What follows belongs to an exercise in optimizing a design on an open flow for small area; a production flow would make more cautious choices. RTL that was checked went through simulation tests only; none was proved equivalent to the original. Some runs may be left out. An edit can pass the tests and still lose a function that they never use. Function not checked in runs 4 to 6 and 11: the RTL went through the layout flow alone. No activity file was given, so power comes from the tool's default toggle rates.

## flow/design.v

```verilog
module Hq2x #(parameter LENGTH = 16, parameter HALF_DEPTH = 1, parameter DWIDTH = HALF_DEPTH ? 11 : 23)
(
	input             clk,
	input             ce_in,
	input  [DWIDTH:0] inputpixel,
	input             mono,
	input             disable_hq2x,
	input             reset_frame,
	input             reset_line,
	input             ce_out,
	input       [1:0] read_y,
	input             hblank,
	output [DWIDTH:0] outpixel
);
localparam AWIDTH = $clog2(LENGTH)-1;
localparam DWIDTH1 = DWIDTH+1;
function [5:0] hq_table;
	input [7:0] idx;
begin
	case (idx)
		8'd0: hq_table = 6'd19;
		8'd1: hq_table = 6'd19;
		8'd2: hq_table = 6'd26;
		8'd3: hq_table = 6'd11;
		8'd4: hq_table = 6'd19;
		8'd5: hq_table = 6'd19;
		8'd6: hq_table = 6'd26;
		8'd7: hq_table = 6'd11;
		8'd8: hq_table = 6'd23;
		8'd9: hq_table = 6'd15;
		8'd10: hq_table = 6'd47;
		8'd11: hq_table = 6'd35;
		8'd12: hq_table = 6'd23;
		8'd13: hq_table = 6'd15;
		8'd14: hq_table = 6'd55;
		8'd15: hq_table = 6'd39;
		8'd16: hq_table = 6'd19;
		8'd17: hq_table = 6'd19;
		8'd18: hq_table = 6'd26;
		8'd19: hq_table = 6'd58;
		8'd20: hq_table = 6'd19;
		8'd21: hq_table = 6'd19;
		8'd22: hq_table = 6'd26;
		8'd23: hq_table = 6'd58;
		8'd24: hq_table = 6'd23;
		8'd25: hq_table = 6'd15;
		8'd26: hq_table = 6'd35;
		8'd27: hq_table = 6'd35;
		8'd28: hq_table = 6'd23;
		8'd29: hq_table = 6'd15;
		8'd30: hq_table = 6'd7;
		8'd31: hq_table = 6'd35;
		8'd32: hq_table = 6'd19;
		8'd33: hq_table = 6'd19;
		8'd34: hq_table = 6'd26;
		8'd35: hq_table = 6'd11;
		8'd36: hq_table = 6'd19;
		8'd37: hq_table = 6'd19;
		8'd38: hq_table = 6'd26;
		8'd39: hq_table = 6'd11;
		8'd40: hq_table = 6'd23;
		8'd41: hq_table = 6'd15;
		8'd42: hq_table = 6'd55;
		8'd43: hq_table = 6'd39;
		8'd44: hq_table = 6'd23;
		8'd45: hq_table = 6'd15;
		8'd46: hq_table = 6'd51;
		8'd47: hq_table = 6'd43;
		8'd48: hq_table = 6'd19;
		8'd49: hq_table = 6'd19;
		8'd50: hq_table = 6'd26;
		8'd51: hq_table = 6'd58;
		8'd52: hq_table = 6'd19;
		8'd53: hq_table = 6'd19;
		8'd54: hq_table = 6'd26;
		8'd55: hq_table = 6'd58;
		8'd56: hq_table = 6'd23;
		8'd57: hq_table = 6'd15;
		8'd58: hq_table = 6'd51;
		8'd59: hq_table = 6'd35;
		8'd60: hq_table = 6'd23;
		8'd61: hq_table = 6'd15;
		8'd62: hq_table = 6'd7;
		8'd63: hq_table = 6'd43;
		8'd64: hq_table = 6'd19;
		8'd65: hq_table = 6'd19;
		8'd66: hq_table = 6'd26;
		8'd67: hq_table = 6'd11;
		8'd68: hq_table = 6'd19;
		8'd69: hq_table = 6'd19;
		8'd70: hq_table = 6'd26;
		8'd71: hq_table = 6'd11;
		8'd72: hq_table = 6'd23;
		8'd73: hq_table = 6'd61;
		8'd74: hq_table = 6'd35;
		8'd75: hq_table = 6'd35;
		8'd76: hq_table = 6'd23;
		8'd77: hq_table = 6'd61;
		8'd78: hq_table = 6'd51;
		8'd79: hq_table = 6'd35;
		8'd80: hq_table = 6'd19;
		8'd81: hq_table = 6'd19;
		8'd82: hq_table = 6'd26;
		8'd83: hq_table = 6'd11;
		8'd84: hq_table = 6'd19;
		8'd85: hq_table = 6'd19;
		8'd86: hq_table = 6'd26;
		8'd87: hq_table = 6'd11;
		8'd88: hq_table = 6'd23;
		8'd89: hq_table = 6'd15;
		8'd90: hq_table = 6'd51;
		8'd91: hq_table = 6'd35;
		8'd92: hq_table = 6'd23;
		8'd93: hq_table = 6'd15;
		8'd94: hq_table = 6'd51;
		8'd95: hq_table = 6'd35;
		8'd96: hq_table = 6'd19;
		8'd97: hq_table = 6'd19;
		8'd98: hq_table = 6'd26;
		8'd99: hq_table = 6'd11;
		8'd100: hq_table = 6'd19;
		8'd101: hq_table = 6'd19;
		8'd102: hq_table = 6'd26;
		8'd103: hq_table = 6'd11;
		8'd104: hq_table = 6'd23;
		8'd105: hq_table = 6'd61;
		8'd106: hq_table = 6'd7;
		8'd107: hq_table = 6'd35;
		8'd108: hq_table = 6'd23;
		8'd109: hq_table = 6'd61;
		8'd110: hq_table = 6'd7;
		8'd111: hq_table = 6'd43;
		8'd112: hq_table = 6'd19;
		8'd113: hq_table = 6'd19;
		8'd114: hq_table = 6'd26;
		8'd115: hq_table = 6'd11;
		8'd116: hq_table = 6'd19;
		8'd117: hq_table = 6'd19;
		8'd118: hq_table = 6'd26;
		8'd119: hq_table = 6'd58;
		8'd120: hq_table = 6'd23;
		8'd121: hq_table = 6'd15;
		8'd122: hq_table = 6'd51;
		8'd123: hq_table = 6'd35;
		8'd124: hq_table = 6'd23;
		8'd125: hq_table = 6'd61;
		8'd126: hq_table = 6'd7;
		8'd127: hq_table = 6'd43;
		8'd128: hq_table = 6'd19;
		8'd129: hq_table = 6'd19;
		8'd130: hq_table = 6'd26;
		8'd131: hq_table = 6'd11;
		8'd132: hq_table = 6'd19;
		8'd133: hq_table = 6'd19;
		8'd134: hq_table = 6'd26;
		8'd135: hq_table = 6'd11;
		8'd136: hq_table = 6'd23;
		8'd137: hq_table = 6'd15;
		8'd138: hq_table = 6'd47;
		8'd139: hq_table = 6'd35;
		8'd140: hq_table = 6'd23;
		8'd141: hq_table = 6'd15;
		8'd142: hq_table = 6'd55;
		8'd143: hq_table = 6'd39;
		8'd144: hq_table = 6'd19;
		8'd145: hq_table = 6'd19;
		8'd146: hq_table = 6'd26;
		8'd147: hq_table = 6'd11;
		8'd148: hq_table = 6'd19;
		8'd149: hq_table = 6'd19;
		8'd150: hq_table = 6'd26;
		8'd151: hq_table = 6'd11;
		8'd152: hq_table = 6'd23;
		8'd153: hq_table = 6'd15;
		8'd154: hq_table = 6'd51;
		8'd155: hq_table = 6'd35;
		8'd156: hq_table = 6'd23;
		8'd157: hq_table = 6'd15;
		8'd158: hq_table = 6'd51;
		8'd159: hq_table = 6'd35;
		8'd160: hq_table = 6'd19;
		8'd161: hq_table = 6'd19;
		8'd162: hq_table = 6'd26;
		8'd163: hq_table = 6'd11;
		8'd164: hq_table = 6'd19;
		8'd165: hq_table = 6'd19;
		8'd166: hq_table = 6'd26;
		8'd167: hq_table = 6'd11;
		8'd168: hq_table = 6'd23;
		8'd169: hq_table = 6'd15;
		8'd170: hq_table = 6'd55;
		8'd171: hq_table = 6'd39;
		8'd172: hq_table = 6'd23;
		8'd173: hq_table = 6'd15;
		8'd174: hq_table = 6'd51;
		8'd175: hq_table = 6'd43;
		8'd176: hq_table = 6'd19;
		8'd177: hq_table = 6'd19;
		8'd178: hq_table = 6'd26;
		8'd179: hq_table = 6'd11;
		8'd180: hq_table = 6'd19;
		8'd181: hq_table = 6'd19;
		8'd182: hq_table = 6'd26;
		8'd183: hq_table = 6'd11;
		8'd184: hq_table = 6'd23;
		8'd185: hq_table = 6'd15;
		8'd186: hq_table = 6'd51;
		8'd187: hq_table = 6'd39;
		8'd188: hq_table = 6'd23;
		8'd189: hq_table = 6'd15;
		8'd190: hq_table = 6'd7;
		8'd191: hq_table = 6'd43;
		8'd192: hq_table = 6'd19;
		8'd193: hq_table = 6'd19;
		8'd194: hq_table = 6'd26;
		8'd195: hq_table = 6'd11;
		8'd196: hq_table = 6'd19;
		8'd197: hq_table = 6'd19;
		8'd198: hq_table = 6'd26;
		8'd199: hq_table = 6'd11;
		8'd200: hq_table = 6'd23;
		8'd201: hq_table = 6'd15;
		8'd202: hq_table = 6'd51;
		8'd203: hq_table = 6'd35;
		8'd204: hq_table = 6'd23;
		8'd205: hq_table = 6'd15;
		8'd206: hq_table = 6'd51;
		8'd207: hq_table = 6'd39;
		8'd208: hq_table = 6'd19;
		8'd209: hq_table = 6'd19;
		8'd210: hq_table = 6'd26;
		8'd211: hq_table = 6'd11;
		8'd212: hq_table = 6'd19;
		8'd213: hq_table = 6'd19;
		8'd214: hq_table = 6'd26;
		8'd215: hq_table = 6'd11;
		8'd216: hq_table = 6'd23;
		8'd217: hq_table = 6'd15;
		8'd218: hq_table = 6'd51;
		8'd219: hq_table = 6'd35;
		8'd220: hq_table = 6'd23;
		8'd221: hq_table = 6'd15;
		8'd222: hq_table = 6'd7;
		8'd223: hq_table = 6'd35;
		8'd224: hq_table = 6'd19;
		8'd225: hq_table = 6'd19;
		8'd226: hq_table = 6'd26;
		8'd227: hq_table = 6'd11;
		8'd228: hq_table = 6'd19;
		8'd229: hq_table = 6'd19;
		8'd230: hq_table = 6'd26;
		8'd231: hq_table = 6'd11;
		8'd232: hq_table = 6'd23;
		8'd233: hq_table = 6'd15;
		8'd234: hq_table = 6'd51;
		8'd235: hq_table = 6'd35;
		8'd236: hq_table = 6'd23;
		8'd237: hq_table = 6'd15;
		8'd238: hq_table = 6'd7;
		8'd239: hq_table = 6'd43;
		8'd240: hq_table = 6'd19;
		8'd241: hq_table = 6'd19;
		8'd242: hq_table = 6'd26;
		8'd243: hq_table = 6'd11;
		8'd244: hq_table = 6'd19;
		8'd245: hq_table = 6'd19;
		8'd246: hq_table = 6'd26;
		8'd247: hq_table = 6'd11;
		8'd248: hq_table = 6'd23;
		8'd249: hq_table = 6'd15;
		8'd250: hq_table = 6'd7;
		8'd251: hq_table = 6'd35;
		8'd252: hq_table = 6'd23;
		8'd253: hq_table = 6'd15;
		8'd254: hq_table = 6'd7;
		8'd255: hq_table = 6'd43;
		default: hq_table = 6'd0;
	endcase
end
endfunction
wire [5:0] hqrule = hq_table(nextpatt);
reg [23:0] Prev0, Prev1, Prev2, Curr0, Curr1, Curr2, Next0, Next1, Next2;
reg [23:0] A, B, D, F, G, H;
reg  [7:0] pattern, nextpatt;
reg  [1:0] cyc;
reg  curbuf;
reg  prevbuf;
wire iobuf = !curbuf;
wire diff0, diff1;
DiffCheck diffcheck0(Curr1, (cyc == 0) ? Prev0 : (cyc == 1) ? Curr0 : (cyc == 2) ? Prev2 : Next1, diff0);
DiffCheck diffcheck1(Curr1, (cyc == 0) ? Prev1 : (cyc == 1) ? Next0 : (cyc == 2) ? Curr2 : Next2, diff1);
wire [7:0] new_pattern = {diff1, diff0, pattern[7:2]};
wire [23:0] X = (cyc == 0) ? A : (cyc == 1) ? Prev1 : (cyc == 2) ? Next1 : G;
wire [23:0] blend_result_pre;
Blend blender(clk, ce_in, disable_hq2x ? 6'd0 : hqrule, Curr0, X, B, D, F, H, blend_result_pre);
wire [DWIDTH:0] Curr20tmp;
wire     [23:0] Curr20 = HALF_DEPTH ? h2rgb(Curr20tmp) : Curr20tmp;
wire [DWIDTH:0] Curr21tmp;
wire     [23:0] Curr21 = HALF_DEPTH ? h2rgb(Curr21tmp) : Curr21tmp;
reg  [AWIDTH:0] wrin_addr2;
reg  [DWIDTH:0] wrpix;
reg             wrin_en;
function [23:0] h2rgb;
	input [11:0] v;
begin
	h2rgb = mono ? {v[7:0], v[7:0], v[7:0]} : {v[11:8],v[11:8],v[7:4],v[7:4],v[3:0],v[3:0]};
end
endfunction
function [11:0] rgb2h;
	input [23:0] v;
begin
	rgb2h = mono ? {4'b0000, v[23:20], v[19:16]} : {v[23:20], v[15:12], v[7:4]};
end
endfunction
hq2x_in #(.LENGTH(LENGTH), .DWIDTH(DWIDTH)) hq2x_in
(
	.clk(clk),
	.rdaddr(offs),
	.rdbuf0(prevbuf),
	.rdbuf1(curbuf),
	.q0(Curr20tmp),
	.q1(Curr21tmp),
	.wraddr(wrin_addr2),
	.wrbuf(iobuf),
	.data(wrpix),
	.wren(wrin_en)
);
reg     [AWIDTH+1:0] read_x;
reg     [AWIDTH+1:0] wrout_addr; 
reg                  wrout_en;
reg  [DWIDTH1*4-1:0] wrdata, wrdata_pre;
wire [DWIDTH1*4-1:0] outpixel_x4;
reg  [DWIDTH1*2-1:0] outpixel_x2;
assign outpixel = read_x[0] ? outpixel_x2[DWIDTH1*2-1:DWIDTH1] : outpixel_x2[DWIDTH:0];
hq2x_buf #(.NUMWORDS(LENGTH*2), .AWIDTH(AWIDTH+1), .DWIDTH(DWIDTH1*4-1)) hq2x_out
(
	.clock(clk),
	.rdaddress({read_x[AWIDTH+1:1],read_y[1]}),
	.q(outpixel_x4),
	.data(wrdata),
	.wraddress(wrout_addr),
	.wren(wrout_en)
);
always @(posedge clk) begin
	if(ce_out) begin
		if(read_x[0]) outpixel_x2 <= read_y[0] ? outpixel_x4[DWIDTH1*4-1:DWIDTH1*2] : outpixel_x4[DWIDTH1*2-1:0];
		if(~hblank & ~&read_x) read_x <= read_x + 1'd1;
		if(hblank) read_x <= 0;
	end
end
wire [DWIDTH:0] blend_result = HALF_DEPTH ? rgb2h(blend_result_pre) : blend_result_pre[DWIDTH:0];
reg [AWIDTH:0] offs;
reg old_reset_line;
reg old_reset_frame;
reg [3:0] wrdata_finished;
reg [AWIDTH+1:0] waddr;
always @(posedge clk) begin
	wrout_en <= 0;
	wrin_en  <= 0;
	if(ce_in) begin
		case(cyc)
			0: wrdata[DWIDTH:0]                   <= blend_result;
			1: wrdata[DWIDTH1+DWIDTH:DWIDTH1]     <= blend_result;
			2: wrdata[DWIDTH1*3+DWIDTH:DWIDTH1*3] <= blend_result;
			3: wrdata[DWIDTH1*2+DWIDTH:DWIDTH1*2] <= blend_result;
		endcase
		wrdata_finished <= wrdata_finished << 1;
		if(wrdata_finished[3]) begin
			wrout_en <= 1;
			wrout_addr <= waddr;
		end
		if(~&offs) begin
			if (cyc == 1) begin
				Prev2 <= Curr20;
				Curr2 <= Curr21;
				Next2 <= HALF_DEPTH ? h2rgb(inputpixel) : inputpixel;
				wrpix <= inputpixel;
				wrin_addr2 <= offs;
				wrin_en <= 1;
			end
			if(cyc==3) begin
				offs <= offs + 1'd1;
				waddr <= {offs, curbuf};
				wrdata_finished[0] <= 1;
			end
		end
		pattern <= new_pattern;
		if(cyc==3) begin
			nextpatt <= {new_pattern[7:6], new_pattern[3], new_pattern[5], new_pattern[2], new_pattern[4], new_pattern[1:0]};
			{A, G} <= {Prev0, Next0};
			{B, F, H, D} <= {Prev1, Curr2, Next1, Curr0};
			{Prev0, Prev1} <= {Prev1, Prev2};
			{Curr0, Curr1} <= {Curr1, Curr2};
			{Next0, Next1} <= {Next1, Next2};
		end else begin
			nextpatt <= {nextpatt[5], nextpatt[3], nextpatt[0], nextpatt[6], nextpatt[1], nextpatt[7], nextpatt[4], nextpatt[2]};
			{B, F, H, D} <= {F, H, D, B};
		end
		cyc <= cyc + 1'b1;
		if(old_reset_line && ~reset_line) begin
			old_reset_frame <= reset_frame;
			offs <= 0;
			cyc <= 0;
			curbuf <= ~curbuf;
			prevbuf <= curbuf;
			{Prev0, Prev1, Prev2, Curr0, Curr1, Curr2, Next0, Next1, Next2} <= '0;
			if(old_reset_frame & ~reset_frame) begin
				curbuf <= 0;
				prevbuf <= 0;
			end
		end
		old_reset_line  <= reset_line;
	end
end
endmodule
module hq2x_in #(parameter LENGTH = 16, parameter DWIDTH = 11, parameter AWIDTH = $clog2(LENGTH)-1)
(
	input            clk,
	input [AWIDTH:0] rdaddr,
	input            rdbuf0, rdbuf1,
	output[DWIDTH:0] q0,q1,
	input [AWIDTH:0] wraddr,
	input            wrbuf,
	input [DWIDTH:0] data,
	input            wren
);
wire  [DWIDTH:0] out0, out1;
assign q0 = rdbuf0 ? out1 : out0;
assign q1 = rdbuf1 ? out1 : out0;
hq2x_buf #(.NUMWORDS(LENGTH), .AWIDTH(AWIDTH), .DWIDTH(DWIDTH)) buf0(clk,data,rdaddr,wraddr,wren && (wrbuf == 0),out0);
hq2x_buf #(.NUMWORDS(LENGTH), .AWIDTH(AWIDTH), .DWIDTH(DWIDTH)) buf1(clk,data,rdaddr,wraddr,wren && (wrbuf == 1),out1);
endmodule
module hq2x_buf #(parameter NUMWORDS = 16, parameter AWIDTH = 3, parameter DWIDTH = 11)
(
	input                 clock,
	input      [DWIDTH:0] data,
	input      [AWIDTH:0] rdaddress,
	input      [AWIDTH:0] wraddress,
	input                 wren,
	output reg [DWIDTH:0] q
);
reg [DWIDTH:0] ram[0:NUMWORDS-1];
always_ff@(posedge clock) begin
	if(wren) ram[wraddress] <= data;
	q <= ram[rdaddress];
end
endmodule
module DiffCheck
(
	input [23:0] rgb1,
	input [23:0] rgb2,
	output       result
);
	wire [7:0] r = rgb1[7:1]   - rgb2[7:1];
	wire [7:0] g = rgb1[15:9]  - rgb2[15:9];
	wire [7:0] b = rgb1[23:17] - rgb2[23:17];
	wire [8:0] t = $signed(r) + $signed(b);
	wire [9:0] y = $signed(t) + $signed({g[7], g});
	wire [8:0] u = $signed(r) - $signed(b);
	wire [9:0] v = $signed({g, 1'b0}) - $signed(t);
	wire y_inside = (y < 10'h60 || y >= 10'h3a0);
	wire u_inside = (!u[8:4] || &u[8:4]);  
	wire v_inside = (v < 10'h18 || v >= 10'h3e8);
	assign result = !(y_inside && u_inside && v_inside);
endmodule
module Blend
(
	input         clk,
	input         clk_en,
	input   [5:0] rule,
	input  [23:0] E,
	input  [23:0] A,
	input  [23:0] B,
	input  [23:0] D,
	input  [23:0] F,
	input  [23:0] H,
	output reg [23:0] Result
);
	localparam BLEND1 = 7'b110_10_00;  
	localparam BLEND2 = 7'b100_10_10;  
	localparam BLEND3 = 7'b101_10_01;  
	localparam BLEND4 = 7'b110_01_01;  
	localparam BLEND5 = 7'b010_11_11;  
	localparam BLEND6 = 7'b111_00_00;  
	reg [23:0] a,b,d,e,h,f;
	reg  [3:0] bl_rule;
	reg  [1:0] df_rule;
	always @(posedge clk) if (clk_en) begin
		{bl_rule,df_rule} <= rule;
		a <= A; b <= B; d <= D; e <= E; f <= F; h <= H;
	end
	wire is_diff;
	DiffCheck diff_checker(df_rule[1] ? b : h, df_rule[0] ? d : f, is_diff);
	reg [23:0] i10,i20,i30;
	reg  [6:0] op0;
	always @(posedge clk) if (clk_en) begin
		i10 <= e;
		case({!is_diff, bl_rule})
		1,11,12,13,17: {op0, i20, i30} <= {BLEND1, a, 24'd0};
		      2,14,18: {op0, i20, i30} <= {BLEND1, d, 24'd0};
		      3,15,19: {op0, i20, i30} <= {BLEND1, b, 24'd0};
			4,20,24,27: {op0, i20, i30} <= {BLEND2, d, b};
			      5,21: {op0, i20, i30} <= {BLEND2, a, b};
			      6,22: {op0, i20, i30} <= {BLEND2, a, d};
		        25,29: {op0, i20, i30} <= {BLEND5, d, b};
			        26: {op0, i20, i30} <= {BLEND6, d, b};
			        28: {op0, i20, i30} <= {BLEND4, d, b};
			        30: {op0, i20, i30} <= {BLEND3, b, d};
			        31: {op0, i20, i30} <= {BLEND3, d, b};
		      default: {op0, i20, i30} <= {BLEND1, e, 24'd0}; 
		endcase
	end
	reg [23:0] i1,i2,i3;
	reg  [6:0] op;
	always @(posedge clk) if (clk_en) begin
		op <= op0; i1 <= i10; i2 <= i20; i3 <= i30;
	end
	function  [34:0] mul24x3;
		input  [23:0] op1;
		input   [2:0] op2;
	begin
		mul24x3 = 0;
		if(op2[0]) mul24x3 = mul24x3 + {op1[23:16], 4'b0000, op1[15:8], 4'b0000, op1[7:0]};
		if(op2[1]) mul24x3 = mul24x3 + {op1[23:16], 4'b0000, op1[15:8], 4'b0000, op1[7:0], 1'b0};
		if(op2[2]) mul24x3 = mul24x3 + {op1[23:16], 4'b0000, op1[15:8], 4'b0000, op1[7:0], 2'b00};
	end
	endfunction
	wire [35:0] res = {mul24x3(i1, op[6:4]), 1'b0} + mul24x3(i2, {op[3:2], !op[3:2]}) + mul24x3(i3, {op[1:0], !op[3:2]});
	always @(posedge clk) if (clk_en) Result <= {res[35:28],res[23:16],res[11:4]};
endmodule
```

## flow/config.mk

```make
export PLATFORM = sky130hd
export DESIGN_NAME = Hq2x
export DESIGN_NICKNAME = Hq2x
export VERILOG_FILES = /design/flow/design.v
export SDC_FILE = /design/flow/constraint.sdc
export NUM_CORES = 4
export LEC_CHECK = 0
export CAP_MARGIN = 20
export CORE_MARGIN = 2
export CORE_UTILIZATION = 45
export PLACE_DENSITY = 0.6
export SLEW_MARGIN = 20
```

## flow/run.sh

```bash
#!/bin/bash
# synth_recipe.tcl (not shown) runs the flow's synth.tcl, then flattens the netlist and writes it again
# the make line also repeats each setting of config.mk as NAME=value (left out here)
make -C /OpenROAD-flow-scripts/flow DESIGN_CONFIG=/design/flow/config.mk WORK_HOME=/design/flow/orfs CLKGATE_MAP_FILE= SYNTH_SCRIPT=/design/flow/synth_recipe.tcl finish
```

## flow/constraint.sdc

```tcl
create_clock -name core_clock -period 8.0 [get_ports {clk}]
set_input_delay 1.6000 -clock core_clock [delete_from_list [all_inputs] [get_ports {clk}]]
set_output_delay 1.6000 -clock core_clock [all_outputs]
set_load 0.01 [all_outputs]
```

### Metal 1, run 1

Bar = 200 microns. Cells faint in the background.
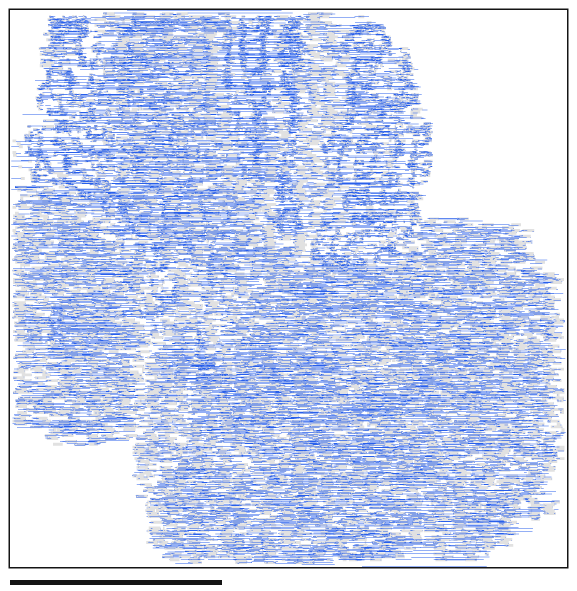
longest straight run: 153 microns
wire length on this layer: 134 mm
main direction: horizontal
met1 Use GR: 32.2%
Vias: 63400
DRT Wirelength: 295000 microns

### Signal wires on met2, run 1

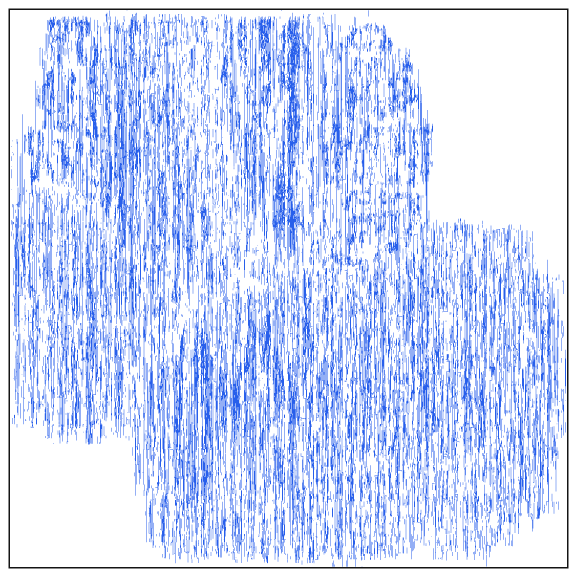
main direction: vertical
share of all routed wire: 46%
nets with wire on the layer: 6491
wire length on this layer: 137 mm
met2 global-route usage: 32.9%

==> flow_metrics.tcl, run 1 <==
set metrics [dict create \
    slew_viol_final 0 \
    comb.multi_input.count 3548 \
    h-tree-depth 5 \
    fin_area_sq_um 137000 \
    slowest_delay_ns 0.86 \
    buffers 183 \
    antenna_left 0 \
    cp-startpoint "blender.df_rule[0]" \
    clockNetworkPower_mw 13.3 \
    crit_type "reg2reg" \
    synth_nets 7380 \
    route.met2.wl_microns 137000 \
    synth_area_sq_um 122000 \
    port_buffers 33 \
    seq-power_mw 17.4 \
    multi_input_area_sq_um 36600 \
    fin_ws_ns 0.958 \
    die_x_microns 524 \
    grt_busiest_layer "met2" \
    multi_input_area_share_pct 26.7 \
    synth_seq_cells 2803 \
    rows 191 \
    nets 7539 \
    hp-class "reg2reg" \
    numCtsBuffers 298 \
    taps 3570 \
    nClkBuffers 382 \
    holdPathStages 0 \
    status "no timing/DRC/antenna violations" \
    setup_viol 0 \
    design.portCount 34 \
    p_int_mw 27.9 \
    crit_path_top_delay_cell "and3_1" \
    viasPerCell 5.81 \
    syn_area_per_cell_sq_um 17.5 \
    post_cts_resized 0 \
    p_clk_share_pct 34.1 \
    ff2ff_setup_slack_ns 0.96 \
    pg_comb_mw 8.31 \
    p_per_area_nw_per_um2 285 \
    drc 0 \
    start_util_pct 45.1 \
    synthSimpleGateAreaFrac_pct 3.98 \
    met1Wirelength_microns 134000 \
    finalHoldViolations 0 \
    hpwl_microns 176000 \
    cp.required_ns 8.68 \
    hold-worst-slack_ns 0.403 \
    instances_no_fill 10900 \
    placed_cell_area_sq_um 127000 \
    start_kind "register" \
    regMostFlops "hq2x_out.ram" \
    fillers 21700 \
    fin_crit_sh_pct 88.0 \
    syn_inst 6951 \
    cts.clk_slew.worst_paths_ns 0.06 \
    area_growth_syn_to_layout_pct 12.1 \
    max_freq_mhz 142 \
    die_h_microns 524 \
    synth_top_family_by_area "multiplexers" \
    diodes 2 \
    end_kind "register" \
    min_to "blender.i3[14]" \
    globalplace.congestion 0.829 \
    grt_pass1_vias 63300 \
    synth_compound_area_share_pct 4.90 \
    crit_chain "buf_4, mux2i_1, fa_1, ha_1, a21o_1, a21oi_1, o21bai_1, a21oi_1, o21bai_1, a21oi_1, xor2_1, inv_1, ha_1, a2111oi_0, a21oi_1, o21ai_0, or4b_4, a221oi_4, and3_1, o21ai_0, o2111ai_1" \
    comb_power_share_pct 21.3 \
    grt_overflow 0 \
    r2r_cells 21 \
    synth_fa_ha_area_share_pct 4.57 \
    path_max_fanout 24 \
    regToRegEndpoint "blender.i20[19]" \
    seq_area_sq_um 83400 \
    synth-xor-area-share_pct 1.46 \
    dp_slack_ns 0.922 \
    buf_share_pct 1.31 \
    antenna_found_initial 8 \
    cp.arrival_ns 7.72 \
    leakage_nw 46.6 \
]
### The metal 3 layer, run 1

Bar = 200 microns. Cells faint in the background.
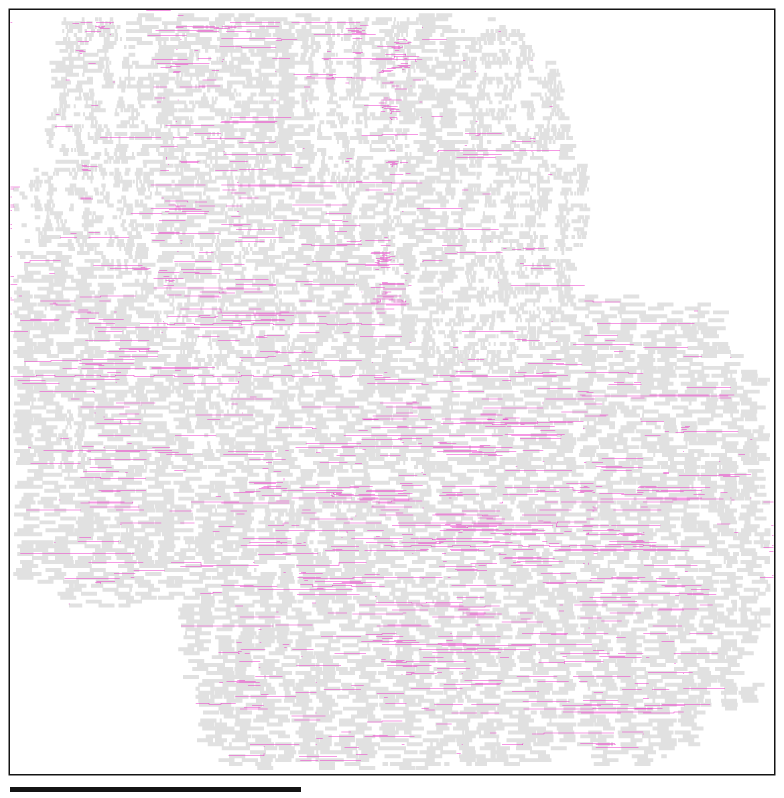
wire length on this layer: 18200 microns
longest straight run: 110 microns
main direction: horizontal
share of all routed wire: 6.2%
global routing usage on met3: 2.75%

### Routing congestion, run 1

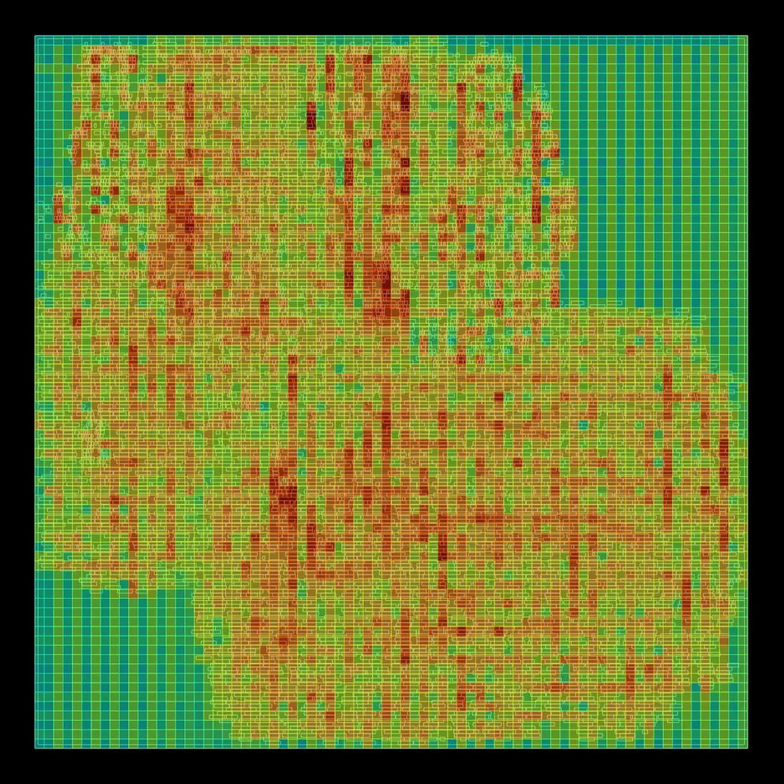
total track usage: 21.2%
Avg WL per Cell: 27.0 microns
final core occ: 50.6%

==> run 2: a larger rewrite; changed files in full <==
==> flow/design.v <==
module Hq2x #(parameter LENGTH = 16, parameter HALF_DEPTH = 1, parameter DWIDTH = HALF_DEPTH ? 11 : 23)
(
	input             clk,
	input             ce_in,
	input  [DWIDTH:0] inputpixel,
	input             mono,
	input             disable_hq2x,
	input             reset_frame,
	input             reset_line,
	input             ce_out,
	input       [1:0] read_y,
	input             hblank,
	output [DWIDTH:0] outpixel
);
function [5:0] hq_table;
	input [7:0] idx;
begin
	case (idx)
		8'd0: hq_table = 6'd19;
		8'd1: hq_table = 6'd19;
		8'd2: hq_table = 6'd26;
		8'd3: hq_table = 6'd11;
		8'd4: hq_table = 6'd19;
		8'd5: hq_table = 6'd19;
		8'd6: hq_table = 6'd26;
		8'd7: hq_table = 6'd11;
		8'd8: hq_table = 6'd23;
		8'd9: hq_table = 6'd15;
		8'd10: hq_table = 6'd47;
		8'd11: hq_table = 6'd35;
		8'd12: hq_table = 6'd23;
		8'd13: hq_table = 6'd15;
		8'd14: hq_table = 6'd55;
		8'd15: hq_table = 6'd39;
		8'd16: hq_table = 6'd19;
		8'd17: hq_table = 6'd19;
		8'd18: hq_table = 6'd26;
		8'd19: hq_table = 6'd58;
		8'd20: hq_table = 6'd19;
		8'd21: hq_table = 6'd19;
		8'd22: hq_table = 6'd26;
		8'd23: hq_table = 6'd58;
		8'd24: hq_table = 6'd23;
		8'd25: hq_table = 6'd15;
		8'd26: hq_table = 6'd35;
		8'd27: hq_table = 6'd35;
		8'd28: hq_table = 6'd23;
		8'd29: hq_table = 6'd15;
		8'd30: hq_table = 6'd7;
		8'd31: hq_table = 6'd35;
		8'd32: hq_table = 6'd19;
		8'd33: hq_table = 6'd19;
		8'd34: hq_table = 6'd26;
		8'd35: hq_table = 6'd11;
		8'd36: hq_table = 6'd19;
		8'd37: hq_table = 6'd19;
		8'd38: hq_table = 6'd26;
		8'd39: hq_table = 6'd11;
		8'd40: hq_table = 6'd23;
		8'd41: hq_table = 6'd15;
		8'd42: hq_table = 6'd55;
		8'd43: hq_table = 6'd39;
		8'd44: hq_table = 6'd23;
		8'd45: hq_table = 6'd15;
		8'd46: hq_table = 6'd51;
		8'd47: hq_table = 6'd43;
		8'd48: hq_table = 6'd19;
		8'd49: hq_table = 6'd19;
		8'd50: hq_table = 6'd26;
		8'd51: hq_table = 6'd58;
		8'd52: hq_table = 6'd19;
		8'd53: hq_table = 6'd19;
		8'd54: hq_table = 6'd26;
		8'd55: hq_table = 6'd58;
		8'd56: hq_table = 6'd23;
		8'd57: hq_table = 6'd15;
		8'd58: hq_table = 6'd51;
		8'd59: hq_table = 6'd35;
		8'd60: hq_table = 6'd23;
		8'd61: hq_table = 6'd15;
		8'd62: hq_table = 6'd7;
		8'd63: hq_table = 6'd43;
		8'd64: hq_table = 6'd19;
		8'd65: hq_table = 6'd19;
		8'd66: hq_table = 6'd26;
		8'd67: hq_table = 6'd11;
		8'd68: hq_table = 6'd19;
		8'd69: hq_table = 6'd19;
		8'd70: hq_table = 6'd26;
		8'd71: hq_table = 6'd11;
		8'd72: hq_table = 6'd23;
		8'd73: hq_table = 6'd61;
		8'd74: hq_table = 6'd35;
		8'd75: hq_table = 6'd35;
		8'd76: hq_table = 6'd23;
		8'd77: hq_table = 6'd61;
		8'd78: hq_table = 6'd51;
		8'd79: hq_table = 6'd35;
		8'd80: hq_table = 6'd19;
		8'd81: hq_table = 6'd19;
		8'd82: hq_table = 6'd26;
		8'd83: hq_table = 6'd11;
		8'd84: hq_table = 6'd19;
		8'd85: hq_table = 6'd19;
		8'd86: hq_table = 6'd26;
		8'd87: hq_table = 6'd11;
		8'd88: hq_table = 6'd23;
		8'd89: hq_table = 6'd15;
		8'd90: hq_table = 6'd51;
		8'd91: hq_table = 6'd35;
		8'd92: hq_table = 6'd23;
		8'd93: hq_table = 6'd15;
		8'd94: hq_table = 6'd51;
		8'd95: hq_table = 6'd35;
		8'd96: hq_table = 6'd19;
		8'd97: hq_table = 6'd19;
		8'd98: hq_table = 6'd26;
		8'd99: hq_table = 6'd11;
		8'd100: hq_table = 6'd19;
		8'd101: hq_table = 6'd19;
		8'd102: hq_table = 6'd26;
		8'd103: hq_table = 6'd11;
		8'd104: hq_table = 6'd23;
		8'd105: hq_table = 6'd61;
		8'd106: hq_table = 6'd7;
		8'd107: hq_table = 6'd35;
		8'd108: hq_table = 6'd23;
		8'd109: hq_table = 6'd61;
		8'd110: hq_table = 6'd7;
		8'd111: hq_table = 6'd43;
		8'd112: hq_table = 6'd19;
		8'd113: hq_table = 6'd19;
		8'd114: hq_table = 6'd26;
		8'd115: hq_table = 6'd11;
		8'd116: hq_table = 6'd19;
		8'd117: hq_table = 6'd19;
		8'd118: hq_table = 6'd26;
		8'd119: hq_table = 6'd58;
		8'd120: hq_table = 6'd23;
		8'd121: hq_table = 6'd15;
		8'd122: hq_table = 6'd51;
		8'd123: hq_table = 6'd35;
		8'd124: hq_table = 6'd23;
		8'd125: hq_table = 6'd61;
		8'd126: hq_table = 6'd7;
		8'd127: hq_table = 6'd43;
		8'd128: hq_table = 6'd19;
		8'd129: hq_table = 6'd19;
		8'd130: hq_table = 6'd26;
		8'd131: hq_table = 6'd11;
		8'd132: hq_table = 6'd19;
		8'd133: hq_table = 6'd19;
		8'd134: hq_table = 6'd26;
		8'd135: hq_table = 6'd11;
		8'd136: hq_table = 6'd23;
		8'd137: hq_table = 6'd15;
		8'd138: hq_table = 6'd47;
		8'd139: hq_table = 6'd35;
		8'd140: hq_table = 6'd23;
		8'd141: hq_table = 6'd15;
		8'd142: hq_table = 6'd55;
		8'd143: hq_table = 6'd39;
		8'd144: hq_table = 6'd19;
		8'd145: hq_table = 6'd19;
		8'd146: hq_table = 6'd26;
		8'd147: hq_table = 6'd11;
		8'd148: hq_table = 6'd19;
		8'd149: hq_table = 6'd19;
		8'd150: hq_table = 6'd26;
		8'd151: hq_table = 6'd11;
		8'd152: hq_table = 6'd23;
		8'd153: hq_table = 6'd15;
		8'd154: hq_table = 6'd51;
		8'd155: hq_table = 6'd35;
		8'd156: hq_table = 6'd23;
		8'd157: hq_table = 6'd15;
		8'd158: hq_table = 6'd51;
		8'd159: hq_table = 6'd35;
		8'd160: hq_table = 6'd19;
		8'd161: hq_table = 6'd19;
		8'd162: hq_table = 6'd26;
		8'd163: hq_table = 6'd11;
		8'd164: hq_table = 6'd19;
		8'd165: hq_table = 6'd19;
		8'd166: hq_table = 6'd26;
		8'd167: hq_table = 6'd11;
		8'd168: hq_table = 6'd23;
		8'd169: hq_table = 6'd15;
		8'd170: hq_table = 6'd55;
		8'd171: hq_table = 6'd39;
		8'd172: hq_table = 6'd23;
		8'd173: hq_table = 6'd15;
		8'd174: hq_table = 6'd51;
		8'd175: hq_table = 6'd43;
		8'd176: hq_table = 6'd19;
		8'd177: hq_table = 6'd19;
		8'd178: hq_table = 6'd26;
		8'd179: hq_table = 6'd11;
		8'd180: hq_table = 6'd19;
		8'd181: hq_table = 6'd19;
		8'd182: hq_table = 6'd26;
		8'd183: hq_table = 6'd11;
		8'd184: hq_table = 6'd23;
		8'd185: hq_table = 6'd15;
		8'd186: hq_table = 6'd51;
		8'd187: hq_table = 6'd39;
		8'd188: hq_table = 6'd23;
		8'd189: hq_table = 6'd15;
		8'd190: hq_table = 6'd7;
		8'd191: hq_table = 6'd43;
		8'd192: hq_table = 6'd19;
		8'd193: hq_table = 6'd19;
		8'd194: hq_table = 6'd26;
		8'd195: hq_table = 6'd11;
		8'd196: hq_table = 6'd19;
		8'd197: hq_table = 6'd19;
		8'd198: hq_table = 6'd26;
		8'd199: hq_table = 6'd11;
		8'd200: hq_table = 6'd23;
		8'd201: hq_table = 6'd15;
		8'd202: hq_table = 6'd51;
		8'd203: hq_table = 6'd35;
		8'd204: hq_table = 6'd23;
		8'd205: hq_table = 6'd15;
		8'd206: hq_table = 6'd51;
		8'd207: hq_table = 6'd39;
		8'd208: hq_table = 6'd19;
		8'd209: hq_table = 6'd19;
		8'd210: hq_table = 6'd26;
		8'd211: hq_table = 6'd11;
		8'd212: hq_table = 6'd19;
		8'd213: hq_table = 6'd19;
		8'd214: hq_table = 6'd26;
		8'd215: hq_table = 6'd11;
		8'd216: hq_table = 6'd23;
		8'd217: hq_table = 6'd15;
		8'd218: hq_table = 6'd51;
		8'd219: hq_table = 6'd35;
		8'd220: hq_table = 6'd23;
		8'd221: hq_table = 6'd15;
		8'd222: hq_table = 6'd7;
		8'd223: hq_table = 6'd35;
		8'd224: hq_table = 6'd19;
		8'd225: hq_table = 6'd19;
		8'd226: hq_table = 6'd26;
		8'd227: hq_table = 6'd11;
		8'd228: hq_table = 6'd19;
		8'd229: hq_table = 6'd19;
		8'd230: hq_table = 6'd26;
		8'd231: hq_table = 6'd11;
		8'd232: hq_table = 6'd23;
		8'd233: hq_table = 6'd15;
		8'd234: hq_table = 6'd51;
		8'd235: hq_table = 6'd35;
		8'd236: hq_table = 6'd23;
		8'd237: hq_table = 6'd15;
		8'd238: hq_table = 6'd7;
		8'd239: hq_table = 6'd43;
		8'd240: hq_table = 6'd19;
		8'd241: hq_table = 6'd19;
		8'd242: hq_table = 6'd26;
		8'd243: hq_table = 6'd11;
		8'd244: hq_table = 6'd19;
		8'd245: hq_table = 6'd19;
		8'd246: hq_table = 6'd26;
		8'd247: hq_table = 6'd11;
		8'd248: hq_table = 6'd23;
		8'd249: hq_table = 6'd15;
		8'd250: hq_table = 6'd7;
		8'd251: hq_table = 6'd35;
		8'd252: hq_table = 6'd23;
		8'd253: hq_table = 6'd15;
		8'd254: hq_table = 6'd7;
		8'd255: hq_table = 6'd43;
		default: hq_table = 6'd0;
	endcase
end
endfunction
function diff12;
	input [11:0] p1;
	input [11:0] p2;
	reg [6:0] a1, a2, b1, b2, c1, c2;
	reg [7:0] r, g, b, dm;
	reg [8:0] t, u;
	reg [9:0] y, v;
	reg y_inside, u_inside, v_inside;
begin
	a1 = {p1[3:0],  p1[3:1]};  a2 = {p2[3:0],  p2[3:1]};
	b1 = {p1[11:8], p1[11:9]}; b2 = {p2[11:8], p2[11:9]};
	c1 = {p1[7:4],  p1[7:5]};  c2 = {p2[7:4],  p2[7:5]};
	r = a1 - a2;
	g = c1 - c2;
	b = b1 - b2;
	t = $signed(r) + $signed(b);
	y = $signed(t) + $signed({g[7], g});
	u = $signed(r) - $signed(b);
	v = $signed({g, 1'b0}) - $signed(t);
	y_inside = (y < 10'h60 || y >= 10'h3a0);
	u_inside = (!u[8:4] || &u[8:4]);
	v_inside = (v < 10'h18 || v >= 10'h3e8);
	dm = {1'b0, p1[7:1]} - {1'b0, p2[7:1]};
	if (mono)
		diff12 = !(dm[7:5] == 3'b000 || dm[7:5] == 3'b111);
	else
		diff12 = !(y_inside && u_inside && v_inside);
end
endfunction
function [7:0] wsum;
	input [2:0] typ;
	input [3:0] n1;
	input [3:0] n2;
	input [3:0] n3;
	reg [2:0] m1, m2, m3;
begin
	case (typ)
		3'd0: begin m1 = 3'd6; m2 = 3'd4; m3 = 3'd0; end
		3'd1: begin m1 = 3'd4; m2 = 3'd4; m3 = 3'd4; end
		3'd2: begin m1 = 3'd5; m2 = 3'd4; m3 = 3'd2; end
		3'd3: begin m1 = 3'd6; m2 = 3'd2; m3 = 3'd2; end
		3'd4: begin m1 = 3'd2; m2 = 3'd6; m3 = 3'd6; end
		default: begin m1 = 3'd7; m2 = 3'd1; m3 = 3'd1; end
	endcase
	wsum = 8'd2 * n1 * m1 + n2 * m2 + n3 * m3;
end
endfunction
function [3:0] topn;
	input [7:0] s;
begin
	topn = s[7:4] + ({1'b0, s[7:4]} + {1'b0, s[3:0]} >= 5'd16);
end
endfunction
reg [11:0] Prev0, Prev1, Prev2, Curr0, Curr1, Curr2, Next0, Next1, Next2;
reg [11:0] A, B, D, F, G, H;
reg  [7:0] pattern, nextpatt;
reg  [1:0] cyc;
reg  curbuf;
reg  prevbuf;
wire diff0 = diff12(Curr1, (cyc == 0) ? Prev0 : (cyc == 1) ? Curr0 : (cyc == 2) ? Prev2 : Next1);
wire diff1 = diff12(Curr1, (cyc == 0) ? Prev1 : (cyc == 1) ? Next0 : (cyc == 2) ? Curr2 : Next2);
wire [7:0] new_pattern = {diff1, diff0, pattern[7:2]};
wire [11:0] X = (cyc == 0) ? A : (cyc == 1) ? Prev1 : (cyc == 2) ? Next1 : G;
wire [7:0] nextpatt_nx = (cyc == 3) ?
	{new_pattern[7:6], new_pattern[3], new_pattern[5], new_pattern[2], new_pattern[4], new_pattern[1:0]} :
	{nextpatt[5], nextpatt[3], nextpatt[0], nextpatt[6], nextpatt[1], nextpatt[7], nextpatt[4], nextpatt[2]};
reg [5:0] hqrule;    
wire [3:0] bl_rule = hqrule[5:2];
wire [1:0] df_rule = hqrule[1:0];
wire is_diff = diff12(df_rule[1] ? B : H, df_rule[0] ? D : F);
reg  [2:0] btyp0;
reg [11:0] bi20, bi30;
always @(*) begin
	case({!is_diff, bl_rule})
		1,11,12,13,17: begin btyp0 = 3'd0; bi20 = X; bi30 = D; end
		      2,14,18: begin btyp0 = 3'd0; bi20 = D; bi30 = D; end
		      3,15,19: begin btyp0 = 3'd0; bi20 = B; bi30 = D; end
		   4,20,24,27: begin btyp0 = 3'd1; bi20 = D; bi30 = B; end
		         5,21: begin btyp0 = 3'd1; bi20 = X; bi30 = B; end
		         6,22: begin btyp0 = 3'd1; bi20 = X; bi30 = D; end
		        25,29: begin btyp0 = 3'd4; bi20 = D; bi30 = B; end
		           26: begin btyp0 = 3'd5; bi20 = D; bi30 = B; end
		           28: begin btyp0 = 3'd3; bi20 = D; bi30 = B; end
		           30: begin btyp0 = 3'd2; bi20 = B; bi30 = D; end
		           31: begin btyp0 = 3'd2; bi20 = D; bi30 = B; end
		      default: begin btyp0 = 3'd0; bi20 = Curr0; bi30 = D; end
	endcase
end
reg  [2:0] btyp;
reg [11:0] bi1, bi2, bi3;
wire [7:0] s_hi  = wsum(btyp, bi1[11:8], bi2[11:8], bi3[11:8]);
wire [7:0] s_mid = wsum(btyp, bi1[7:4],  bi2[7:4],  bi3[7:4]);
wire [7:0] s_lo  = wsum(btyp, bi1[3:0],  bi2[3:0],  bi3[3:0]);
wire [11:0] blend_now = mono ? {4'b0000, s_mid + {4'b0000, s_lo[7:4]}}
                             : {topn(s_hi), topn(s_mid), topn(s_lo)};
reg [11:0] bl2, bl3, blend_result;
reg [11:0] ibuf0 [0:LENGTH-2];
reg [11:0] ibuf1 [0:LENGTH-2];
function [11:0] rd_in;
	input sel;
	input [3:0] a;
	reg [11:0] v0, v1;
begin
	v0 = ibuf0[(a == 4'd15) ? 4'd14 : a];
	v1 = ibuf1[(a == 4'd15) ? 4'd14 : a];
	rd_in = sel ? v1 : v0;
end
endfunction
reg [47:0] obuf [0:2*LENGTH-3];
reg  [4:0] read_x;
reg  [4:0] wrout_addr;
reg        wrout_en;
reg [47:0] wrdata;
reg [47:0] q;
reg [23:0] outpixel_x2;
assign outpixel = read_x[0] ? outpixel_x2[23:12] : outpixel_x2[11:0];
wire [3:0] rpos = read_x[4:1];
wire [4:0] raddr = {rpos[3:1], rpos[0] & ~&rpos[3:1], read_y[1]};
always @(posedge clk) begin
	q <= obuf[raddr];
	if (wrout_en && wrout_addr < 5'd30) obuf[wrout_addr] <= wrdata;
	if(ce_out) begin
		if(read_x[0]) outpixel_x2 <= read_y[0] ? q[47:24] : q[23:0];
		if(~hblank & ~&read_x) read_x <= read_x + 1'd1;
		if(hblank) read_x <= 0;
	end
end
reg [3:0] offs;
reg old_reset_line;
reg old_reset_frame;
reg [3:0] wrdata_finished;
reg [4:0] waddr;
wire line_start  = old_reset_line && ~reset_line;
wire frame_start = line_start && old_reset_frame && ~reset_frame;
wire curbuf_next = frame_start ? 1'b0 : line_start ? ~curbuf : curbuf;
always @(posedge clk) begin
	wrout_en <= 0;
	if(ce_in) begin
		hqrule <= disable_hq2x ? 6'd0 : hq_table(nextpatt_nx);
		btyp <= btyp0; bi1 <= Curr0; bi2 <= bi20; bi3 <= bi30;
		bl2 <= blend_now;
		bl3 <= bl2;
		blend_result <= bl3;
		case(cyc)
			0: wrdata[11:0]  <= blend_result;
			1: wrdata[23:12] <= blend_result;
			2: wrdata[47:36] <= blend_result;
			3: wrdata[35:24] <= blend_result;
		endcase
		wrdata_finished <= wrdata_finished << 1;
		if(wrdata_finished[3]) begin
			wrout_en <= 1;
			wrout_addr <= waddr;
		end
		if(~&offs) begin
			if (cyc == 1) begin
				Prev2 <= rd_in(prevbuf, offs);
				Curr2 <= rd_in(curbuf, offs);
				Next2 <= inputpixel;
				if (curbuf_next) ibuf0[offs] <= inputpixel;
				else             ibuf1[offs] <= inputpixel;
			end
			if(cyc==3) begin
				offs <= offs + 1'd1;
				waddr <= {offs, curbuf};
				wrdata_finished[0] <= 1;
			end
		end
		pattern <= new_pattern;
		if(cyc==3) begin
			nextpatt <= {new_pattern[7:6], new_pattern[3], new_pattern[5], new_pattern[2], new_pattern[4], new_pattern[1:0]};
			{A, G} <= {Prev0, Next0};
			{B, F, H, D} <= {Prev1, Curr2, Next1, Curr0};
			{Prev0, Prev1} <= {Prev1, Prev2};
			{Curr0, Curr1} <= {Curr1, Curr2};
			{Next0, Next1} <= {Next1, Next2};
		end else begin
			nextpatt <= {nextpatt[5], nextpatt[3], nextpatt[0], nextpatt[6], nextpatt[1], nextpatt[7], nextpatt[4], nextpatt[2]};
			{B, F, H, D} <= {F, H, D, B};
		end
		cyc <= cyc + 1'b1;
		if(line_start) begin
			old_reset_frame <= reset_frame;
			offs <= 0;
			cyc <= 0;
			curbuf <= ~curbuf;
			prevbuf <= curbuf;
			{Prev0, Prev1, Prev2, Curr0, Curr1, Curr2, Next0, Next1, Next2} <= '0;
			if(old_reset_frame & ~reset_frame) begin
				curbuf <= 0;
				prevbuf <= 0;
			end
		end
		old_reset_line  <= reset_line;
	end
end
endmodule
### The worst timing path, run 2

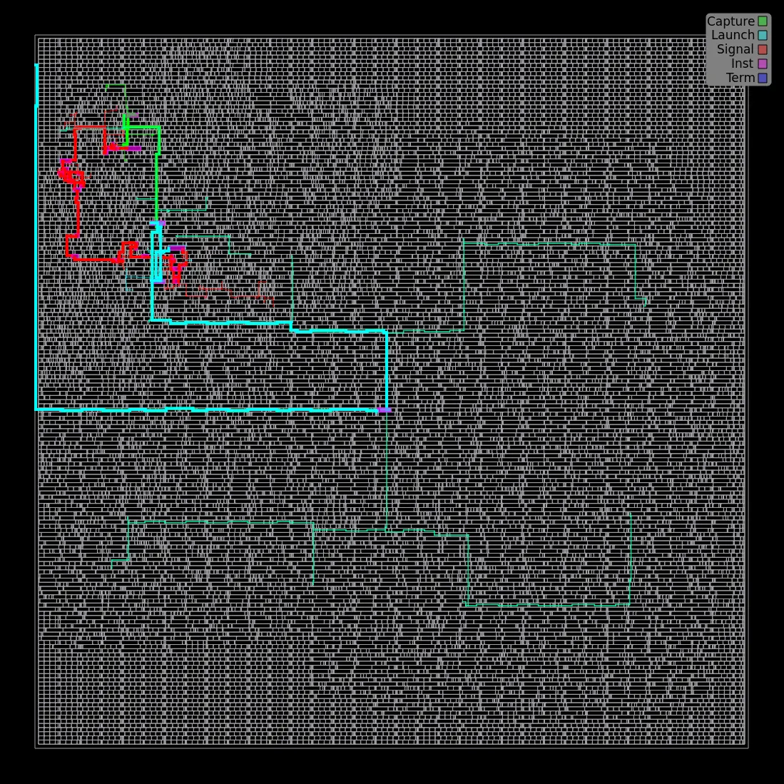
Post-Layout Cell Count: 9292
PnR worst setup slack: 0.748 ns

==> flow_metrics.tcl, run 2 <==
set metrics [dict create \
    status "no timing/DRC/antenna violations" \
    cp.required_ns 8.66 \
    comb.multi_input.count 3403 \
    cts.clk_slew.worst_paths_ns 0.06 \
    synth_top_family_by_area "compound AO/OA/AOI/OAI gates" \
    track_usage_pct 22.7 \
    slew_viol_final 0 \
    seq_area_share_pct 61.7 \
    holdPathStages 0 \
    ff2ff_setup_slack_ns 0.75 \
    power.switching_mw 10.4 \
    path_max_fanout 16 \
    slowest_delay_ns 0.54 \
    route.met2.wl_microns 121000 \
    cp.arrival_ns 7.91 \
    synthSimpleGateAreaFrac_pct 5.43 \
    max_cap_violations 0 \
    yosysSeqAreaShare_pct 68.6 \
    antenna_left 0 \
    synth_compound_area_share_pct 9.31 \
    diodes 3 \
    port_buffers 33 \
    grtUsageMet1_pct 32.3 \
    fin_area_sq_um 108000 \
    numCtsBuffers 217 \
    drc 0 \
    wl_per_cell_microns 27.0 \
    seq-power_mw 13.5 \
    synth_fa_ha_area_share_pct 4.72 \
    pg_comb_mw 9.72 \
    p_clk_share_pct 30.4 \
    grt_overflow 0 \
    fin_crit_sh_pct 90.7 \
    multi_input_area_share_pct 26.3 \
    crit_path_top_delay_cell "or4_1" \
    die_h_microns 467 \
    fillers 17900 \
    hold-worst-slack_ns 0.379 \
    max_freq_mhz 138 \
    use_met3_pct 3.15 \
    syn_inst 6256 \
    hp-class "reg2reg" \
    design.portCount 34 \
    clockNetworkPower_mw 10.2 \
    synth_area_sq_um 96600 \
    yosysTopAreaCellShare_pct 67.6 \
    synth_nets 6593 \
    seq_area_sq_um 66300 \
    crit_type "reg2reg" \
    min_to "blend_result[2]" \
    viasPerCell 6.01 \
    regMostFlops "obuf" \
    syn_area_per_cell_sq_um 15.4 \
    irDropWorstVdd_v 0.000537 \
    start_kind "register" \
    finalHoldViolations 0 \
    setup_viol 0 \
    nClkBuffers 288 \
    buf_share_pct 1.26 \
    p_per_area_nw_per_um2 311 \
    multi_input_area_sq_um 28200 \
    rows 170 \
    grt_pass1_vias 55400 \
    regToRegEndpoint "hqrule[2]" \
    die_x_microns 467 \
    post_cts_resized 0 \
    dp_slack_ns 0.760 \
    taps 2838 \
    placed_cell_area_sq_um 100000 \
    comb_power_share_pct 29.1 \
    end_kind "register" \
    cp-startpoint "cyc[0]" \
    area_growth_syn_to_layout_pct 11.3 \
    synth_seq_cells 2225 \
    h-tree-depth 4 \
    leakage_nw 36.2 \
]
### Signal wires on met2, run 2

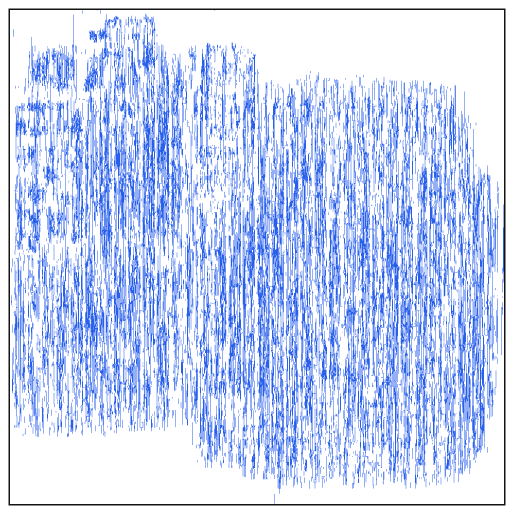
nets with wire on the layer: 5478
share of all routed wire: 48%
main direction: vertical
DRT Wirelength: 251000 microns
met2 global-route usage: 37.0%
Vias: 55800

--- run 3 (diff from run 2) ---
--- a/flow/design.v
+++ b/flow/design.v
@@ -279,30 +279,30 @@
 function diff12;
 	input [11:0] p1;
 	input [11:0] p2;
-	reg [6:0] a1, a2, b1, b2, c1, c2;
-	reg [7:0] r, g, b, dm;
-	reg [8:0] t, u;
-	reg [9:0] y, v;
-	reg y_inside, u_inside, v_inside;
+	reg signed [6:0] dl, dm, dh;
+	reg signed [7:0] S, U, V;
+	reg [7:0] dmono;
+	reg [2:0] rp, rn;
+	reg y_in, u_in, v_in;
 begin
-	a1 = {p1[3:0],  p1[3:1]};  a2 = {p2[3:0],  p2[3:1]};
-	b1 = {p1[11:8], p1[11:9]}; b2 = {p2[11:8], p2[11:9]};
-	c1 = {p1[7:4],  p1[7:5]};  c2 = {p2[7:4],  p2[7:5]};
-	r = a1 - a2;
-	g = c1 - c2;
-	b = b1 - b2;
-	t = $signed(r) + $signed(b);
-	y = $signed(t) + $signed({g[7], g});
-	u = $signed(r) - $signed(b);
-	v = $signed({g, 1'b0}) - $signed(t);
-	y_inside = (y < 10'h60 || y >= 10'h3a0);
-	u_inside = (!u[8:4] || &u[8:4]);
-	v_inside = (v < 10'h18 || v >= 10'h3e8);
-	dm = {1'b0, p1[7:1]} - {1'b0, p2[7:1]};
+	dl = $signed({3'b000, p1[3:0]})  - $signed({3'b000, p2[3:0]});
+	dm = $signed({3'b000, p1[7:4]})  - $signed({3'b000, p2[7:4]});
+	dh = $signed({3'b000, p1[11:8]}) - $signed({3'b000, p2[11:8]});
+	S = dl + dm + dh;
+	U = dl - dh;
+	V = 2 * dm - dl - dh;
+	y_in = (S <= 8'sd11) && (S >= -8'sd11);
+	u_in = ((U <= 8'sd1) && (U >= -8'sd1)) ||
+	       (U == -8'sd2 && p2[0] && !p2[8] && !p1[0] && p1[8]);
+	rp = {p2[4], 1'b0} + p1[0] + p1[8];
+	rn = {p1[4], 1'b0} + p2[0] + p2[8];
+	v_in = ((V <= 8'sd2) && (V >= -8'sd2)) ||
+	       (V == -8'sd3 && rp >= rn + 3'd3);
+	dmono = {1'b0, p1[7:1]} - {1'b0, p2[7:1]};
 	if (mono)
-		diff12 = !(dm[7:5] == 3'b000 || dm[7:5] == 3'b111);
+		diff12 = !(dmono[7:5] == 3'b000 || dmono[7:5] == 3'b111);
 	else
-		diff12 = !(y_inside && u_inside && v_inside);
+		diff12 = !(y_in && u_in && v_in);
 end
 endfunction
 function [7:0] wsum;
@@ -310,17 +310,19 @@
 	input [3:0] n1;
 	input [3:0] n2;
 	input [3:0] n3;
-	reg [2:0] m1, m2, m3;
+	reg [4:0] m;
+	reg t1, t2, t3, t4, t5;
 begin
-	case (typ)
-		3'd0: begin m1 = 3'd6; m2 = 3'd4; m3 = 3'd0; end
-		3'd1: begin m1 = 3'd4; m2 = 3'd4; m3 = 3'd4; end
-		3'd2: begin m1 = 3'd5; m2 = 3'd4; m3 = 3'd2; end
-		3'd3: begin m1 = 3'd6; m2 = 3'd2; m3 = 3'd2; end
-		3'd4: begin m1 = 3'd2; m2 = 3'd6; m3 = 3'd6; end
-		default: begin m1 = 3'd7; m2 = 3'd1; m3 = 3'd1; end
-	endcase
-	wsum = 8'd2 * n1 * m1 + n2 * m2 + n3 * m3;
+	m = n2 + n3;
+	t1 = typ == 3'd1; t2 = typ == 3'd2; t4 = typ == 3'd4; t5 = typ == 3'd5;
+	t3 = !(t1 | t2 | t4 | t5);
+	wsum = ({1'b0, n1, 3'b000} & {8{!t4}})
+	     + ({2'b00, n1, 2'b00} & {8{t3 | t4 | t5}})
+	     + ({3'b000, n1, 1'b0} & {8{t2 | t5}})
+	     + ({1'b0, m, 2'b00}   & {8{t1 | t4}})
+	     + ({2'b00, m, 1'b0}   & {8{t2 | t3 | t4}})
+	     + ({3'b000, m}        & {8{t5}})
+	     + ({3'b000, n2, 1'b0} & {8{t2}});
 end
 endfunction
 function [3:0] topn;
@@ -350,9 +352,9 @@
 reg [11:0] bi20, bi30;
 always @(*) begin
 	case({!is_diff, bl_rule})
-		1,11,12,13,17: begin btyp0 = 3'd0; bi20 = X; bi30 = D; end
-		      2,14,18: begin btyp0 = 3'd0; bi20 = D; bi30 = D; end
-		      3,15,19: begin btyp0 = 3'd0; bi20 = B; bi30 = D; end
+		1,11,12,13,17: begin btyp0 = 3'd3; bi20 = X; bi30 = X; end
+		      2,14,18: begin btyp0 = 3'd3; bi20 = D; bi30 = D; end
+		      3,15,19: begin btyp0 = 3'd3; bi20 = B; bi30 = B; end
 		   4,20,24,27: begin btyp0 = 3'd1; bi20 = D; bi30 = B; end
 		         5,21: begin btyp0 = 3'd1; bi20 = X; bi30 = B; end
 		         6,22: begin btyp0 = 3'd1; bi20 = X; bi30 = D; end
@@ -361,7 +363,7 @@
 		           28: begin btyp0 = 3'd3; bi20 = D; bi30 = B; end
 		           30: begin btyp0 = 3'd2; bi20 = B; bi30 = D; end
 		           31: begin btyp0 = 3'd2; bi20 = D; bi30 = B; end
-		      default: begin btyp0 = 3'd0; bi20 = Curr0; bi30 = D; end
+		      default: begin btyp0 = 3'd3; bi20 = Curr0; bi30 = Curr0; end
 	endcase
 end
 reg  [2:0] btyp;
@@ -393,9 +395,15 @@
 reg [23:0] outpixel_x2;
 assign outpixel = read_x[0] ? outpixel_x2[23:12] : outpixel_x2[11:0];
 wire [3:0] rpos = read_x[4:1];
-wire [4:0] raddr = {rpos[3:1], rpos[0] & ~&rpos[3:1], read_y[1]};
+reg [47:0] q_nx;
+integer qi;
+always @(*) begin
+	q_nx = 48'd0;
+	for (qi = 0; qi < 2*LENGTH-2; qi = qi + 1)
+		if (rpos == qi[4:1] && read_y[1] == qi[0]) q_nx = q_nx | obuf[qi];
+end
 always @(posedge clk) begin
-	q <= obuf[raddr];
+	q <= q_nx;
 	if (wrout_en && wrout_addr < 5'd30) obuf[wrout_addr] <= wrdata;
 	if(ce_out) begin
 		if(read_x[0]) outpixel_x2 <= read_y[0] ? q[47:24] : q[23:0];
### Routing congestion, run 3

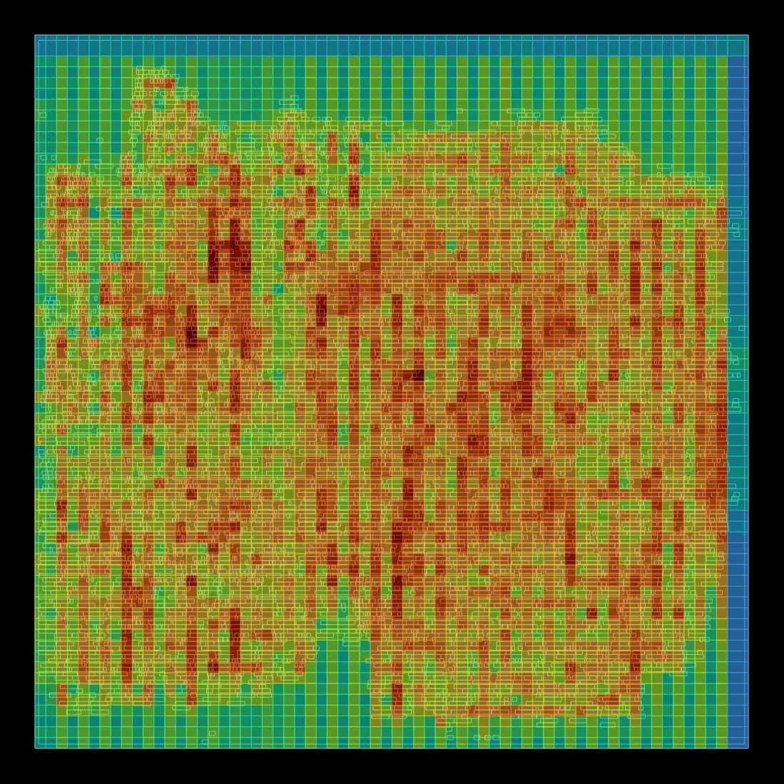
met1 Use GR: 31.9%
met2 global-route usage: 42.2%
final core occ: 50.9%
total track usage: 24.4%

==> flow_metrics.tcl, run 3 <==
set metrics [dict create \
    placed_cell_area_sq_um 95700 \
    buffers 177 \
    cp.required_ns 8.56 \
    end_kind "register" \
    hp-class "reg2reg" \
    instances_no_fill 8721 \
    cts.clk_slew.worst_paths_ns 0.06 \
    regToRegEndpoint "bi2[1]" \
    slew_viol_final 0 \
    cts_root_buf "clkbuf_16" \
    synth_seq_cells 2225 \
    setup_viol 0 \
    grt_pass1_vias 52300 \
    grt_overflow 0 \
    fillers 16400 \
    cp.arrival_ns 7.61 \
    drc 0 \
    fin_area_sq_um 103000 \
    numCtsBuffers 214 \
    finalHoldViolations 0 \
    muxShareOfSynthArea_pct 3.65 \
    multi_input_area_sq_um 23700 \
    fin_ws_ns 0.951 \
    start_kind "register" \
    timing.rr.start "hqrule[1]" \
    synth_fa_ha_area_share_pct 4.90 \
    viasPerCell 6.03 \
    final-clk-cell-share_pct 6.88 \
    crit_type "reg2reg" \
    yosysTopAreaCellShare_pct 71.4 \
    syn_area_per_cell_sq_um 15.9 \
    status "no timing/DRC/antenna violations" \
    clkSinkCount 2225 \
    post_cts_resized 0 \
    irDropWorstVdd_v 0.000348 \
    die_x_microns 455 \
    max_cap_violations 0 \
    synthSimpleGateAreaFrac_pct 5.77 \
    clockNetworkPower_mw 10.2 \
    buf_share_pct 1.43 \
    drt_wl_total_microns 255000 \
    synth_compound_area_share_pct 10.3 \
    largestRegisters "obuf: 1440 flops, ibuf0: 180 flops, ibuf1: 180 flops" \
    wl_met3_microns 16900 \
    syn_inst 5764 \
    cp-startpoint "hqrule[1]" \
    taps 2672 \
    slowest_delay_ns 0.82 \
    synth_area_sq_um 91500 \
    diodes 3 \
    grt_setup_unrepaired "false" \
    holdPathStages 0 \
    mostFrequentLayoutCell "edfxtp_1" \
    multi_input_area_share_pct 23.1 \
    synth_top_family_by_area "compound AO/OA/AOI/OAI gates" \
    use_met3_pct 3.17 \
    die_h_microns 455 \
    path_max_fanout 24 \
    leakage_nw 34.6 \
    synthArstFlopShare_pct 0 \
    max_freq_mhz 142 \
    rows 165 \
    route.met2.wl_microns 128000 \
    design.portCount 34 \
    pg_comb_mw 6.40 \
    port_buffers 33 \
    drive_gt1_share_pct 11.8 \
    cp_top_family "compound AO/OA/AOI/OAI gates" \
    dp_slack_ns 1.03 \
    regMostFlops "obuf" \
    synth_nets 6080 \
    fin_crit_sh_pct 88.1 \
    crit_path_top_delay_cell "o211ai_4" \
    yosysSeqAreaShare_pct 72.5 \
    cts_tree "yes" \
    antenna_left 0 \
    synth_enable_flop_cells 2176 \
    power.switching_mw 8.44 \
    nClkBuffers 278 \
    wl_per_cell_microns 29.2 \
    p_per_area_nw_per_um2 293 \
    drtIter0Drc 6210 \
    h-tree-depth 4 \
    die-area_sq_um 207000 \
    synth-xor-area-share_pct 0.708 \
    inverters 223 \
    min_to "blend_result[3]" \
    area_growth_syn_to_layout_pct 12.3 \
    comb.multi_input.count 3016 \
    coreArea_sq_um 202000 \
    largest_cell_class "flip-flops and latches" \
    hold-worst-slack_ns 0.393 \
    comb_power_share_pct 21.2 \
    ff2ff_setup_slack_ns 0.95 \
    num_vias 52600 \
    p_clk_share_pct 33.7 \
]
### Sequential cells grouped by signal name, run 3

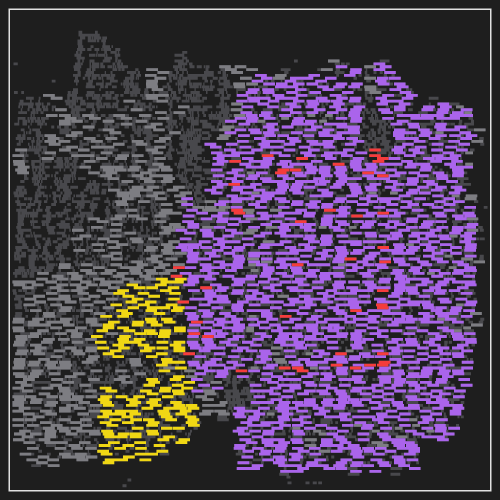
legend:
  red:
    signal: wrdata
    sequential_cells: 48
  yellow:
    signal: ibuf1
    sequential_cells: 180
  purple:
    signal: obuf
    sequential_cells: 1440
Sequential Area: 66300 sq um
Seq/total area: 64.5%
Seq group: 13.6 mW

--- run 4 (diff from run 3) ---
--- a/flow/design.v
+++ b/flow/design.v
@@ -279,30 +279,28 @@
 function diff12;
 	input [11:0] p1;
 	input [11:0] p2;
-	reg signed [6:0] dl, dm, dh;
-	reg signed [7:0] S, U, V;
-	reg [7:0] dmono;
+	reg [4:0] Lp, Hp, Mp;
+	reg [5:0] T;
+	reg [6:0] S, U, V;
 	reg [2:0] rp, rn;
-	reg y_in, u_in, v_in;
+	reg y_in, u_in, v_in, m_in;
 begin
-	dl = $signed({3'b000, p1[3:0]})  - $signed({3'b000, p2[3:0]});
-	dm = $signed({3'b000, p1[7:4]})  - $signed({3'b000, p2[7:4]});
-	dh = $signed({3'b000, p1[11:8]}) - $signed({3'b000, p2[11:8]});
-	S = dl + dm + dh;
-	U = dl - dh;
-	V = 2 * dm - dl - dh;
-	y_in = (S <= 8'sd11) && (S >= -8'sd11);
-	u_in = ((U <= 8'sd1) && (U >= -8'sd1)) ||
-	       (U == -8'sd2 && p2[0] && !p2[8] && !p1[0] && p1[8]);
+	Lp = {1'b0, p1[3:0]}  + {1'b0, ~p2[3:0]};      
+	Mp = {1'b0, p1[7:4]}  + {1'b0, ~p2[7:4]};      
+	Hp = {1'b0, p1[11:8]} + {1'b0, ~p2[11:8]};     
+	T = {1'b0, Lp} + {1'b0, Hp};                   
+	S = {1'b0, T} + {2'b00, Mp};                   
+	U = {2'b00, Lp} + {2'b00, ~Hp};                
+	V = {1'b0, Mp, 1'b0} + {1'b0, ~T};             
+	y_in = (S >= 7'd34) && (S <= 7'd56);
+	u_in = ((U >= 7'd30) && (U <= 7'd32)) || (U == 7'd29 && p2[0] && !p2[8] && !p1[0] && p1[8]);
 	rp = {p2[4], 1'b0} + p1[0] + p1[8];
 	rn = {p1[4], 1'b0} + p2[0] + p2[8];
-	v_in = ((V <= 8'sd2) && (V >= -8'sd2)) ||
-	       (V == -8'sd3 && rp >= rn + 3'd3);
-	dmono = {1'b0, p1[7:1]} - {1'b0, p2[7:1]};
-	if (mono)
-		diff12 = !(dmono[7:5] == 3'b000 || dmono[7:5] == 3'b111);
-	else
-		diff12 = !(y_in && u_in && v_in);
+	v_in = ((V >= 7'd61) && (V <= 7'd65)) || (V == 7'd60 && rp >= rn + 3'd3);
+	m_in = ((Mp >= 5'd12) && (Mp <= 5'd18)) ||
+	       (Mp == 5'd11 && p1[3:1] >= p2[3:1]) ||
+	       (Mp == 5'd19 && p1[3:1] <  p2[3:1]);
+	diff12 = mono ? !m_in : !(y_in && u_in && v_in);
 end
 endfunction
 function [7:0] wsum;
--- a/flow/config.mk
+++ b/flow/config.mk
@@ -8,5 +8,8 @@
 export CAP_MARGIN = 20
 export CORE_MARGIN = 2
 export CORE_UTILIZATION = 45
+export CTS_BUF_LIST = sky130_fd_sc_hd__clkbuf_16
+export CTS_CLUSTER_DIAMETER = 100
+export CTS_CLUSTER_SIZE = 30
 export PLACE_DENSITY = 0.6
 export SLEW_MARGIN = 20
### Signal wires on met2, run 4

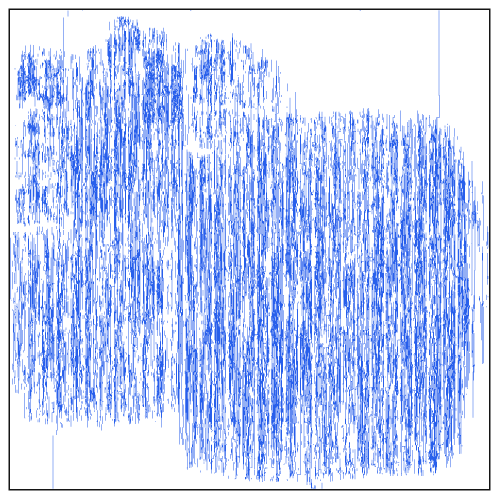
nets with wire on the layer: 4836
longest straight run: 173 microns
Vias: 52600
DRT Wirelength: 261000 microns

==> flow_metrics.tcl, run 4 <==
set metrics [dict create \
    cp-startpoint "hqrule[0]" \
    end_kind "register" \
    cts_root_buf "clkbuf_16" \
    largestRegisters "obuf: 1440 flops, ibuf0: 180 flops, ibuf1: 180 flops" \
    fin_crit_sh_pct 84.1 \
    max_cap_violations 0 \
    viasPerCell 6.25 \
    hp-class "reg2reg" \
    dp_slack_ns 1.39 \
    grt_pass1_vias 50700 \
    ff2ff_setup_slack_ns 1.27 \
    p_per_area_nw_per_um2 262 \
    hold-worst-slack_ns 0.428 \
    setup_viol 0 \
    holdPathStages 0 \
    status "no timing/DRC/antenna violations" \
    pg_comb_mw 6.49 \
    synth_enable_flop_cells 2176 \
    numCtsBuffers 87 \
    cts_tree "yes" \
    port_buffers 33 \
    utilization_pct 48.5 \
    yosysSeqAreaShare_pct 72.9 \
    seq_area_share_pct 67.7 \
    cts.clk_slew.worst_paths_ns 0.11 \
    coreArea_sq_um 202000 \
    instances_no_fill 8415 \
    leakage_nw 32.1 \
    drive_gt1_share_pct 8.86 \
    slowest_delay_ns 0.92 \
    synth_seq_cells 2225 \
    syn_inst 5713 \
    design.portCount 34 \
    power.switching_mw 7.59 \
    die_x_microns 454 \
    placed_cell_area_sq_um 95300 \
    multi_input_area_sq_um 23300 \
    start_kind "register" \
    multi_input_area_share_pct 23.8 \
    mostFrequentLayoutCell "edfxtp_1" \
    min_to "blend_result[3]" \
    syn_area_per_cell_sq_um 15.9 \
    timing.rr.start "hqrule[0]" \
    taps 2672 \
    comb.multi_input.count 3001 \
    cp_top_family "compound AO/OA/AOI/OAI gates" \
    wl_met3_microns 22600 \
    final-clk-cell-share_pct 2.62 \
    h-tree-depth 3 \
    regToRegEndpoint "bi3[6]" \
    synthSimpleGateAreaFrac_pct 5.28 \
    crit_type "reg2reg" \
    diodes 0 \
    clockNetworkPower_mw 5.61 \
    irDropWorstVdd_v 0.000371 \
    rows 165 \
    inverters 179 \
    crit_path_top_delay_cell "a21oi_1" \
    nClkBuffers 87 \
    path_max_fanout 12 \
    finalHoldViolations 0 \
    regMostFlops "obuf" \
    max_freq_mhz 149 \
]
### Metal 1, run 4

Bar = 100 microns. Cells faint in the background.
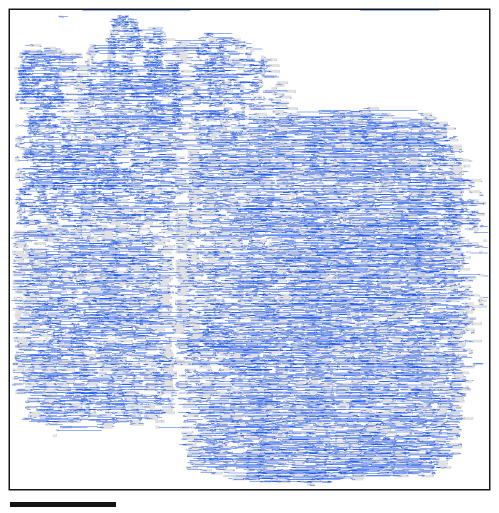
share of all routed wire: 41%
main direction: horizontal
nets with wire on the layer: 5744
wire length on this layer: 106 mm
met1 Use GR: 35.1%

--- run 5 (diff from run 4) ---
--- a/flow/config.mk
+++ b/flow/config.mk
@@ -7,9 +7,9 @@
 export LEC_CHECK = 0
 export CAP_MARGIN = 20
 export CORE_MARGIN = 2
-export CORE_UTILIZATION = 45
+export CORE_UTILIZATION = 65
 export CTS_BUF_LIST = sky130_fd_sc_hd__clkbuf_16
 export CTS_CLUSTER_DIAMETER = 100
 export CTS_CLUSTER_SIZE = 30
-export PLACE_DENSITY = 0.6
+export PLACE_DENSITY = 0.75
 export SLEW_MARGIN = 20
### The metal 3 layer, run 5

Bar = 100 microns. Cells faint in the background.
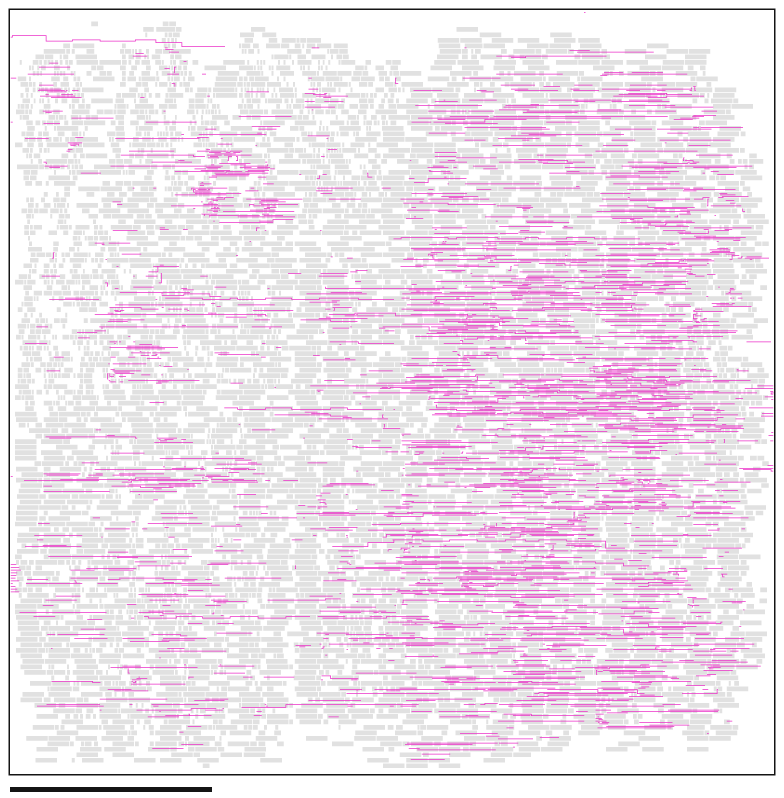
wire length on this layer: 27.1 mm
share of all routed wire: 11%
longest straight run: 141 microns
global routing usage on met3: 5.37%
Vias: 53200
DRT Wirelength: 241000 microns

==> flow_metrics.tcl, run 5 <==
set metrics [dict create \
    cts_tree "yes" \
    taps 1876 \
    synth_enable_flop_cells 2176 \
    yosysSeqAreaShare_pct 72.9 \
    regToRegEndpoint "bi2[8]" \
    rows 137 \
    crit_path_top_delay_cell "mux2i_1" \
    slowest_delay_ns 0.98 \
    syn_inst 5713 \
    largestRegisters "obuf: 1440 flops, ibuf0: 180 flops, ibuf1: 180 flops" \
    multi_input_area_sq_um 23400 \
    placed_cell_area_sq_um 94100 \
    drive_gt1_share_pct 8.51 \
    regMostFlops "obuf" \
    coreArea_sq_um 139000 \
    die_x_microns 378 \
    pg_comb_mw 6.50 \
    cp_top_family "multiplexers" \
    instances_no_fill 7591 \
    mostFrequentLayoutCell "edfxtp_1" \
    fin_crit_sh_pct 85.0 \
    cp-startpoint "hqrule[0]" \
    cts_root_buf "clkbuf_16" \
    viasPerCell 7.01 \
    numCtsBuffers 85 \
    hold-worst-slack_ns 0.422 \
    timing.rr.start "hqrule[0]" \
    cts.clk_slew.worst_paths_ns 0.12 \
    p_per_area_nw_per_um2 264 \
    seq_area_share_pct 68.6 \
    irDropWorstVdd_v 0.000435 \
    status "no timing/DRC/antenna violations" \
    max_freq_mhz 147 \
    path_max_fanout 12 \
    dp_slack_ns 1.43 \
    start_kind "register" \
    design.portCount 34 \
    crit_type "reg2reg" \
    ff2ff_setup_slack_ns 1.20 \
    h-tree-depth 3 \
    multi_input_area_share_pct 24.2 \
]
### Routing congestion, run 5

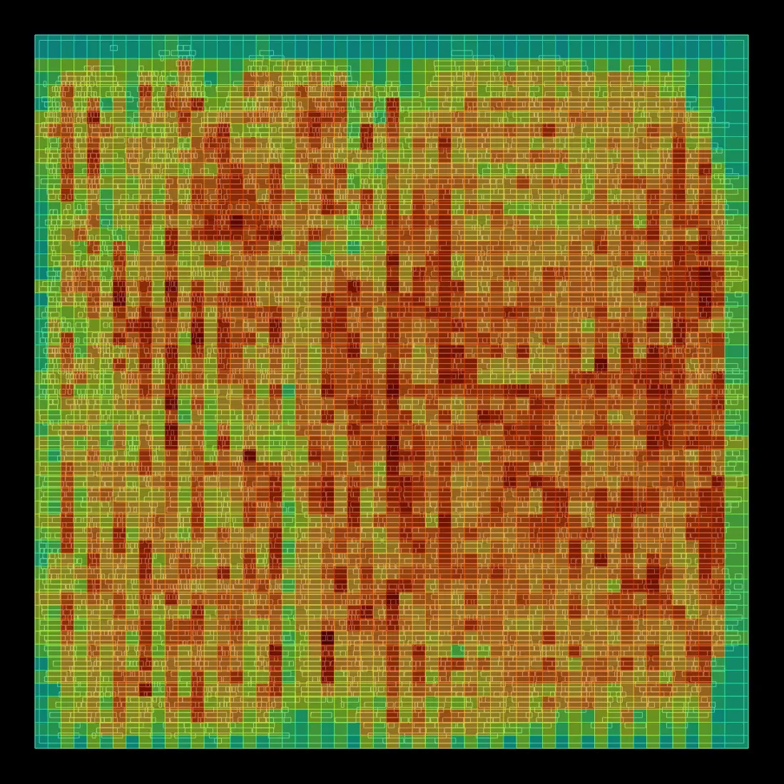
final core occ: 69.4%
met1 Use GR: 45.8%
met2 global-route usage: 55.3%
total track usage: 33.6%
GR peak layer: met2

--- run 6 (diff from run 5) ---
--- a/flow/config.mk
+++ b/flow/config.mk
@@ -9,7 +9,7 @@
 export CORE_MARGIN = 2
 export CORE_UTILIZATION = 65
 export CTS_BUF_LIST = sky130_fd_sc_hd__clkbuf_16
-export CTS_CLUSTER_DIAMETER = 100
-export CTS_CLUSTER_SIZE = 30
+export CTS_CLUSTER_DIAMETER = 70
+export CTS_CLUSTER_SIZE = 24
 export PLACE_DENSITY = 0.75
 export SLEW_MARGIN = 20
### Sequential cells grouped by signal name, run 6

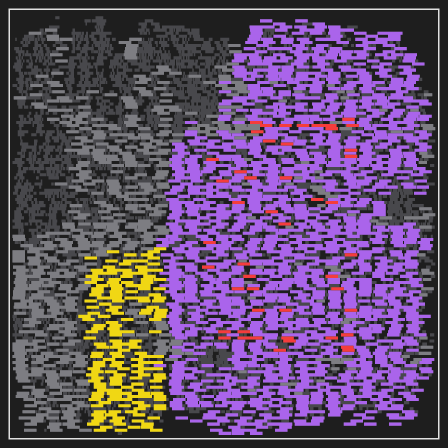
legend:
  purple:
    signal: obuf
    sequential_cells: 1440
  red:
    signal: wrdata
    sequential_cells: 48
  yellow:
    signal: ibuf1
    sequential_cells: 180
    where: lower left
not coloured: 557
Seq/total area: 67.9%
final core occ: 70.2%

==> flow_metrics.tcl, run 6 <==
set metrics [dict create \
    grtUsageMet1_pct 45.9 \
    p_int_mw 18.8 \
    cp_top_family "multiplexers" \
    crit_path_top_delay_cell "mux2i_1" \
    design.portCount 34 \
    fin_ws_ns 1.19 \
    cts.clk_slew.worst_paths_ns 0.09 \
    fin_area_sq_um 97700 \
    dp_slack_ns 1.43 \
    crit_type "reg2reg" \
    cts_tree "yes" \
    min-delay-start "bl3[1]" \
    path_max_fanout 12 \
    clkSinkCount 2225 \
    ff2ff_setup_slack_ns 1.19 \
    synth_enable_flop_cells 2176 \
    grt_busiest_layer "met2" \
    status "no timing/DRC/antenna violations" \
    die_x_microns 378 \
    drive_gt1_share_pct 9.31 \
    regMostFlops "obuf" \
    wl_per_cell_microns 31.6 \
    slew_viol_final 0 \
    timing.rr.start "hqrule[0]" \
    h-tree-depth 3 \
    multi_input_area_sq_um 23300 \
    holdPathStages 0 \
    path_buf_inv 3 \
    tightest_slew_ns 1.24 \
    syn_inst 5713 \
    clockNetworkPower_mw 6.48 \
    pg_comb_mw 6.52 \
    largestRegisters "obuf: 1440 flops, ibuf0: 180 flops, ibuf1: 180 flops" \
    buf_share_pct 1.48 \
    leakage_nw 32.5 \
    diodes 2 \
    synthArstFlopShare_pct 0 \
    regToRegEndpoint "bi2[8]" \
    drc 0 \
    grt_setup_unrepaired "false" \
    synth_area_leaders "edfxtp_1 (72%), a22oi_1 (2.8%), ha_1 (2.6%), mux2i_1 (2.1%), fa_1 (1.8%)" \
    grt_pass1_wl_microns 347000 \
    die_h_microns 378 \
    viasPerCell 6.99 \
    yosys_warnings 1 \
    dp.cells 7450 \
    antenna_left 0 \
    hold-worst-slack_ns 0.402 \
    yosysSeqAreaShare_pct 72.9 \
    placed_cell_area_sq_um 94100 \
    numCtsBuffers 114 \
    mostFrequentLayoutCells "edfxtp_1 (2176), a22oi_1 (340), nor2_1 (260), inv_1 (220), nand2_1 (212)" \
    sequentialPowerShare_pct 51.1 \
    p_per_area_nw_per_um2 272 \
    largest_cell_class "flip-flops and latches" \
    slowest_delay_ns 1.03 \
    cts_setup_buffers 0 \
    mostFrequentLayoutCell "edfxtp_1" \
    use_met3_pct 5.41 \
    maxUsedRoutingLayer "met5" \
    synth_common_cells "edfxtp_1 (2176), a22oi_1 (340), nor2_1 (334)" \
    start_kind "register" \
    max_freq_mhz 147 \
    clockBufferDepth 3 \
    cts_root_buf "clkbuf_16" \
    rows 137 \
    synth_fa_ha_area_share_pct 4.42 \
    grt_overflow 0 \
    taps 1876 \
    irDropWorstVdd_v 0.000435 \
    total_power_mw 26.6 \
    fin_crit_sh_pct 85.2 \
    top_power_group "registers" \
    comb_power_share_pct 24.5 \
    cp-endpoint "bi2[8]" \
    cp-startpoint "hqrule[0]" \
    power.switching_mw 7.74 \
    coreArea_sq_um 139000 \
    setup_viol 0 \
    multi_input_area_share_pct 23.9 \
    instances_no_fill 7656 \
    track_usage_pct 33.8 \
    wl_met3_microns 27000 \
    synth_seq_cells 2225 \
    synthSimpleGateAreaFrac_pct 5.28 \
]
### Signal wires on met2, run 6

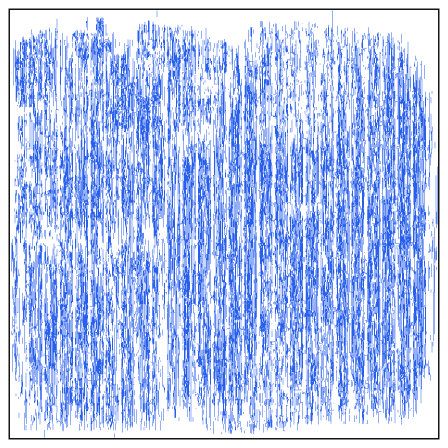
main direction: vertical
wire length on this layer: 117 mm
Vias: 53500
DRT Wirelength: 242000 microns
met2 global-route usage: 55.6%

--- run 7 (diff from run 6) ---
--- a/flow/design.v
+++ b/flow/design.v
@@ -310,17 +310,16 @@
 	input [3:0] n3;
 	reg [4:0] m;
 	reg t1, t2, t3, t4, t5;
+	reg [7:0] r1, r2, r3, r4;
 begin
 	m = n2 + n3;
 	t1 = typ == 3'd1; t2 = typ == 3'd2; t4 = typ == 3'd4; t5 = typ == 3'd5;
 	t3 = !(t1 | t2 | t4 | t5);
-	wsum = ({1'b0, n1, 3'b000} & {8{!t4}})
-	     + ({2'b00, n1, 2'b00} & {8{t3 | t4 | t5}})
-	     + ({3'b000, n1, 1'b0} & {8{t2 | t5}})
-	     + ({1'b0, m, 2'b00}   & {8{t1 | t4}})
-	     + ({2'b00, m, 1'b0}   & {8{t2 | t3 | t4}})
-	     + ({3'b000, m}        & {8{t5}})
-	     + ({3'b000, n2, 1'b0} & {8{t2}});
+	r1 = t4 ? {2'b00, n1, 2'b00} : {1'b0, n1, 3'b000};
+	r2 = (t1 | t4) ? {1'b0, m, 2'b00} : (t2 | t3) ? {2'b00, m, 1'b0} : {3'b000, n1, 1'b0};
+	r3 = t2 ? {3'b000, n1, 1'b0} : (t3 | t5) ? {2'b00, n1, 2'b00} : t4 ? {2'b00, m, 1'b0} : 8'd0;
+	r4 = t2 ? {3'b000, n2, 1'b0} : t5 ? {3'b000, m} : 8'd0;
+	wsum = r1 + r2 + r3 + r4;
 end
 endfunction
 function [3:0] topn;
@@ -342,10 +341,8 @@
 wire [7:0] nextpatt_nx = (cyc == 3) ?
 	{new_pattern[7:6], new_pattern[3], new_pattern[5], new_pattern[2], new_pattern[4], new_pattern[1:0]} :
 	{nextpatt[5], nextpatt[3], nextpatt[0], nextpatt[6], nextpatt[1], nextpatt[7], nextpatt[4], nextpatt[2]};
-reg [5:0] hqrule;    
-wire [3:0] bl_rule = hqrule[5:2];
-wire [1:0] df_rule = hqrule[1:0];
-wire is_diff = diff12(df_rule[1] ? B : H, df_rule[0] ? D : F);
+reg [3:0] bl_rule;    
+wire is_diff = diff12((bl_rule == 4'd15) ? H : B, (bl_rule == 4'd14) ? F : D);
 reg  [2:0] btyp0;
 reg [11:0] bi20, bi30;
 always @(*) begin
@@ -420,7 +417,7 @@
 always @(posedge clk) begin
 	wrout_en <= 0;
 	if(ce_in) begin
-		hqrule <= disable_hq2x ? 6'd0 : hq_table(nextpatt_nx);
+		bl_rule <= disable_hq2x ? 4'd0 : hq_table(nextpatt_nx) >> 2;
 		btyp <= btyp0; bi1 <= Curr0; bi2 <= bi20; bi3 <= bi30;
 		bl2 <= blend_now;
 		bl3 <= bl2;
==> flow/config.mk (replaced) <==
export PLATFORM = sky130hd
export DESIGN_NAME = Hq2x
export DESIGN_NICKNAME = Hq2x
export VERILOG_FILES = /design/flow/design.v
export SDC_FILE = /design/flow/constraint.sdc
export NUM_CORES = 4
export LEC_CHECK = 0
export CAP_MARGIN = 0
export CORE_MARGIN = 2
export CORE_UTILIZATION = 65
export CTS_BUF_LIST = sky130_fd_sc_hd__clkbuf_16
export CTS_CLUSTER_DIAMETER = 100
export CTS_CLUSTER_SIZE = 30
export PLACE_DENSITY = 0.75
export SLEW_MARGIN = 0
### The metal 3 layer, run 7

Bar = 100 microns. Cells faint in the background.
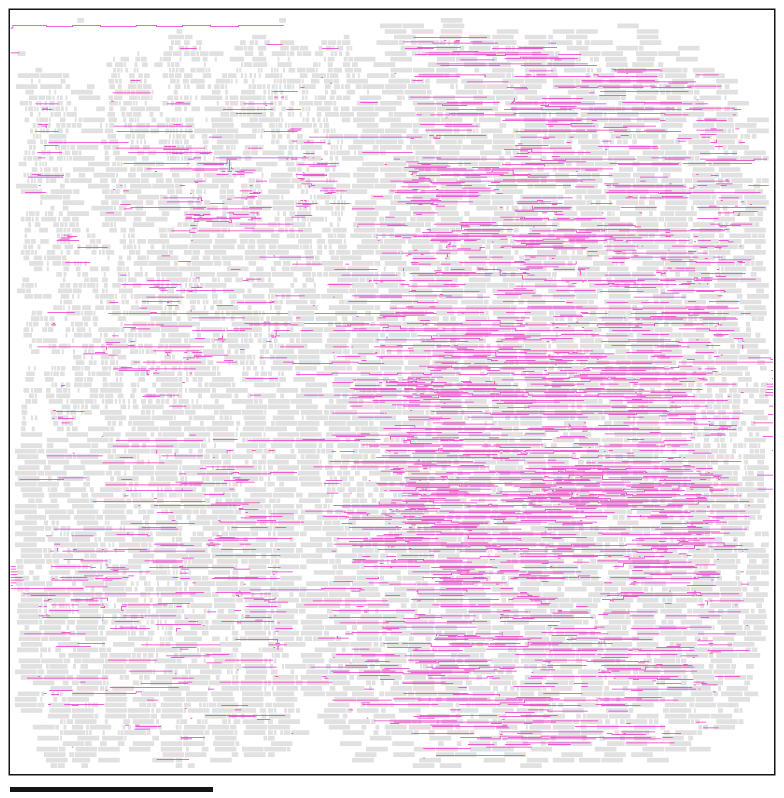
longest straight run: 172 microns
nets with wire on the layer: 691
wire length on this layer: 31.3 mm
DRT Wirelength: 251000 microns
global routing usage on met3: 6.49%
Vias: 53700

==> flow_metrics.tcl, run 7 <==
set metrics [dict create \
    min-delay-start "waddr[2]" \
    cts_tree "yes" \
    synth_fa_ha_area_share_pct 3.73 \
    wl_per_cell_microns 33.7 \
    synth_area_leaders "edfxtp_1 (72%), a22oi_1 (3.6%), ha_1 (2.5%), mux2i_1 (1.9%), mux2_2 (1.5%)" \
    largestRegisters "obuf: 1440 flops, ibuf0: 180 flops, ibuf1: 180 flops" \
    grt_pass1_wl_microns 357000 \
    tightest_slew_ns 1.29 \
    p_int_mw 17.4 \
    synthArstFlopShare_pct 0 \
    antenna_left 0 \
    taps 1794 \
    regMostFlops "obuf" \
    rows 136 \
    syn_inst 5654 \
    synth_common_cells "edfxtp_1 (2174), a22oi_1 (428), nor2_1 (302)" \
    yosysSeqAreaShare_pct 73.5 \
    comb_power_share_pct 21.3 \
    p_per_area_nw_per_um2 252 \
    cts.clk_slew.worst_paths_ns 0.12 \
    clockBufferDepth 3 \
    synth_enable_flop_cells 2174 \
    leakage_nw 31.7 \
    cp_top_family "compound AO/OA/AOI/OAI gates" \
    setup_viol 0 \
    sequentialPowerShare_pct 56.0 \
    regToRegEndpoint "bl_rule[2]" \
    grt_setup_unrepaired "false" \
    slew_viol_final 0 \
    numCtsBuffers 85 \
    status "no timing/DRC/antenna violations" \
    mostFrequentLayoutCell "edfxtp_1" \
    drc 0 \
    placed_cell_area_sq_um 93200 \
    die_x_microns 376 \
    clkSinkCount 2223 \
    start_kind "register" \
    largest_cell_class "flip-flops and latches" \
    pg_comb_mw 5.13 \
    grt_busiest_layer "met2" \
    cp-startpoint "cyc[0]" \
    instances_no_fill 7462 \
    synth_seq_cells 2223 \
    power.switching_mw 6.71 \
    diodes 3 \
    multi_input_area_share_pct 23.7 \
    crit_type "reg2reg" \
    irDropWorstVdd_v 0.000364 \
    viasPerCell 7.20 \
    dp_slack_ns 1.28 \
    crit_path_top_delay_cell "o31ai_4" \
    fin_crit_sh_pct 85.0 \
    total_power_mw 24.1 \
    max_freq_mhz 147 \
    path_buf_inv 5 \
    mostFrequentLayoutCells "edfxtp_1 (2174), a22oi_1 (428), nor2_1 (242), nand2_1 (205), inv_1 (181)" \
    holdPathStages 0 \
    h-tree-depth 3 \
    design.portCount 34 \
    grt_overflow 0 \
    wl_met3_microns 31300 \
    cts_root_buf "clkbuf_16" \
]
### Metal 1, run 7

Bar = 100 microns. Cells faint in the background.
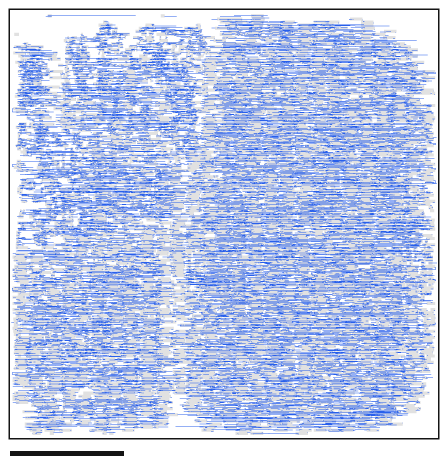
nets with wire on the layer: 5629
share of all routed wire: 35%
met1 Use GR: 47.8%

--- run 8 (diff from run 7) ---
--- a/flow/config.mk
+++ b/flow/config.mk
@@ -5,11 +5,11 @@
 export SDC_FILE = /design/flow/constraint.sdc
 export NUM_CORES = 4
 export LEC_CHECK = 0
-export CAP_MARGIN = 0
+export CAP_MARGIN = 20
 export CORE_MARGIN = 2
 export CORE_UTILIZATION = 65
 export CTS_BUF_LIST = sky130_fd_sc_hd__clkbuf_16
 export CTS_CLUSTER_DIAMETER = 100
 export CTS_CLUSTER_SIZE = 30
 export PLACE_DENSITY = 0.75
-export SLEW_MARGIN = 0
+export SLEW_MARGIN = 20
### Metal 1, run 8

Bar = 100 microns. Cells faint in the background.
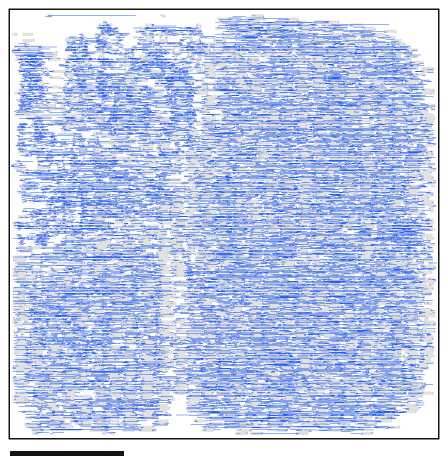
nets with wire on the layer: 5633
longest straight run: 104 microns
share of all routed wire: 35%
wire length on this layer: 88.6 mm
main direction: horizontal
DRT Wirelength: 251000 microns
Vias: 53700
met1 Use GR: 47.8%

==> flow_metrics.tcl, run 8 <==
set metrics [dict create \
    regToRegEndpoint "bl_rule[2]" \
    synthSimpleGateAreaFrac_pct 5.56 \
    antenna_left 0 \
    cts_tree "yes" \
    power.switching_mw 6.73 \
    wl_met3_microns 31200 \
    synth_enable_flop_cells 2174 \
    synth_compound_area_share_pct 11.2 \
    design.portCount 34 \
    viasPerCell 7.19 \
    largestRegisters "obuf: 1440 flops, ibuf0: 180 flops, ibuf1: 180 flops" \
    max_freq_mhz 148 \
    fin_area_sq_um 95900 \
    cp_top_family "compound AO/OA/AOI/OAI gates" \
    clkSinkCount 2223 \
    comb_power_share_pct 21.2 \
    dp_slack_ns 1.29 \
    synth_ff_type "edfxtp_1" \
    r2r_cells 25 \
    setup_viol 0 \
    drc 0 \
    syn_area_per_cell_sq_um 15.9 \
    die_h_microns 376 \
    grt_setup_unrepaired "false" \
    seq_area_sq_um 66300 \
    clockBufferDepth 3 \
    total_power_mw 24.1 \
    grt_busiest_layer "met2" \
    min_to "bl3[10]" \
    multi_input_area_share_pct 23.7 \
    hold_buffers 0 \
    numCtsBuffers 86 \
    taps 1794 \
    hp-class "reg2reg" \
    mostFrequentLayoutCells "edfxtp_1 (2174), a22oi_1 (428), nor2_1 (229), nand2_1 (205), inv_1 (182)" \
    crit_type "reg2reg" \
    diodes 4 \
    synth_top_family_by_area "compound AO/OA/AOI/OAI gates" \
    placed_cell_area_sq_um 93300 \
    slew_viol_final 0 \
    finalHoldViolations 0 \
    comb.multi_input.count 2986 \
    slew_headroom_pct 20.8 \
    sequentialPowerShare_pct 56.0 \
    mostFrequentLayoutCell "edfxtp_1" \
    yosysSeqAreaShare_pct 73.5 \
    regMostFlops "obuf" \
    globalplace.congestion 0.872 \
    start_kind "register" \
    cp-startpoint "cyc[0]" \
    rows 136 \
    largest_cell_class "flip-flops and latches" \
    synthArstFlopShare_pct 0 \
    status "no timing/DRC/antenna violations" \
    start_util_pct 65.6 \
    fin_skew_ns 0.0418 \
    hpwl_microns 139000 \
    end_kind "register" \
    p_per_area_nw_per_um2 251 \
    synth_area_leaders "edfxtp_1 (72%), a22oi_1 (3.6%), ha_1 (2.5%), mux2i_1 (1.9%), mux2_2 (1.5%)" \
    grt_max_degree 78 \
    cts_root_buf "clkbuf_16" \
    met1Wirelength_microns 88600 \
    swShare_pct 27.9 \
    h-tree-depth 3 \
    path_buf_inv 5 \
    wl_per_cell_microns 33.6 \
    yosys_warnings 1 \
    cp.arrival_ns 7.26 \
    crit_path_top_delay_cell "o31ai_4" \
    setup_tns_ns 0 \
    die_x_microns 376 \
    syn_inst 5654 \
    irDropWorstVdd_v 0.000362 \
    pg_comb_mw 5.12 \
    holdPathStages 0 \
    final-clk-cell-share_pct 2.64 \
    min-delay-start "bl2[10]" \
    muxShareOfSynthArea_pct 3.45 \
    synth_seq_cells 2223 \
    instances_no_fill 7470 \
    synth_fa_ha_area_share_pct 3.73 \
    grt_pass1_wl_microns 357000 \
    fin_crit_sh_pct 84.5 \
    grt_overflow 0 \
    hold-worst-slack_ns 0.425 \
    coreArea_sq_um 137000 \
    p_int_mw 17.4 \
    seq_area_share_pct 69.1 \
    tightest_slew_ns 1.19 \
    cts.clk_slew.worst_paths_ns 0.12 \
    leakage_nw 31.8 \
    seq-power_mw 13.5 \
    synth_common_cells "edfxtp_1 (2174), a22oi_1 (428), nor2_1 (302)" \
]
### The metal 3 layer, run 8

Bar = 100 microns. Cells faint in the background.
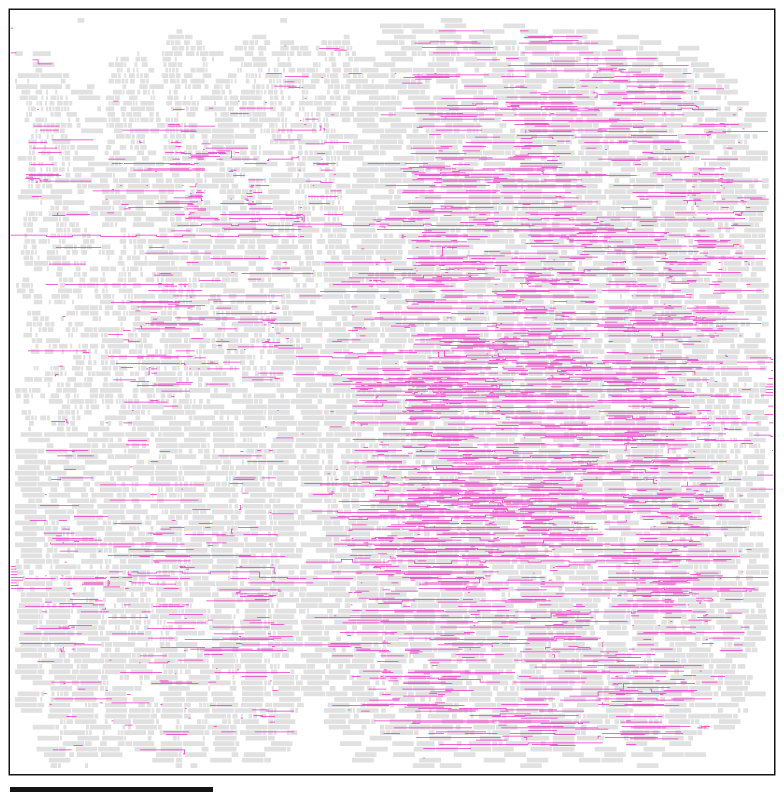
wire length on this layer: 31.2 mm
nets with wire on the layer: 675
longest straight run: 169 microns
main direction: horizontal
share of all routed wire: 12%
global routing usage on met3: 6.80%

--- run 9 (diff from run 8) ---
--- a/flow/config.mk
+++ b/flow/config.mk
@@ -7,9 +7,9 @@
 export LEC_CHECK = 0
 export CAP_MARGIN = 20
 export CORE_MARGIN = 2
-export CORE_UTILIZATION = 65
+export CORE_UTILIZATION = 75
 export CTS_BUF_LIST = sky130_fd_sc_hd__clkbuf_16
 export CTS_CLUSTER_DIAMETER = 100
 export CTS_CLUSTER_SIZE = 30
-export PLACE_DENSITY = 0.75
+export PLACE_DENSITY = 0.85
 export SLEW_MARGIN = 20
### Routing congestion, run 9

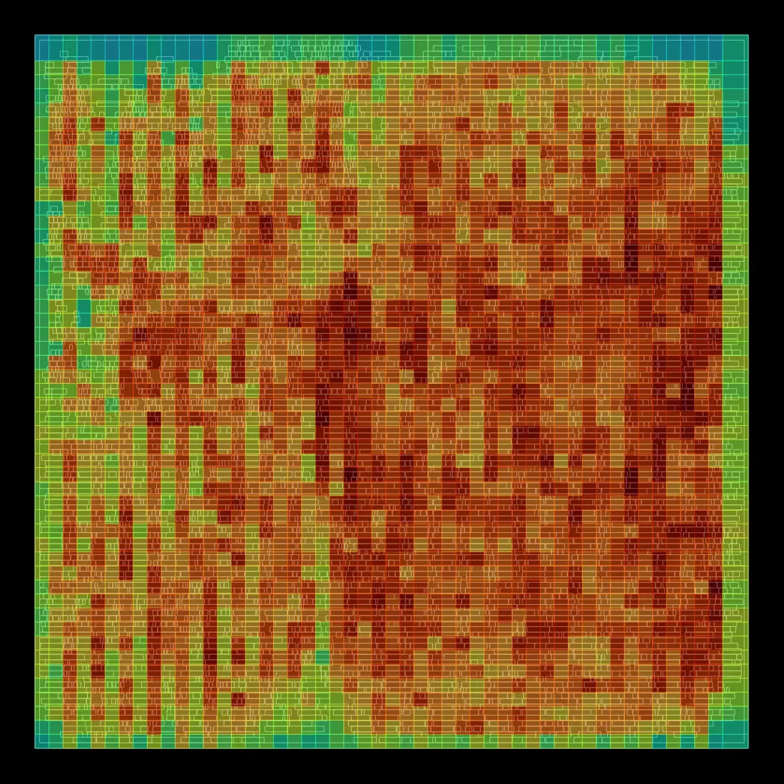
final core occ: 79.8%
met1 Use GR: 53.3%
met2 global-route usage: 65.6%
total track usage: 41.3%
global routing usage on met3: 8.89%

==> flow_metrics.tcl, run 9 <==
set metrics [dict create \
    status "no timing/DRC/antenna violations" \
    top_power_group "registers" \
    cts_tree "yes" \
    syn_area_per_cell_sq_um 15.9 \
    largest_cell_class "flip-flops and latches" \
    diodes 2 \
    tightest_slew_ns 1.28 \
    start_util_pct 75.3 \
    numCtsBuffers 84 \
    nets 5869 \
    h-tree-depth 3 \
    muxShareOfSynthArea_pct 3.45 \
    finalHoldViolations 0 \
    synth_common_cells "edfxtp_1 (2174), a22oi_1 (428), nor2_1 (302)" \
    placed_cell_area_sq_um 93000 \
    synth_ff_type "edfxtp_1" \
    instances_no_fill 7286 \
    dp_slack_ns 1.04 \
    start_kind "register" \
    antenna_left 0 \
    comb.multi_input.count 2986 \
    wl_per_cell_microns 34.9 \
    power.switching_mw 6.68 \
    pg_comb_mw 5.13 \
    hold_buffers 0 \
    hp-class "reg2reg" \
    cts_root_buf "clkbuf_16" \
    seq-power_mw 13.5 \
    max_freq_mhz 141 \
    cp_top_family "compound AO/OA/AOI/OAI gates" \
    swShare_pct 27.9 \
    synthArstFlopShare_pct 0 \
    dp.cells 7133 \
    post_cts_resized 0 \
    rows 127 \
    wl_met3_microns 38100 \
    setup_tns_ns 0 \
    p_per_area_nw_per_um2 251 \
    seq_area_sq_um 66300 \
    path_common_cell "inv_1" \
    buf_share_pct 1.62 \
    slew_viol_final 0 \
    grt_max_degree 85 \
    synth_fa_ha_area_share_pct 3.73 \
    synth_area_leaders "edfxtp_1 (72%), a22oi_1 (3.6%), ha_1 (2.5%), mux2i_1 (1.9%), mux2_2 (1.5%)" \
    hpwl_microns 140000 \
    syn_inst 5654 \
    synth_compound_area_share_pct 11.2 \
    holdPathStages 0 \
    path_buf_inv 5 \
    yosys_warnings 1 \
    synth_top_family_by_area "compound AO/OA/AOI/OAI gates" \
    design.portCount 34 \
    viasPerCell 7.60 \
    total_power_mw 24.0 \
    multi_input_area_share_pct 23.8 \
    port_buffers 33 \
    fin_skew_ns 0.0344 \
    seq_area_share_pct 69.4 \
    irDropWorstVdd_v 0.000438 \
    grt_busiest_layer "met2" \
    regToRegEndpoint "bl_rule[2]" \
    taps 1612 \
    synthSimpleGateAreaFrac_pct 5.56 \
    globalplace.congestion 0.920 \
    largestRegisters "obuf: 1440 flops, ibuf0: 180 flops, ibuf1: 180 flops" \
    mostFrequentLayoutCell "edfxtp_1" \
    die_x_microns 351 \
    comb_power_share_pct 21.4 \
    clockBufferDepth 3 \
    regMostFlops "obuf" \
    hold-worst-slack_ns 0.423 \
    met1Wirelength_microns 79600 \
    grt_setup_unrepaired "false" \
    yosysMostFrequentCell "edfxtp_1" \
    clkSinkCount 2223 \
    synth_area_sq_um 90200 \
    slew_headroom_pct 14.2 \
    p_int_mw 17.3 \
    final-clk-cell-share_pct 2.55 \
    synth_seq_cells 2223 \
    setup_viol 0 \
    mostFrequentLayoutCells "edfxtp_1 (2174), a22oi_1 (428), nor2_1 (229), nand2_1 (205), inv_1 (186)" \
    cp-startpoint "cyc[0]" \
    grt_pass1_wl_microns 360000 \
    fillers 6136 \
    crit_type "reg2reg" \
    min-delay-start "waddr[4]" \
    coreArea_sq_um 120000 \
    cts.clk_slew.worst_paths_ns 0.12 \
    r2r_cells 25 \
    sequentialPowerShare_pct 56.3 \
    end_kind "register" \
    min_to "wrout_addr[4]" \
    synth_enable_flop_cells 2174 \
    leakage_nw 31.8 \
    fin_area_sq_um 95500 \
    yosysSeqAreaShare_pct 73.5 \
]
### Metal 1, run 9

Bar = 100 microns. Cells faint in the background.
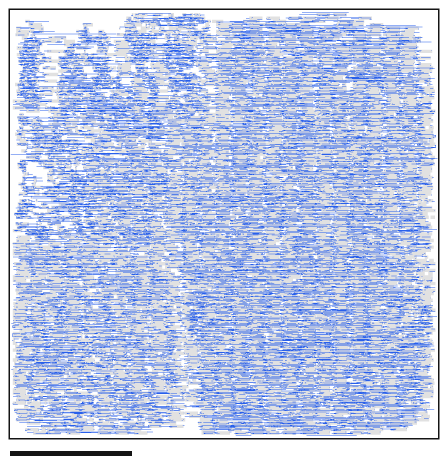
wire length on this layer: 79.6 mm
nets with wire on the layer: 5625
longest straight run: 97.1 microns
share of all routed wire: 31%
main direction: horizontal
DRT Wirelength: 254000 microns
Vias: 55400

--- run 10 (diff from run 9) ---
--- a/flow/design.v
+++ b/flow/design.v
@@ -384,22 +384,36 @@
 reg [47:0] obuf [0:2*LENGTH-3];
 reg  [4:0] read_x;
 reg  [4:0] wrout_addr;
-reg        wrout_en;
-reg [47:0] wrdata;
-reg [47:0] q;
+reg        wrout_en, wrout_en_d;
+reg [47:0] wrdata;           
+reg [11:0] blend_result_d;
+reg  [1:0] cyc_d;
+reg        ce_in_d;
+reg  [4:0] raddr;
 reg [23:0] outpixel_x2;
 assign outpixel = read_x[0] ? outpixel_x2[23:12] : outpixel_x2[11:0];
-wire [3:0] rpos = read_x[4:1];
-reg [47:0] q_nx;
+reg [47:0] q;
 integer qi;
 always @(*) begin
-	q_nx = 48'd0;
+	q = 48'd0;
 	for (qi = 0; qi < 2*LENGTH-2; qi = qi + 1)
-		if (rpos == qi[4:1] && read_y[1] == qi[0]) q_nx = q_nx | obuf[qi];
+		if (raddr == qi) q = q | obuf[qi];
 end
 always @(posedge clk) begin
-	q <= q_nx;
-	if (wrout_en && wrout_addr < 5'd30) obuf[wrout_addr] <= wrdata;
+	raddr <= {read_x[4:1], read_y[1]};
+	wrout_en_d <= wrout_en;
+	blend_result_d <= blend_result;
+	cyc_d <= cyc;
+	ce_in_d <= ce_in;
+	if (ce_in_d) begin
+		case(cyc_d)
+			0: wrdata[11:0]  <= blend_result_d;
+			1: wrdata[23:12] <= blend_result_d;
+			2: wrdata[47:36] <= blend_result_d;
+			3: wrdata[35:24] <= blend_result_d;
+		endcase
+	end
+	if (wrout_en_d && wrout_addr < 5'd30) obuf[wrout_addr] <= wrdata;
 	if(ce_out) begin
 		if(read_x[0]) outpixel_x2 <= read_y[0] ? q[47:24] : q[23:0];
 		if(~hblank & ~&read_x) read_x <= read_x + 1'd1;
@@ -422,12 +436,6 @@
 		bl2 <= blend_now;
 		bl3 <= bl2;
 		blend_result <= bl3;
-		case(cyc)
-			0: wrdata[11:0]  <= blend_result;
-			1: wrdata[23:12] <= blend_result;
-			2: wrdata[47:36] <= blend_result;
-			3: wrdata[35:24] <= blend_result;
-		endcase
 		wrdata_finished <= wrdata_finished << 1;
 		if(wrdata_finished[3]) begin
 			wrout_en <= 1;
--- a/flow/config.mk
+++ b/flow/config.mk
@@ -7,9 +7,9 @@
 export LEC_CHECK = 0
 export CAP_MARGIN = 20
 export CORE_MARGIN = 2
-export CORE_UTILIZATION = 75
+export CORE_UTILIZATION = 65
 export CTS_BUF_LIST = sky130_fd_sc_hd__clkbuf_16
 export CTS_CLUSTER_DIAMETER = 100
 export CTS_CLUSTER_SIZE = 30
-export PLACE_DENSITY = 0.85
+export PLACE_DENSITY = 0.75
 export SLEW_MARGIN = 20
### The metal 3 layer, run 10

Bar = 100 microns. Cells faint in the background.
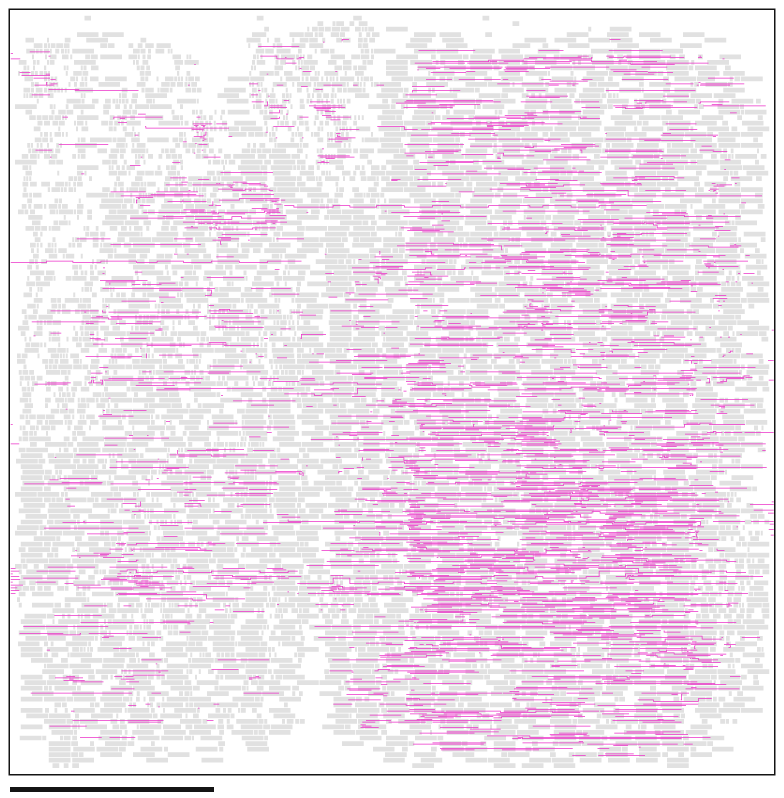
wire length on this layer: 29.8 mm
longest straight run: 134 microns
share of all routed wire: 12%
Vias: 53300
DRT Wirelength: 244000 microns
global routing usage on met3: 6.35%

==> flow_metrics.tcl, run 10 <==
set metrics [dict create \
    port_buffers 33 \
    hold_buffers 0 \
    fin_area_sq_um 95200 \
    cts_tree "yes" \
    synth_area_leaders "edfxtp_1 (73%), ha_1 (2.5%), a221oi_1 (2.1%), a22o_1 (2.1%), mux2i_1 (2.1%)" \
    muxShareOfSynthArea_pct 3.13 \
    die_x_microns 375 \
    synth_fa_ha_area_share_pct 3.76 \
    top_power_group "registers" \
    grt_max_degree 134 \
    yosysSeqAreaShare_pct 73.4 \
    min-delay-start "wrout_en" \
    track_usage_pct 34.5 \
    instances_no_fill 7474 \
    met2_usage_pct 56.3 \
    syn_inst 5668 \
    start_kind "register" \
    fin_crit_sh_pct 87.9 \
    synthArstFlopShare_pct 0 \
    cp_top_family "simple AND/OR/NAND/NOR gates" \
    multi_input_area_share_pct 23.8 \
    synthSimpleGateAreaFrac_pct 5.59 \
    diodes 0 \
    placed_cell_area_sq_um 92600 \
    synth_common_cells "edfxtp_1 (2174), nor2_1 (334), clkbuf_1 (264)" \
    hpwl_microns 135000 \
    status "no timing/DRC/antenna violations" \
    mostFrequentLayoutCell "edfxtp_1" \
    hp-class "reg2reg" \
    crit_type "reg2reg" \
    fin_skew_ns 0.0771 \
    mostFrequentLayoutCells "edfxtp_1 (2174), nor2_1 (266), a21oi_1 (235), nand2_1 (233), a221oi_1 (219)" \
    cts.clk_slew.worst_paths_ns 0.11 \
    leakage_nw 31.4 \
    dp.cells 7325 \
    antenna_left 0 \
    syn_area_per_cell_sq_um 15.8 \
    synth_compound_area_share_pct 11.4 \
    swShare_pct 28.5 \
    cts_root_buf "clkbuf_16" \
    seq_area_share_pct 69.1 \
    taps 1794 \
    path_common_cell "inv_1" \
    min_to "wrout_en_d" \
    p_per_area_nw_per_um2 254 \
    max_freq_mhz 142 \
    setup_tns_ns 0 \
    nets 5878 \
    pg_comb_mw 5.42 \
    start_util_pct 65.3 \
    met1Wirelength_microns 86800 \
    seq_area_sq_um 65700 \
    coreArea_sq_um 137000 \
    utilization_pct 69.4 \
    viasPerCell 7.13 \
    power.switching_mw 6.88 \
    clockBufferDepth 3 \
    synth_enable_flop_cells 2174 \
    total_power_mw 24.2 \
    fillers 8841 \
    seq-power_mw 13.3 \
    rows 136 \
    regToRegEndpoint "bi3[0]" \
    clkSinkCount 2196 \
    slew_headroom_pct 17.9 \
    wl_met3_microns 29800 \
    largestRegisters "obuf: 1440 flops, ibuf0: 180 flops, ibuf1: 180 flops" \
    post_cts_resized 0 \
    synth_top_family_by_area "compound AO/OA/AOI/OAI gates" \
    largest_cell_class "flip-flops and latches" \
    worst-path-stages 19 \
    cp-startpoint "bl_rule[1]" \
    yosysMostFrequentCell "edfxtp_1" \
    final-clk-cell-share_pct 2.68 \
    sequentialPowerShare_pct 55.1 \
    globalplace.congestion 0.882 \
    path_buf_inv 3 \
    slew_viol_final 0 \
    h-tree-depth 3 \
    synth_ff_type "edfxtp_1" \
    hold-worst-slack_ns 0.344 \
    numCtsBuffers 85 \
    grt_setup_unrepaired "false" \
    tightest_slew_ns 1.23 \
    grt_busiest_layer "met2" \
    yosys_warnings 1 \
    regMostFlops "obuf" \
    finalHoldViolations 0 \
    comb_power_share_pct 22.5 \
    setup_viol 0 \
]
### Metal 1, run 10

Bar = 100 microns. Cells faint in the background.
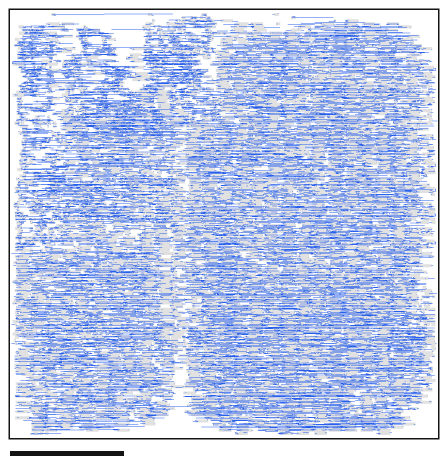
wire length on this layer: 86.8 mm
main direction: horizontal
nets with wire on the layer: 5643
met1 Use GR: 46.9%

==> run 11: too many edits to list; what changed since run 10 <==
flow/design.v: 486 -> 509 lines; modules unchanged: 0
  Hq2x: edited, 486 -> 509 lines
### Metal 1, run 11

Bar = 100 microns. Cells faint in the background.
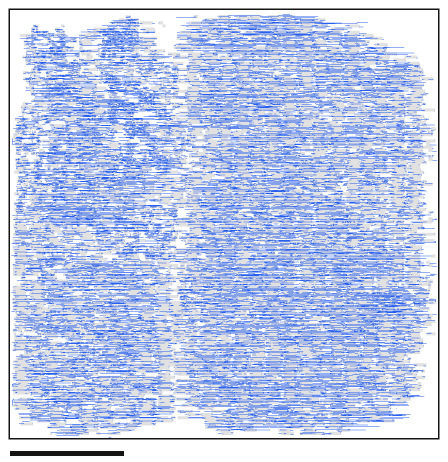
share of all routed wire: 35%
wire length on this layer: 84.8 mm
longest straight run: 129 microns
main direction: horizontal
nets with wire on the layer: 5602
DRT Wirelength: 239000 microns
met1 Use GR: 45.5%
Vias: 52600

==> flow_metrics.tcl, run 11 <==
set metrics [dict create \
    worst-path-stages 27 \
    mostFrequentLayoutCell "edfxtp_1" \
    grt_setup_unrepaired "false" \
    start_kind "register" \
    comb_power_share_pct 25.0 \
    h-tree-depth 3 \
    hold-worst-slack_ns 0.338 \
    yosysSeqAreaShare_pct 73.3 \
    min-delay-start "wrout_en" \
    start_util_pct 65.7 \
    cts_tree "yes" \
    die_x_microns 374 \
    wl_per_cell_microns 32.4 \
    path_common_cell "ha_1" \
    cts.clk_slew.worst_paths_ns 0.12 \
    synthArstFlopShare_pct 0 \
    hold_buffers 0 \
    rows 135 \
    synth_ff_type "edfxtp_1" \
    grt_max_degree 83 \
    viasPerCell 7.13 \
    taps 1781 \
    utilization_pct 69.6 \
    synth_common_cells "edfxtp_1 (2161), nor2_1 (332), clkbuf_1 (252)" \
    p_per_area_nw_per_um2 261 \
    nClkBuffers 85 \
    setup_tns_ns 0 \
    seq_area_sq_um 65300 \
    largestRegisters "obuf: 1440 flops, ibuf0: 180 flops, ibuf1: 180 flops" \
    hpwl_microns 132000 \
    leakage_nw 31.1 \
    swShare_pct 28.7 \
    clkSinkCount 2183 \
    mostFrequentLayoutCells "edfxtp_1 (2161), nor2_1 (261), a21oi_1 (224), a22o_1 (221), a221oi_1 (220)" \
    yosys_warnings 1 \
    cp-startpoint "bl_rule[2]" \
    tightest_slew_ns 1.26 \
    status "no timing/DRC/antenna violations" \
    yosysMostFrequentCell "edfxtp_1" \
    ff2ff_setup_slack_ns 0.40 \
    muxShareOfSynthArea_pct 3.40 \
    setup_viol 0 \
    yosysTopAreaCellShare_pct 72.8 \
    top_power_group "registers" \
    coreArea_sq_um 136000 \
    antenna_left 0 \
    final-clk-cell-share_pct 2.55 \
    cp.arrival_ns 8.05 \
    maxUsedRoutingLayer "met5" \
    synth_area_leaders "edfxtp_1 (73%), ha_1 (2.6%), a22o_1 (2.2%), a221oi_1 (2.2%), mux2i_1 (2.0%)" \
    seq-power_mw 13.2 \
    synth_enable_flop_cells 2161 \
    placed_cell_area_sq_um 92100 \
    sequentialPowerShare_pct 53.5 \
    synth_fa_ha_area_share_pct 3.86 \
    fillers 8805 \
    numCtsBuffers 84 \
    syn_inst 5604 \
    hp-class "reg2reg" \
    clockBufferDepth 3 \
    finalHoldViolations 0 \
    globalplace.congestion 0.926 \
    multi_input_area_share_pct 23.8 \
    met2_usage_pct 55.5 \
    buffers 180 \
    fin_area_sq_um 94500 \
    fin_skew_ns 0.0514 \
    p_int_mw 17.6 \
    dp.cells 7245 \
    grt_busiest_layer "met2" \
    nets 5814 \
    port_buffers 33 \
    diodes 1 \
    drive_gt1_share_pct 8.31 \
    largest_cell_class "flip-flops and latches" \
    synthSimpleGateAreaFrac_pct 5.41 \
    path_buf_inv 3 \
    track_usage_pct 33.8 \
    regMostFlops "obuf" \
    post_cts_resized 0 \
    total_power_mw 24.6 \
    slew_viol_final 0 \
    met1Wirelength_microns 84800 \
    wl_met3_microns 28100 \
    fin_crit_sh_pct 95.0 \
    seq_area_share_pct 69.1 \
    crit_type "reg2reg" \
    grt_overflow 0 \
    die-area_sq_um 140000 \
    cp_top_family "adder cells" \
    max_freq_mhz 132 \
    instances_no_fill 7381 \
]
### The metal 3 layer, run 11

Bar = 100 microns. Cells faint in the background.
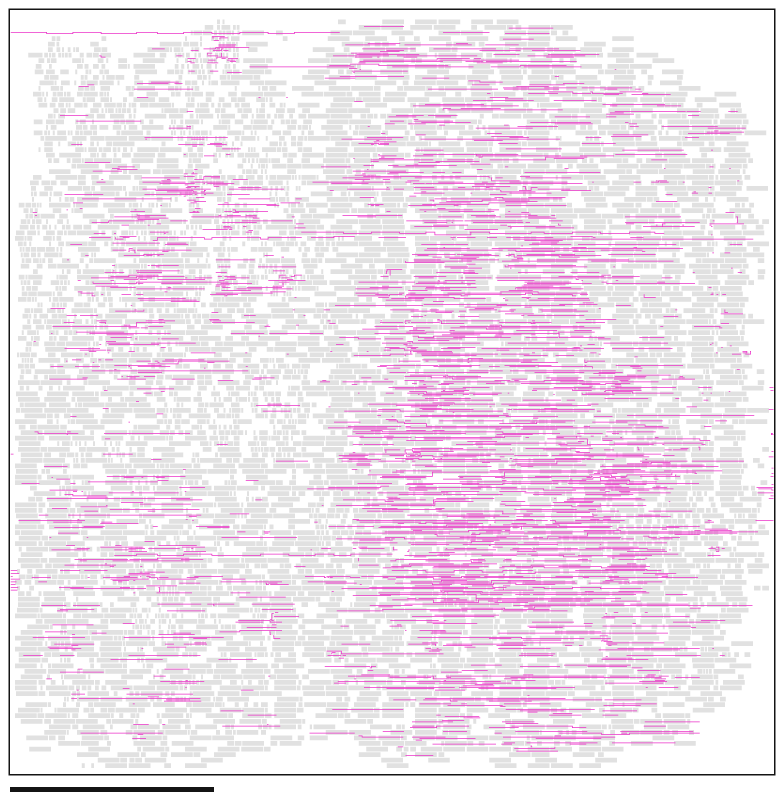
nets with wire on the layer: 641
main direction: horizontal
longest straight run: 117 microns
share of all routed wire: 12%
wire length on this layer: 28.1 mm
global routing usage on met3: 6.01%


==> gallery <==
Metal 1.
Bar = 100 microns. Cells faint in the background.
picture 1
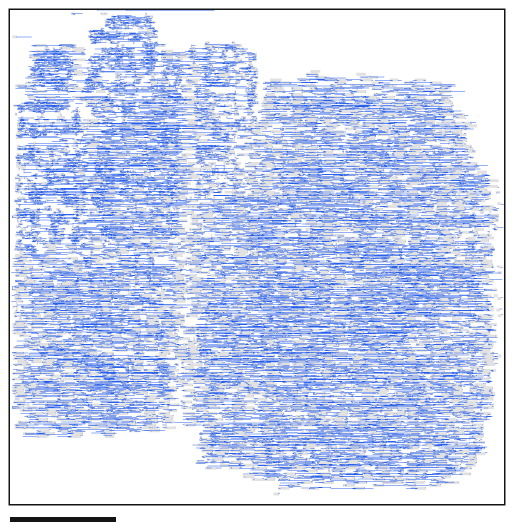
picture 2
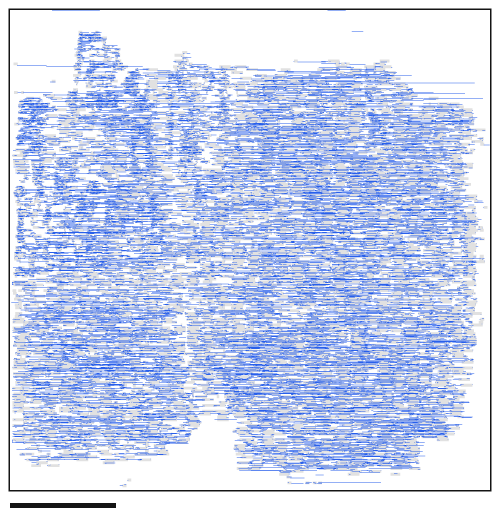
picture 3
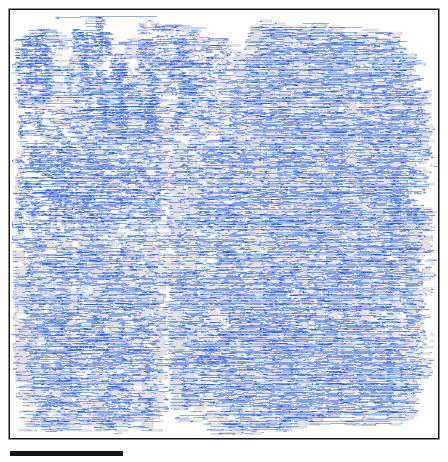
| picture | from |
|---|---|
| picture 3 | run 5 |
| picture 2 | run 3 |
| picture 1 | run 2 |
The one with the smallest die is picture 3.

Key to picture 1:
nets with wire on the layer: 6335
main direction: horizontal
share of all routed wire: 42%
wire length on this layer: 107 mm
longest straight run: 107 microns


==> gallery <==
Sequential cells grouped by signal name.
panel A
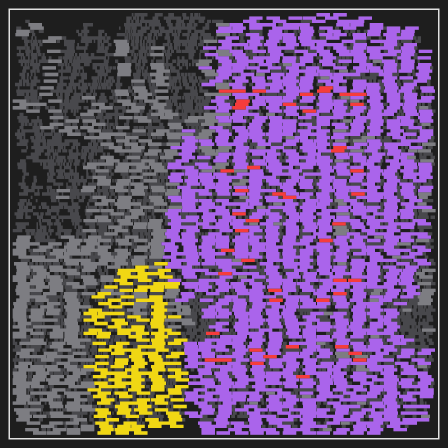
panel B
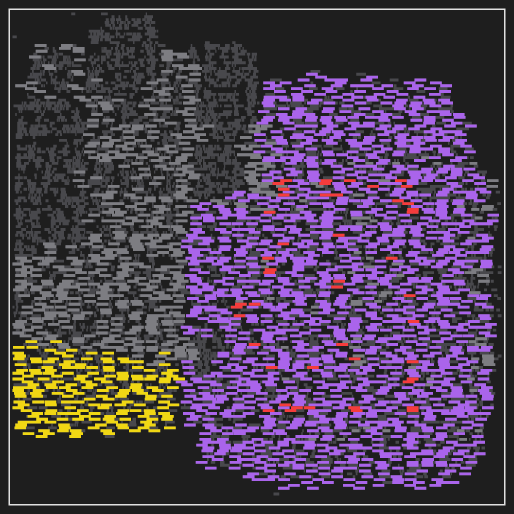
| from | picture |
|---|---|
| run 9 | panel A |
| run 2 | panel B |
- most cells: panel B

Key to panel A:
legend:
  yellow:
    signal: ibuf1
    sequential_cells: 180
  red:
    signal: wrdata
    sequential_cells: 48
  purple:
    signal: obuf
    sequential_cells: 1440
not coloured: 555

-- re-timing with driven ports --
No port has a modelled driver above. Below, the same layouts with a new extraction and two added sets of constraints.
Step 1 (the two cells are an assumption about what drives the block):
set clk [get_ports {clk}]
set_driving_cell -lib_cell sky130_fd_sc_hd__clkbuf_16 $clk
set_driving_cell -lib_cell sky130_fd_sc_hd__buf_2 [delete_from_list [all_inputs] $clk]
Step 2 also shifts input and output timing later by t, the mid clock arrival at the registers, as if the neighbouring blocks saw the same clock.
Three values: ideal ports, drivers, drivers and shift; two values: the first two.
| run | t (ns) | slack for setup (ns) | hold WS [ns] | latest minus earliest clock arrival (ns) |
|---|---|---|---|---|
| run 1 | 0.964 | 0.958 / 0.958 / 0.958 | 0.403 / 0.403 / 0.403 | 0.082 / 0.082 |
| run 2 | 0.926 | 0.748 / 0.748 / 0.748 | 0.379 / 0.379 / 0.379 | 0.083 / 0.083 |
| run 3 | 0.925 | 0.951 / 0.951 / 0.951 | 0.393 / 0.393 / 0.393 | 0.078 / 0.078 |
| run 4 | 0.845 | 1.274 / 1.274 / 1.274 | 0.428 / 0.428 / 0.428 | 0.052 / 0.052 |
| run 5 | 0.824 | 1.201 / 1.201 / 1.201 | 0.422 / 0.422 / 0.422 | 0.041 / 0.041 |
| run 6 | 0.845 | 1.186 / 1.186 / 1.186 | 0.402 / 0.402 / 0.402 | 0.041 / 0.041 |
| run 7 | 0.808 | 1.199 / 1.199 / 1.199 | 0.429 / 0.429 / 0.429 | 0.046 / 0.045 |
| run 8 | 0.806 | 1.238 / 1.238 / 1.238 | 0.425 / 0.425 / 0.425 | 0.054 / 0.054 |
| run 9 | 0.804 | 0.908 / 0.908 / 0.908 | 0.423 / 0.423 / 0.423 | 0.039 / 0.039 |
| run 10 | 0.820 | 0.970 / 0.970 / 0.970 | 0.344 / 0.344 / 0.344 | 0.087 / 0.087 |
| run 11 | 0.805 | 0.401 / 0.401 / 0.401 | 0.338 / 0.338 / 0.338 | 0.058 / 0.057 |
After both steps setup and hold are still met in every run listed.
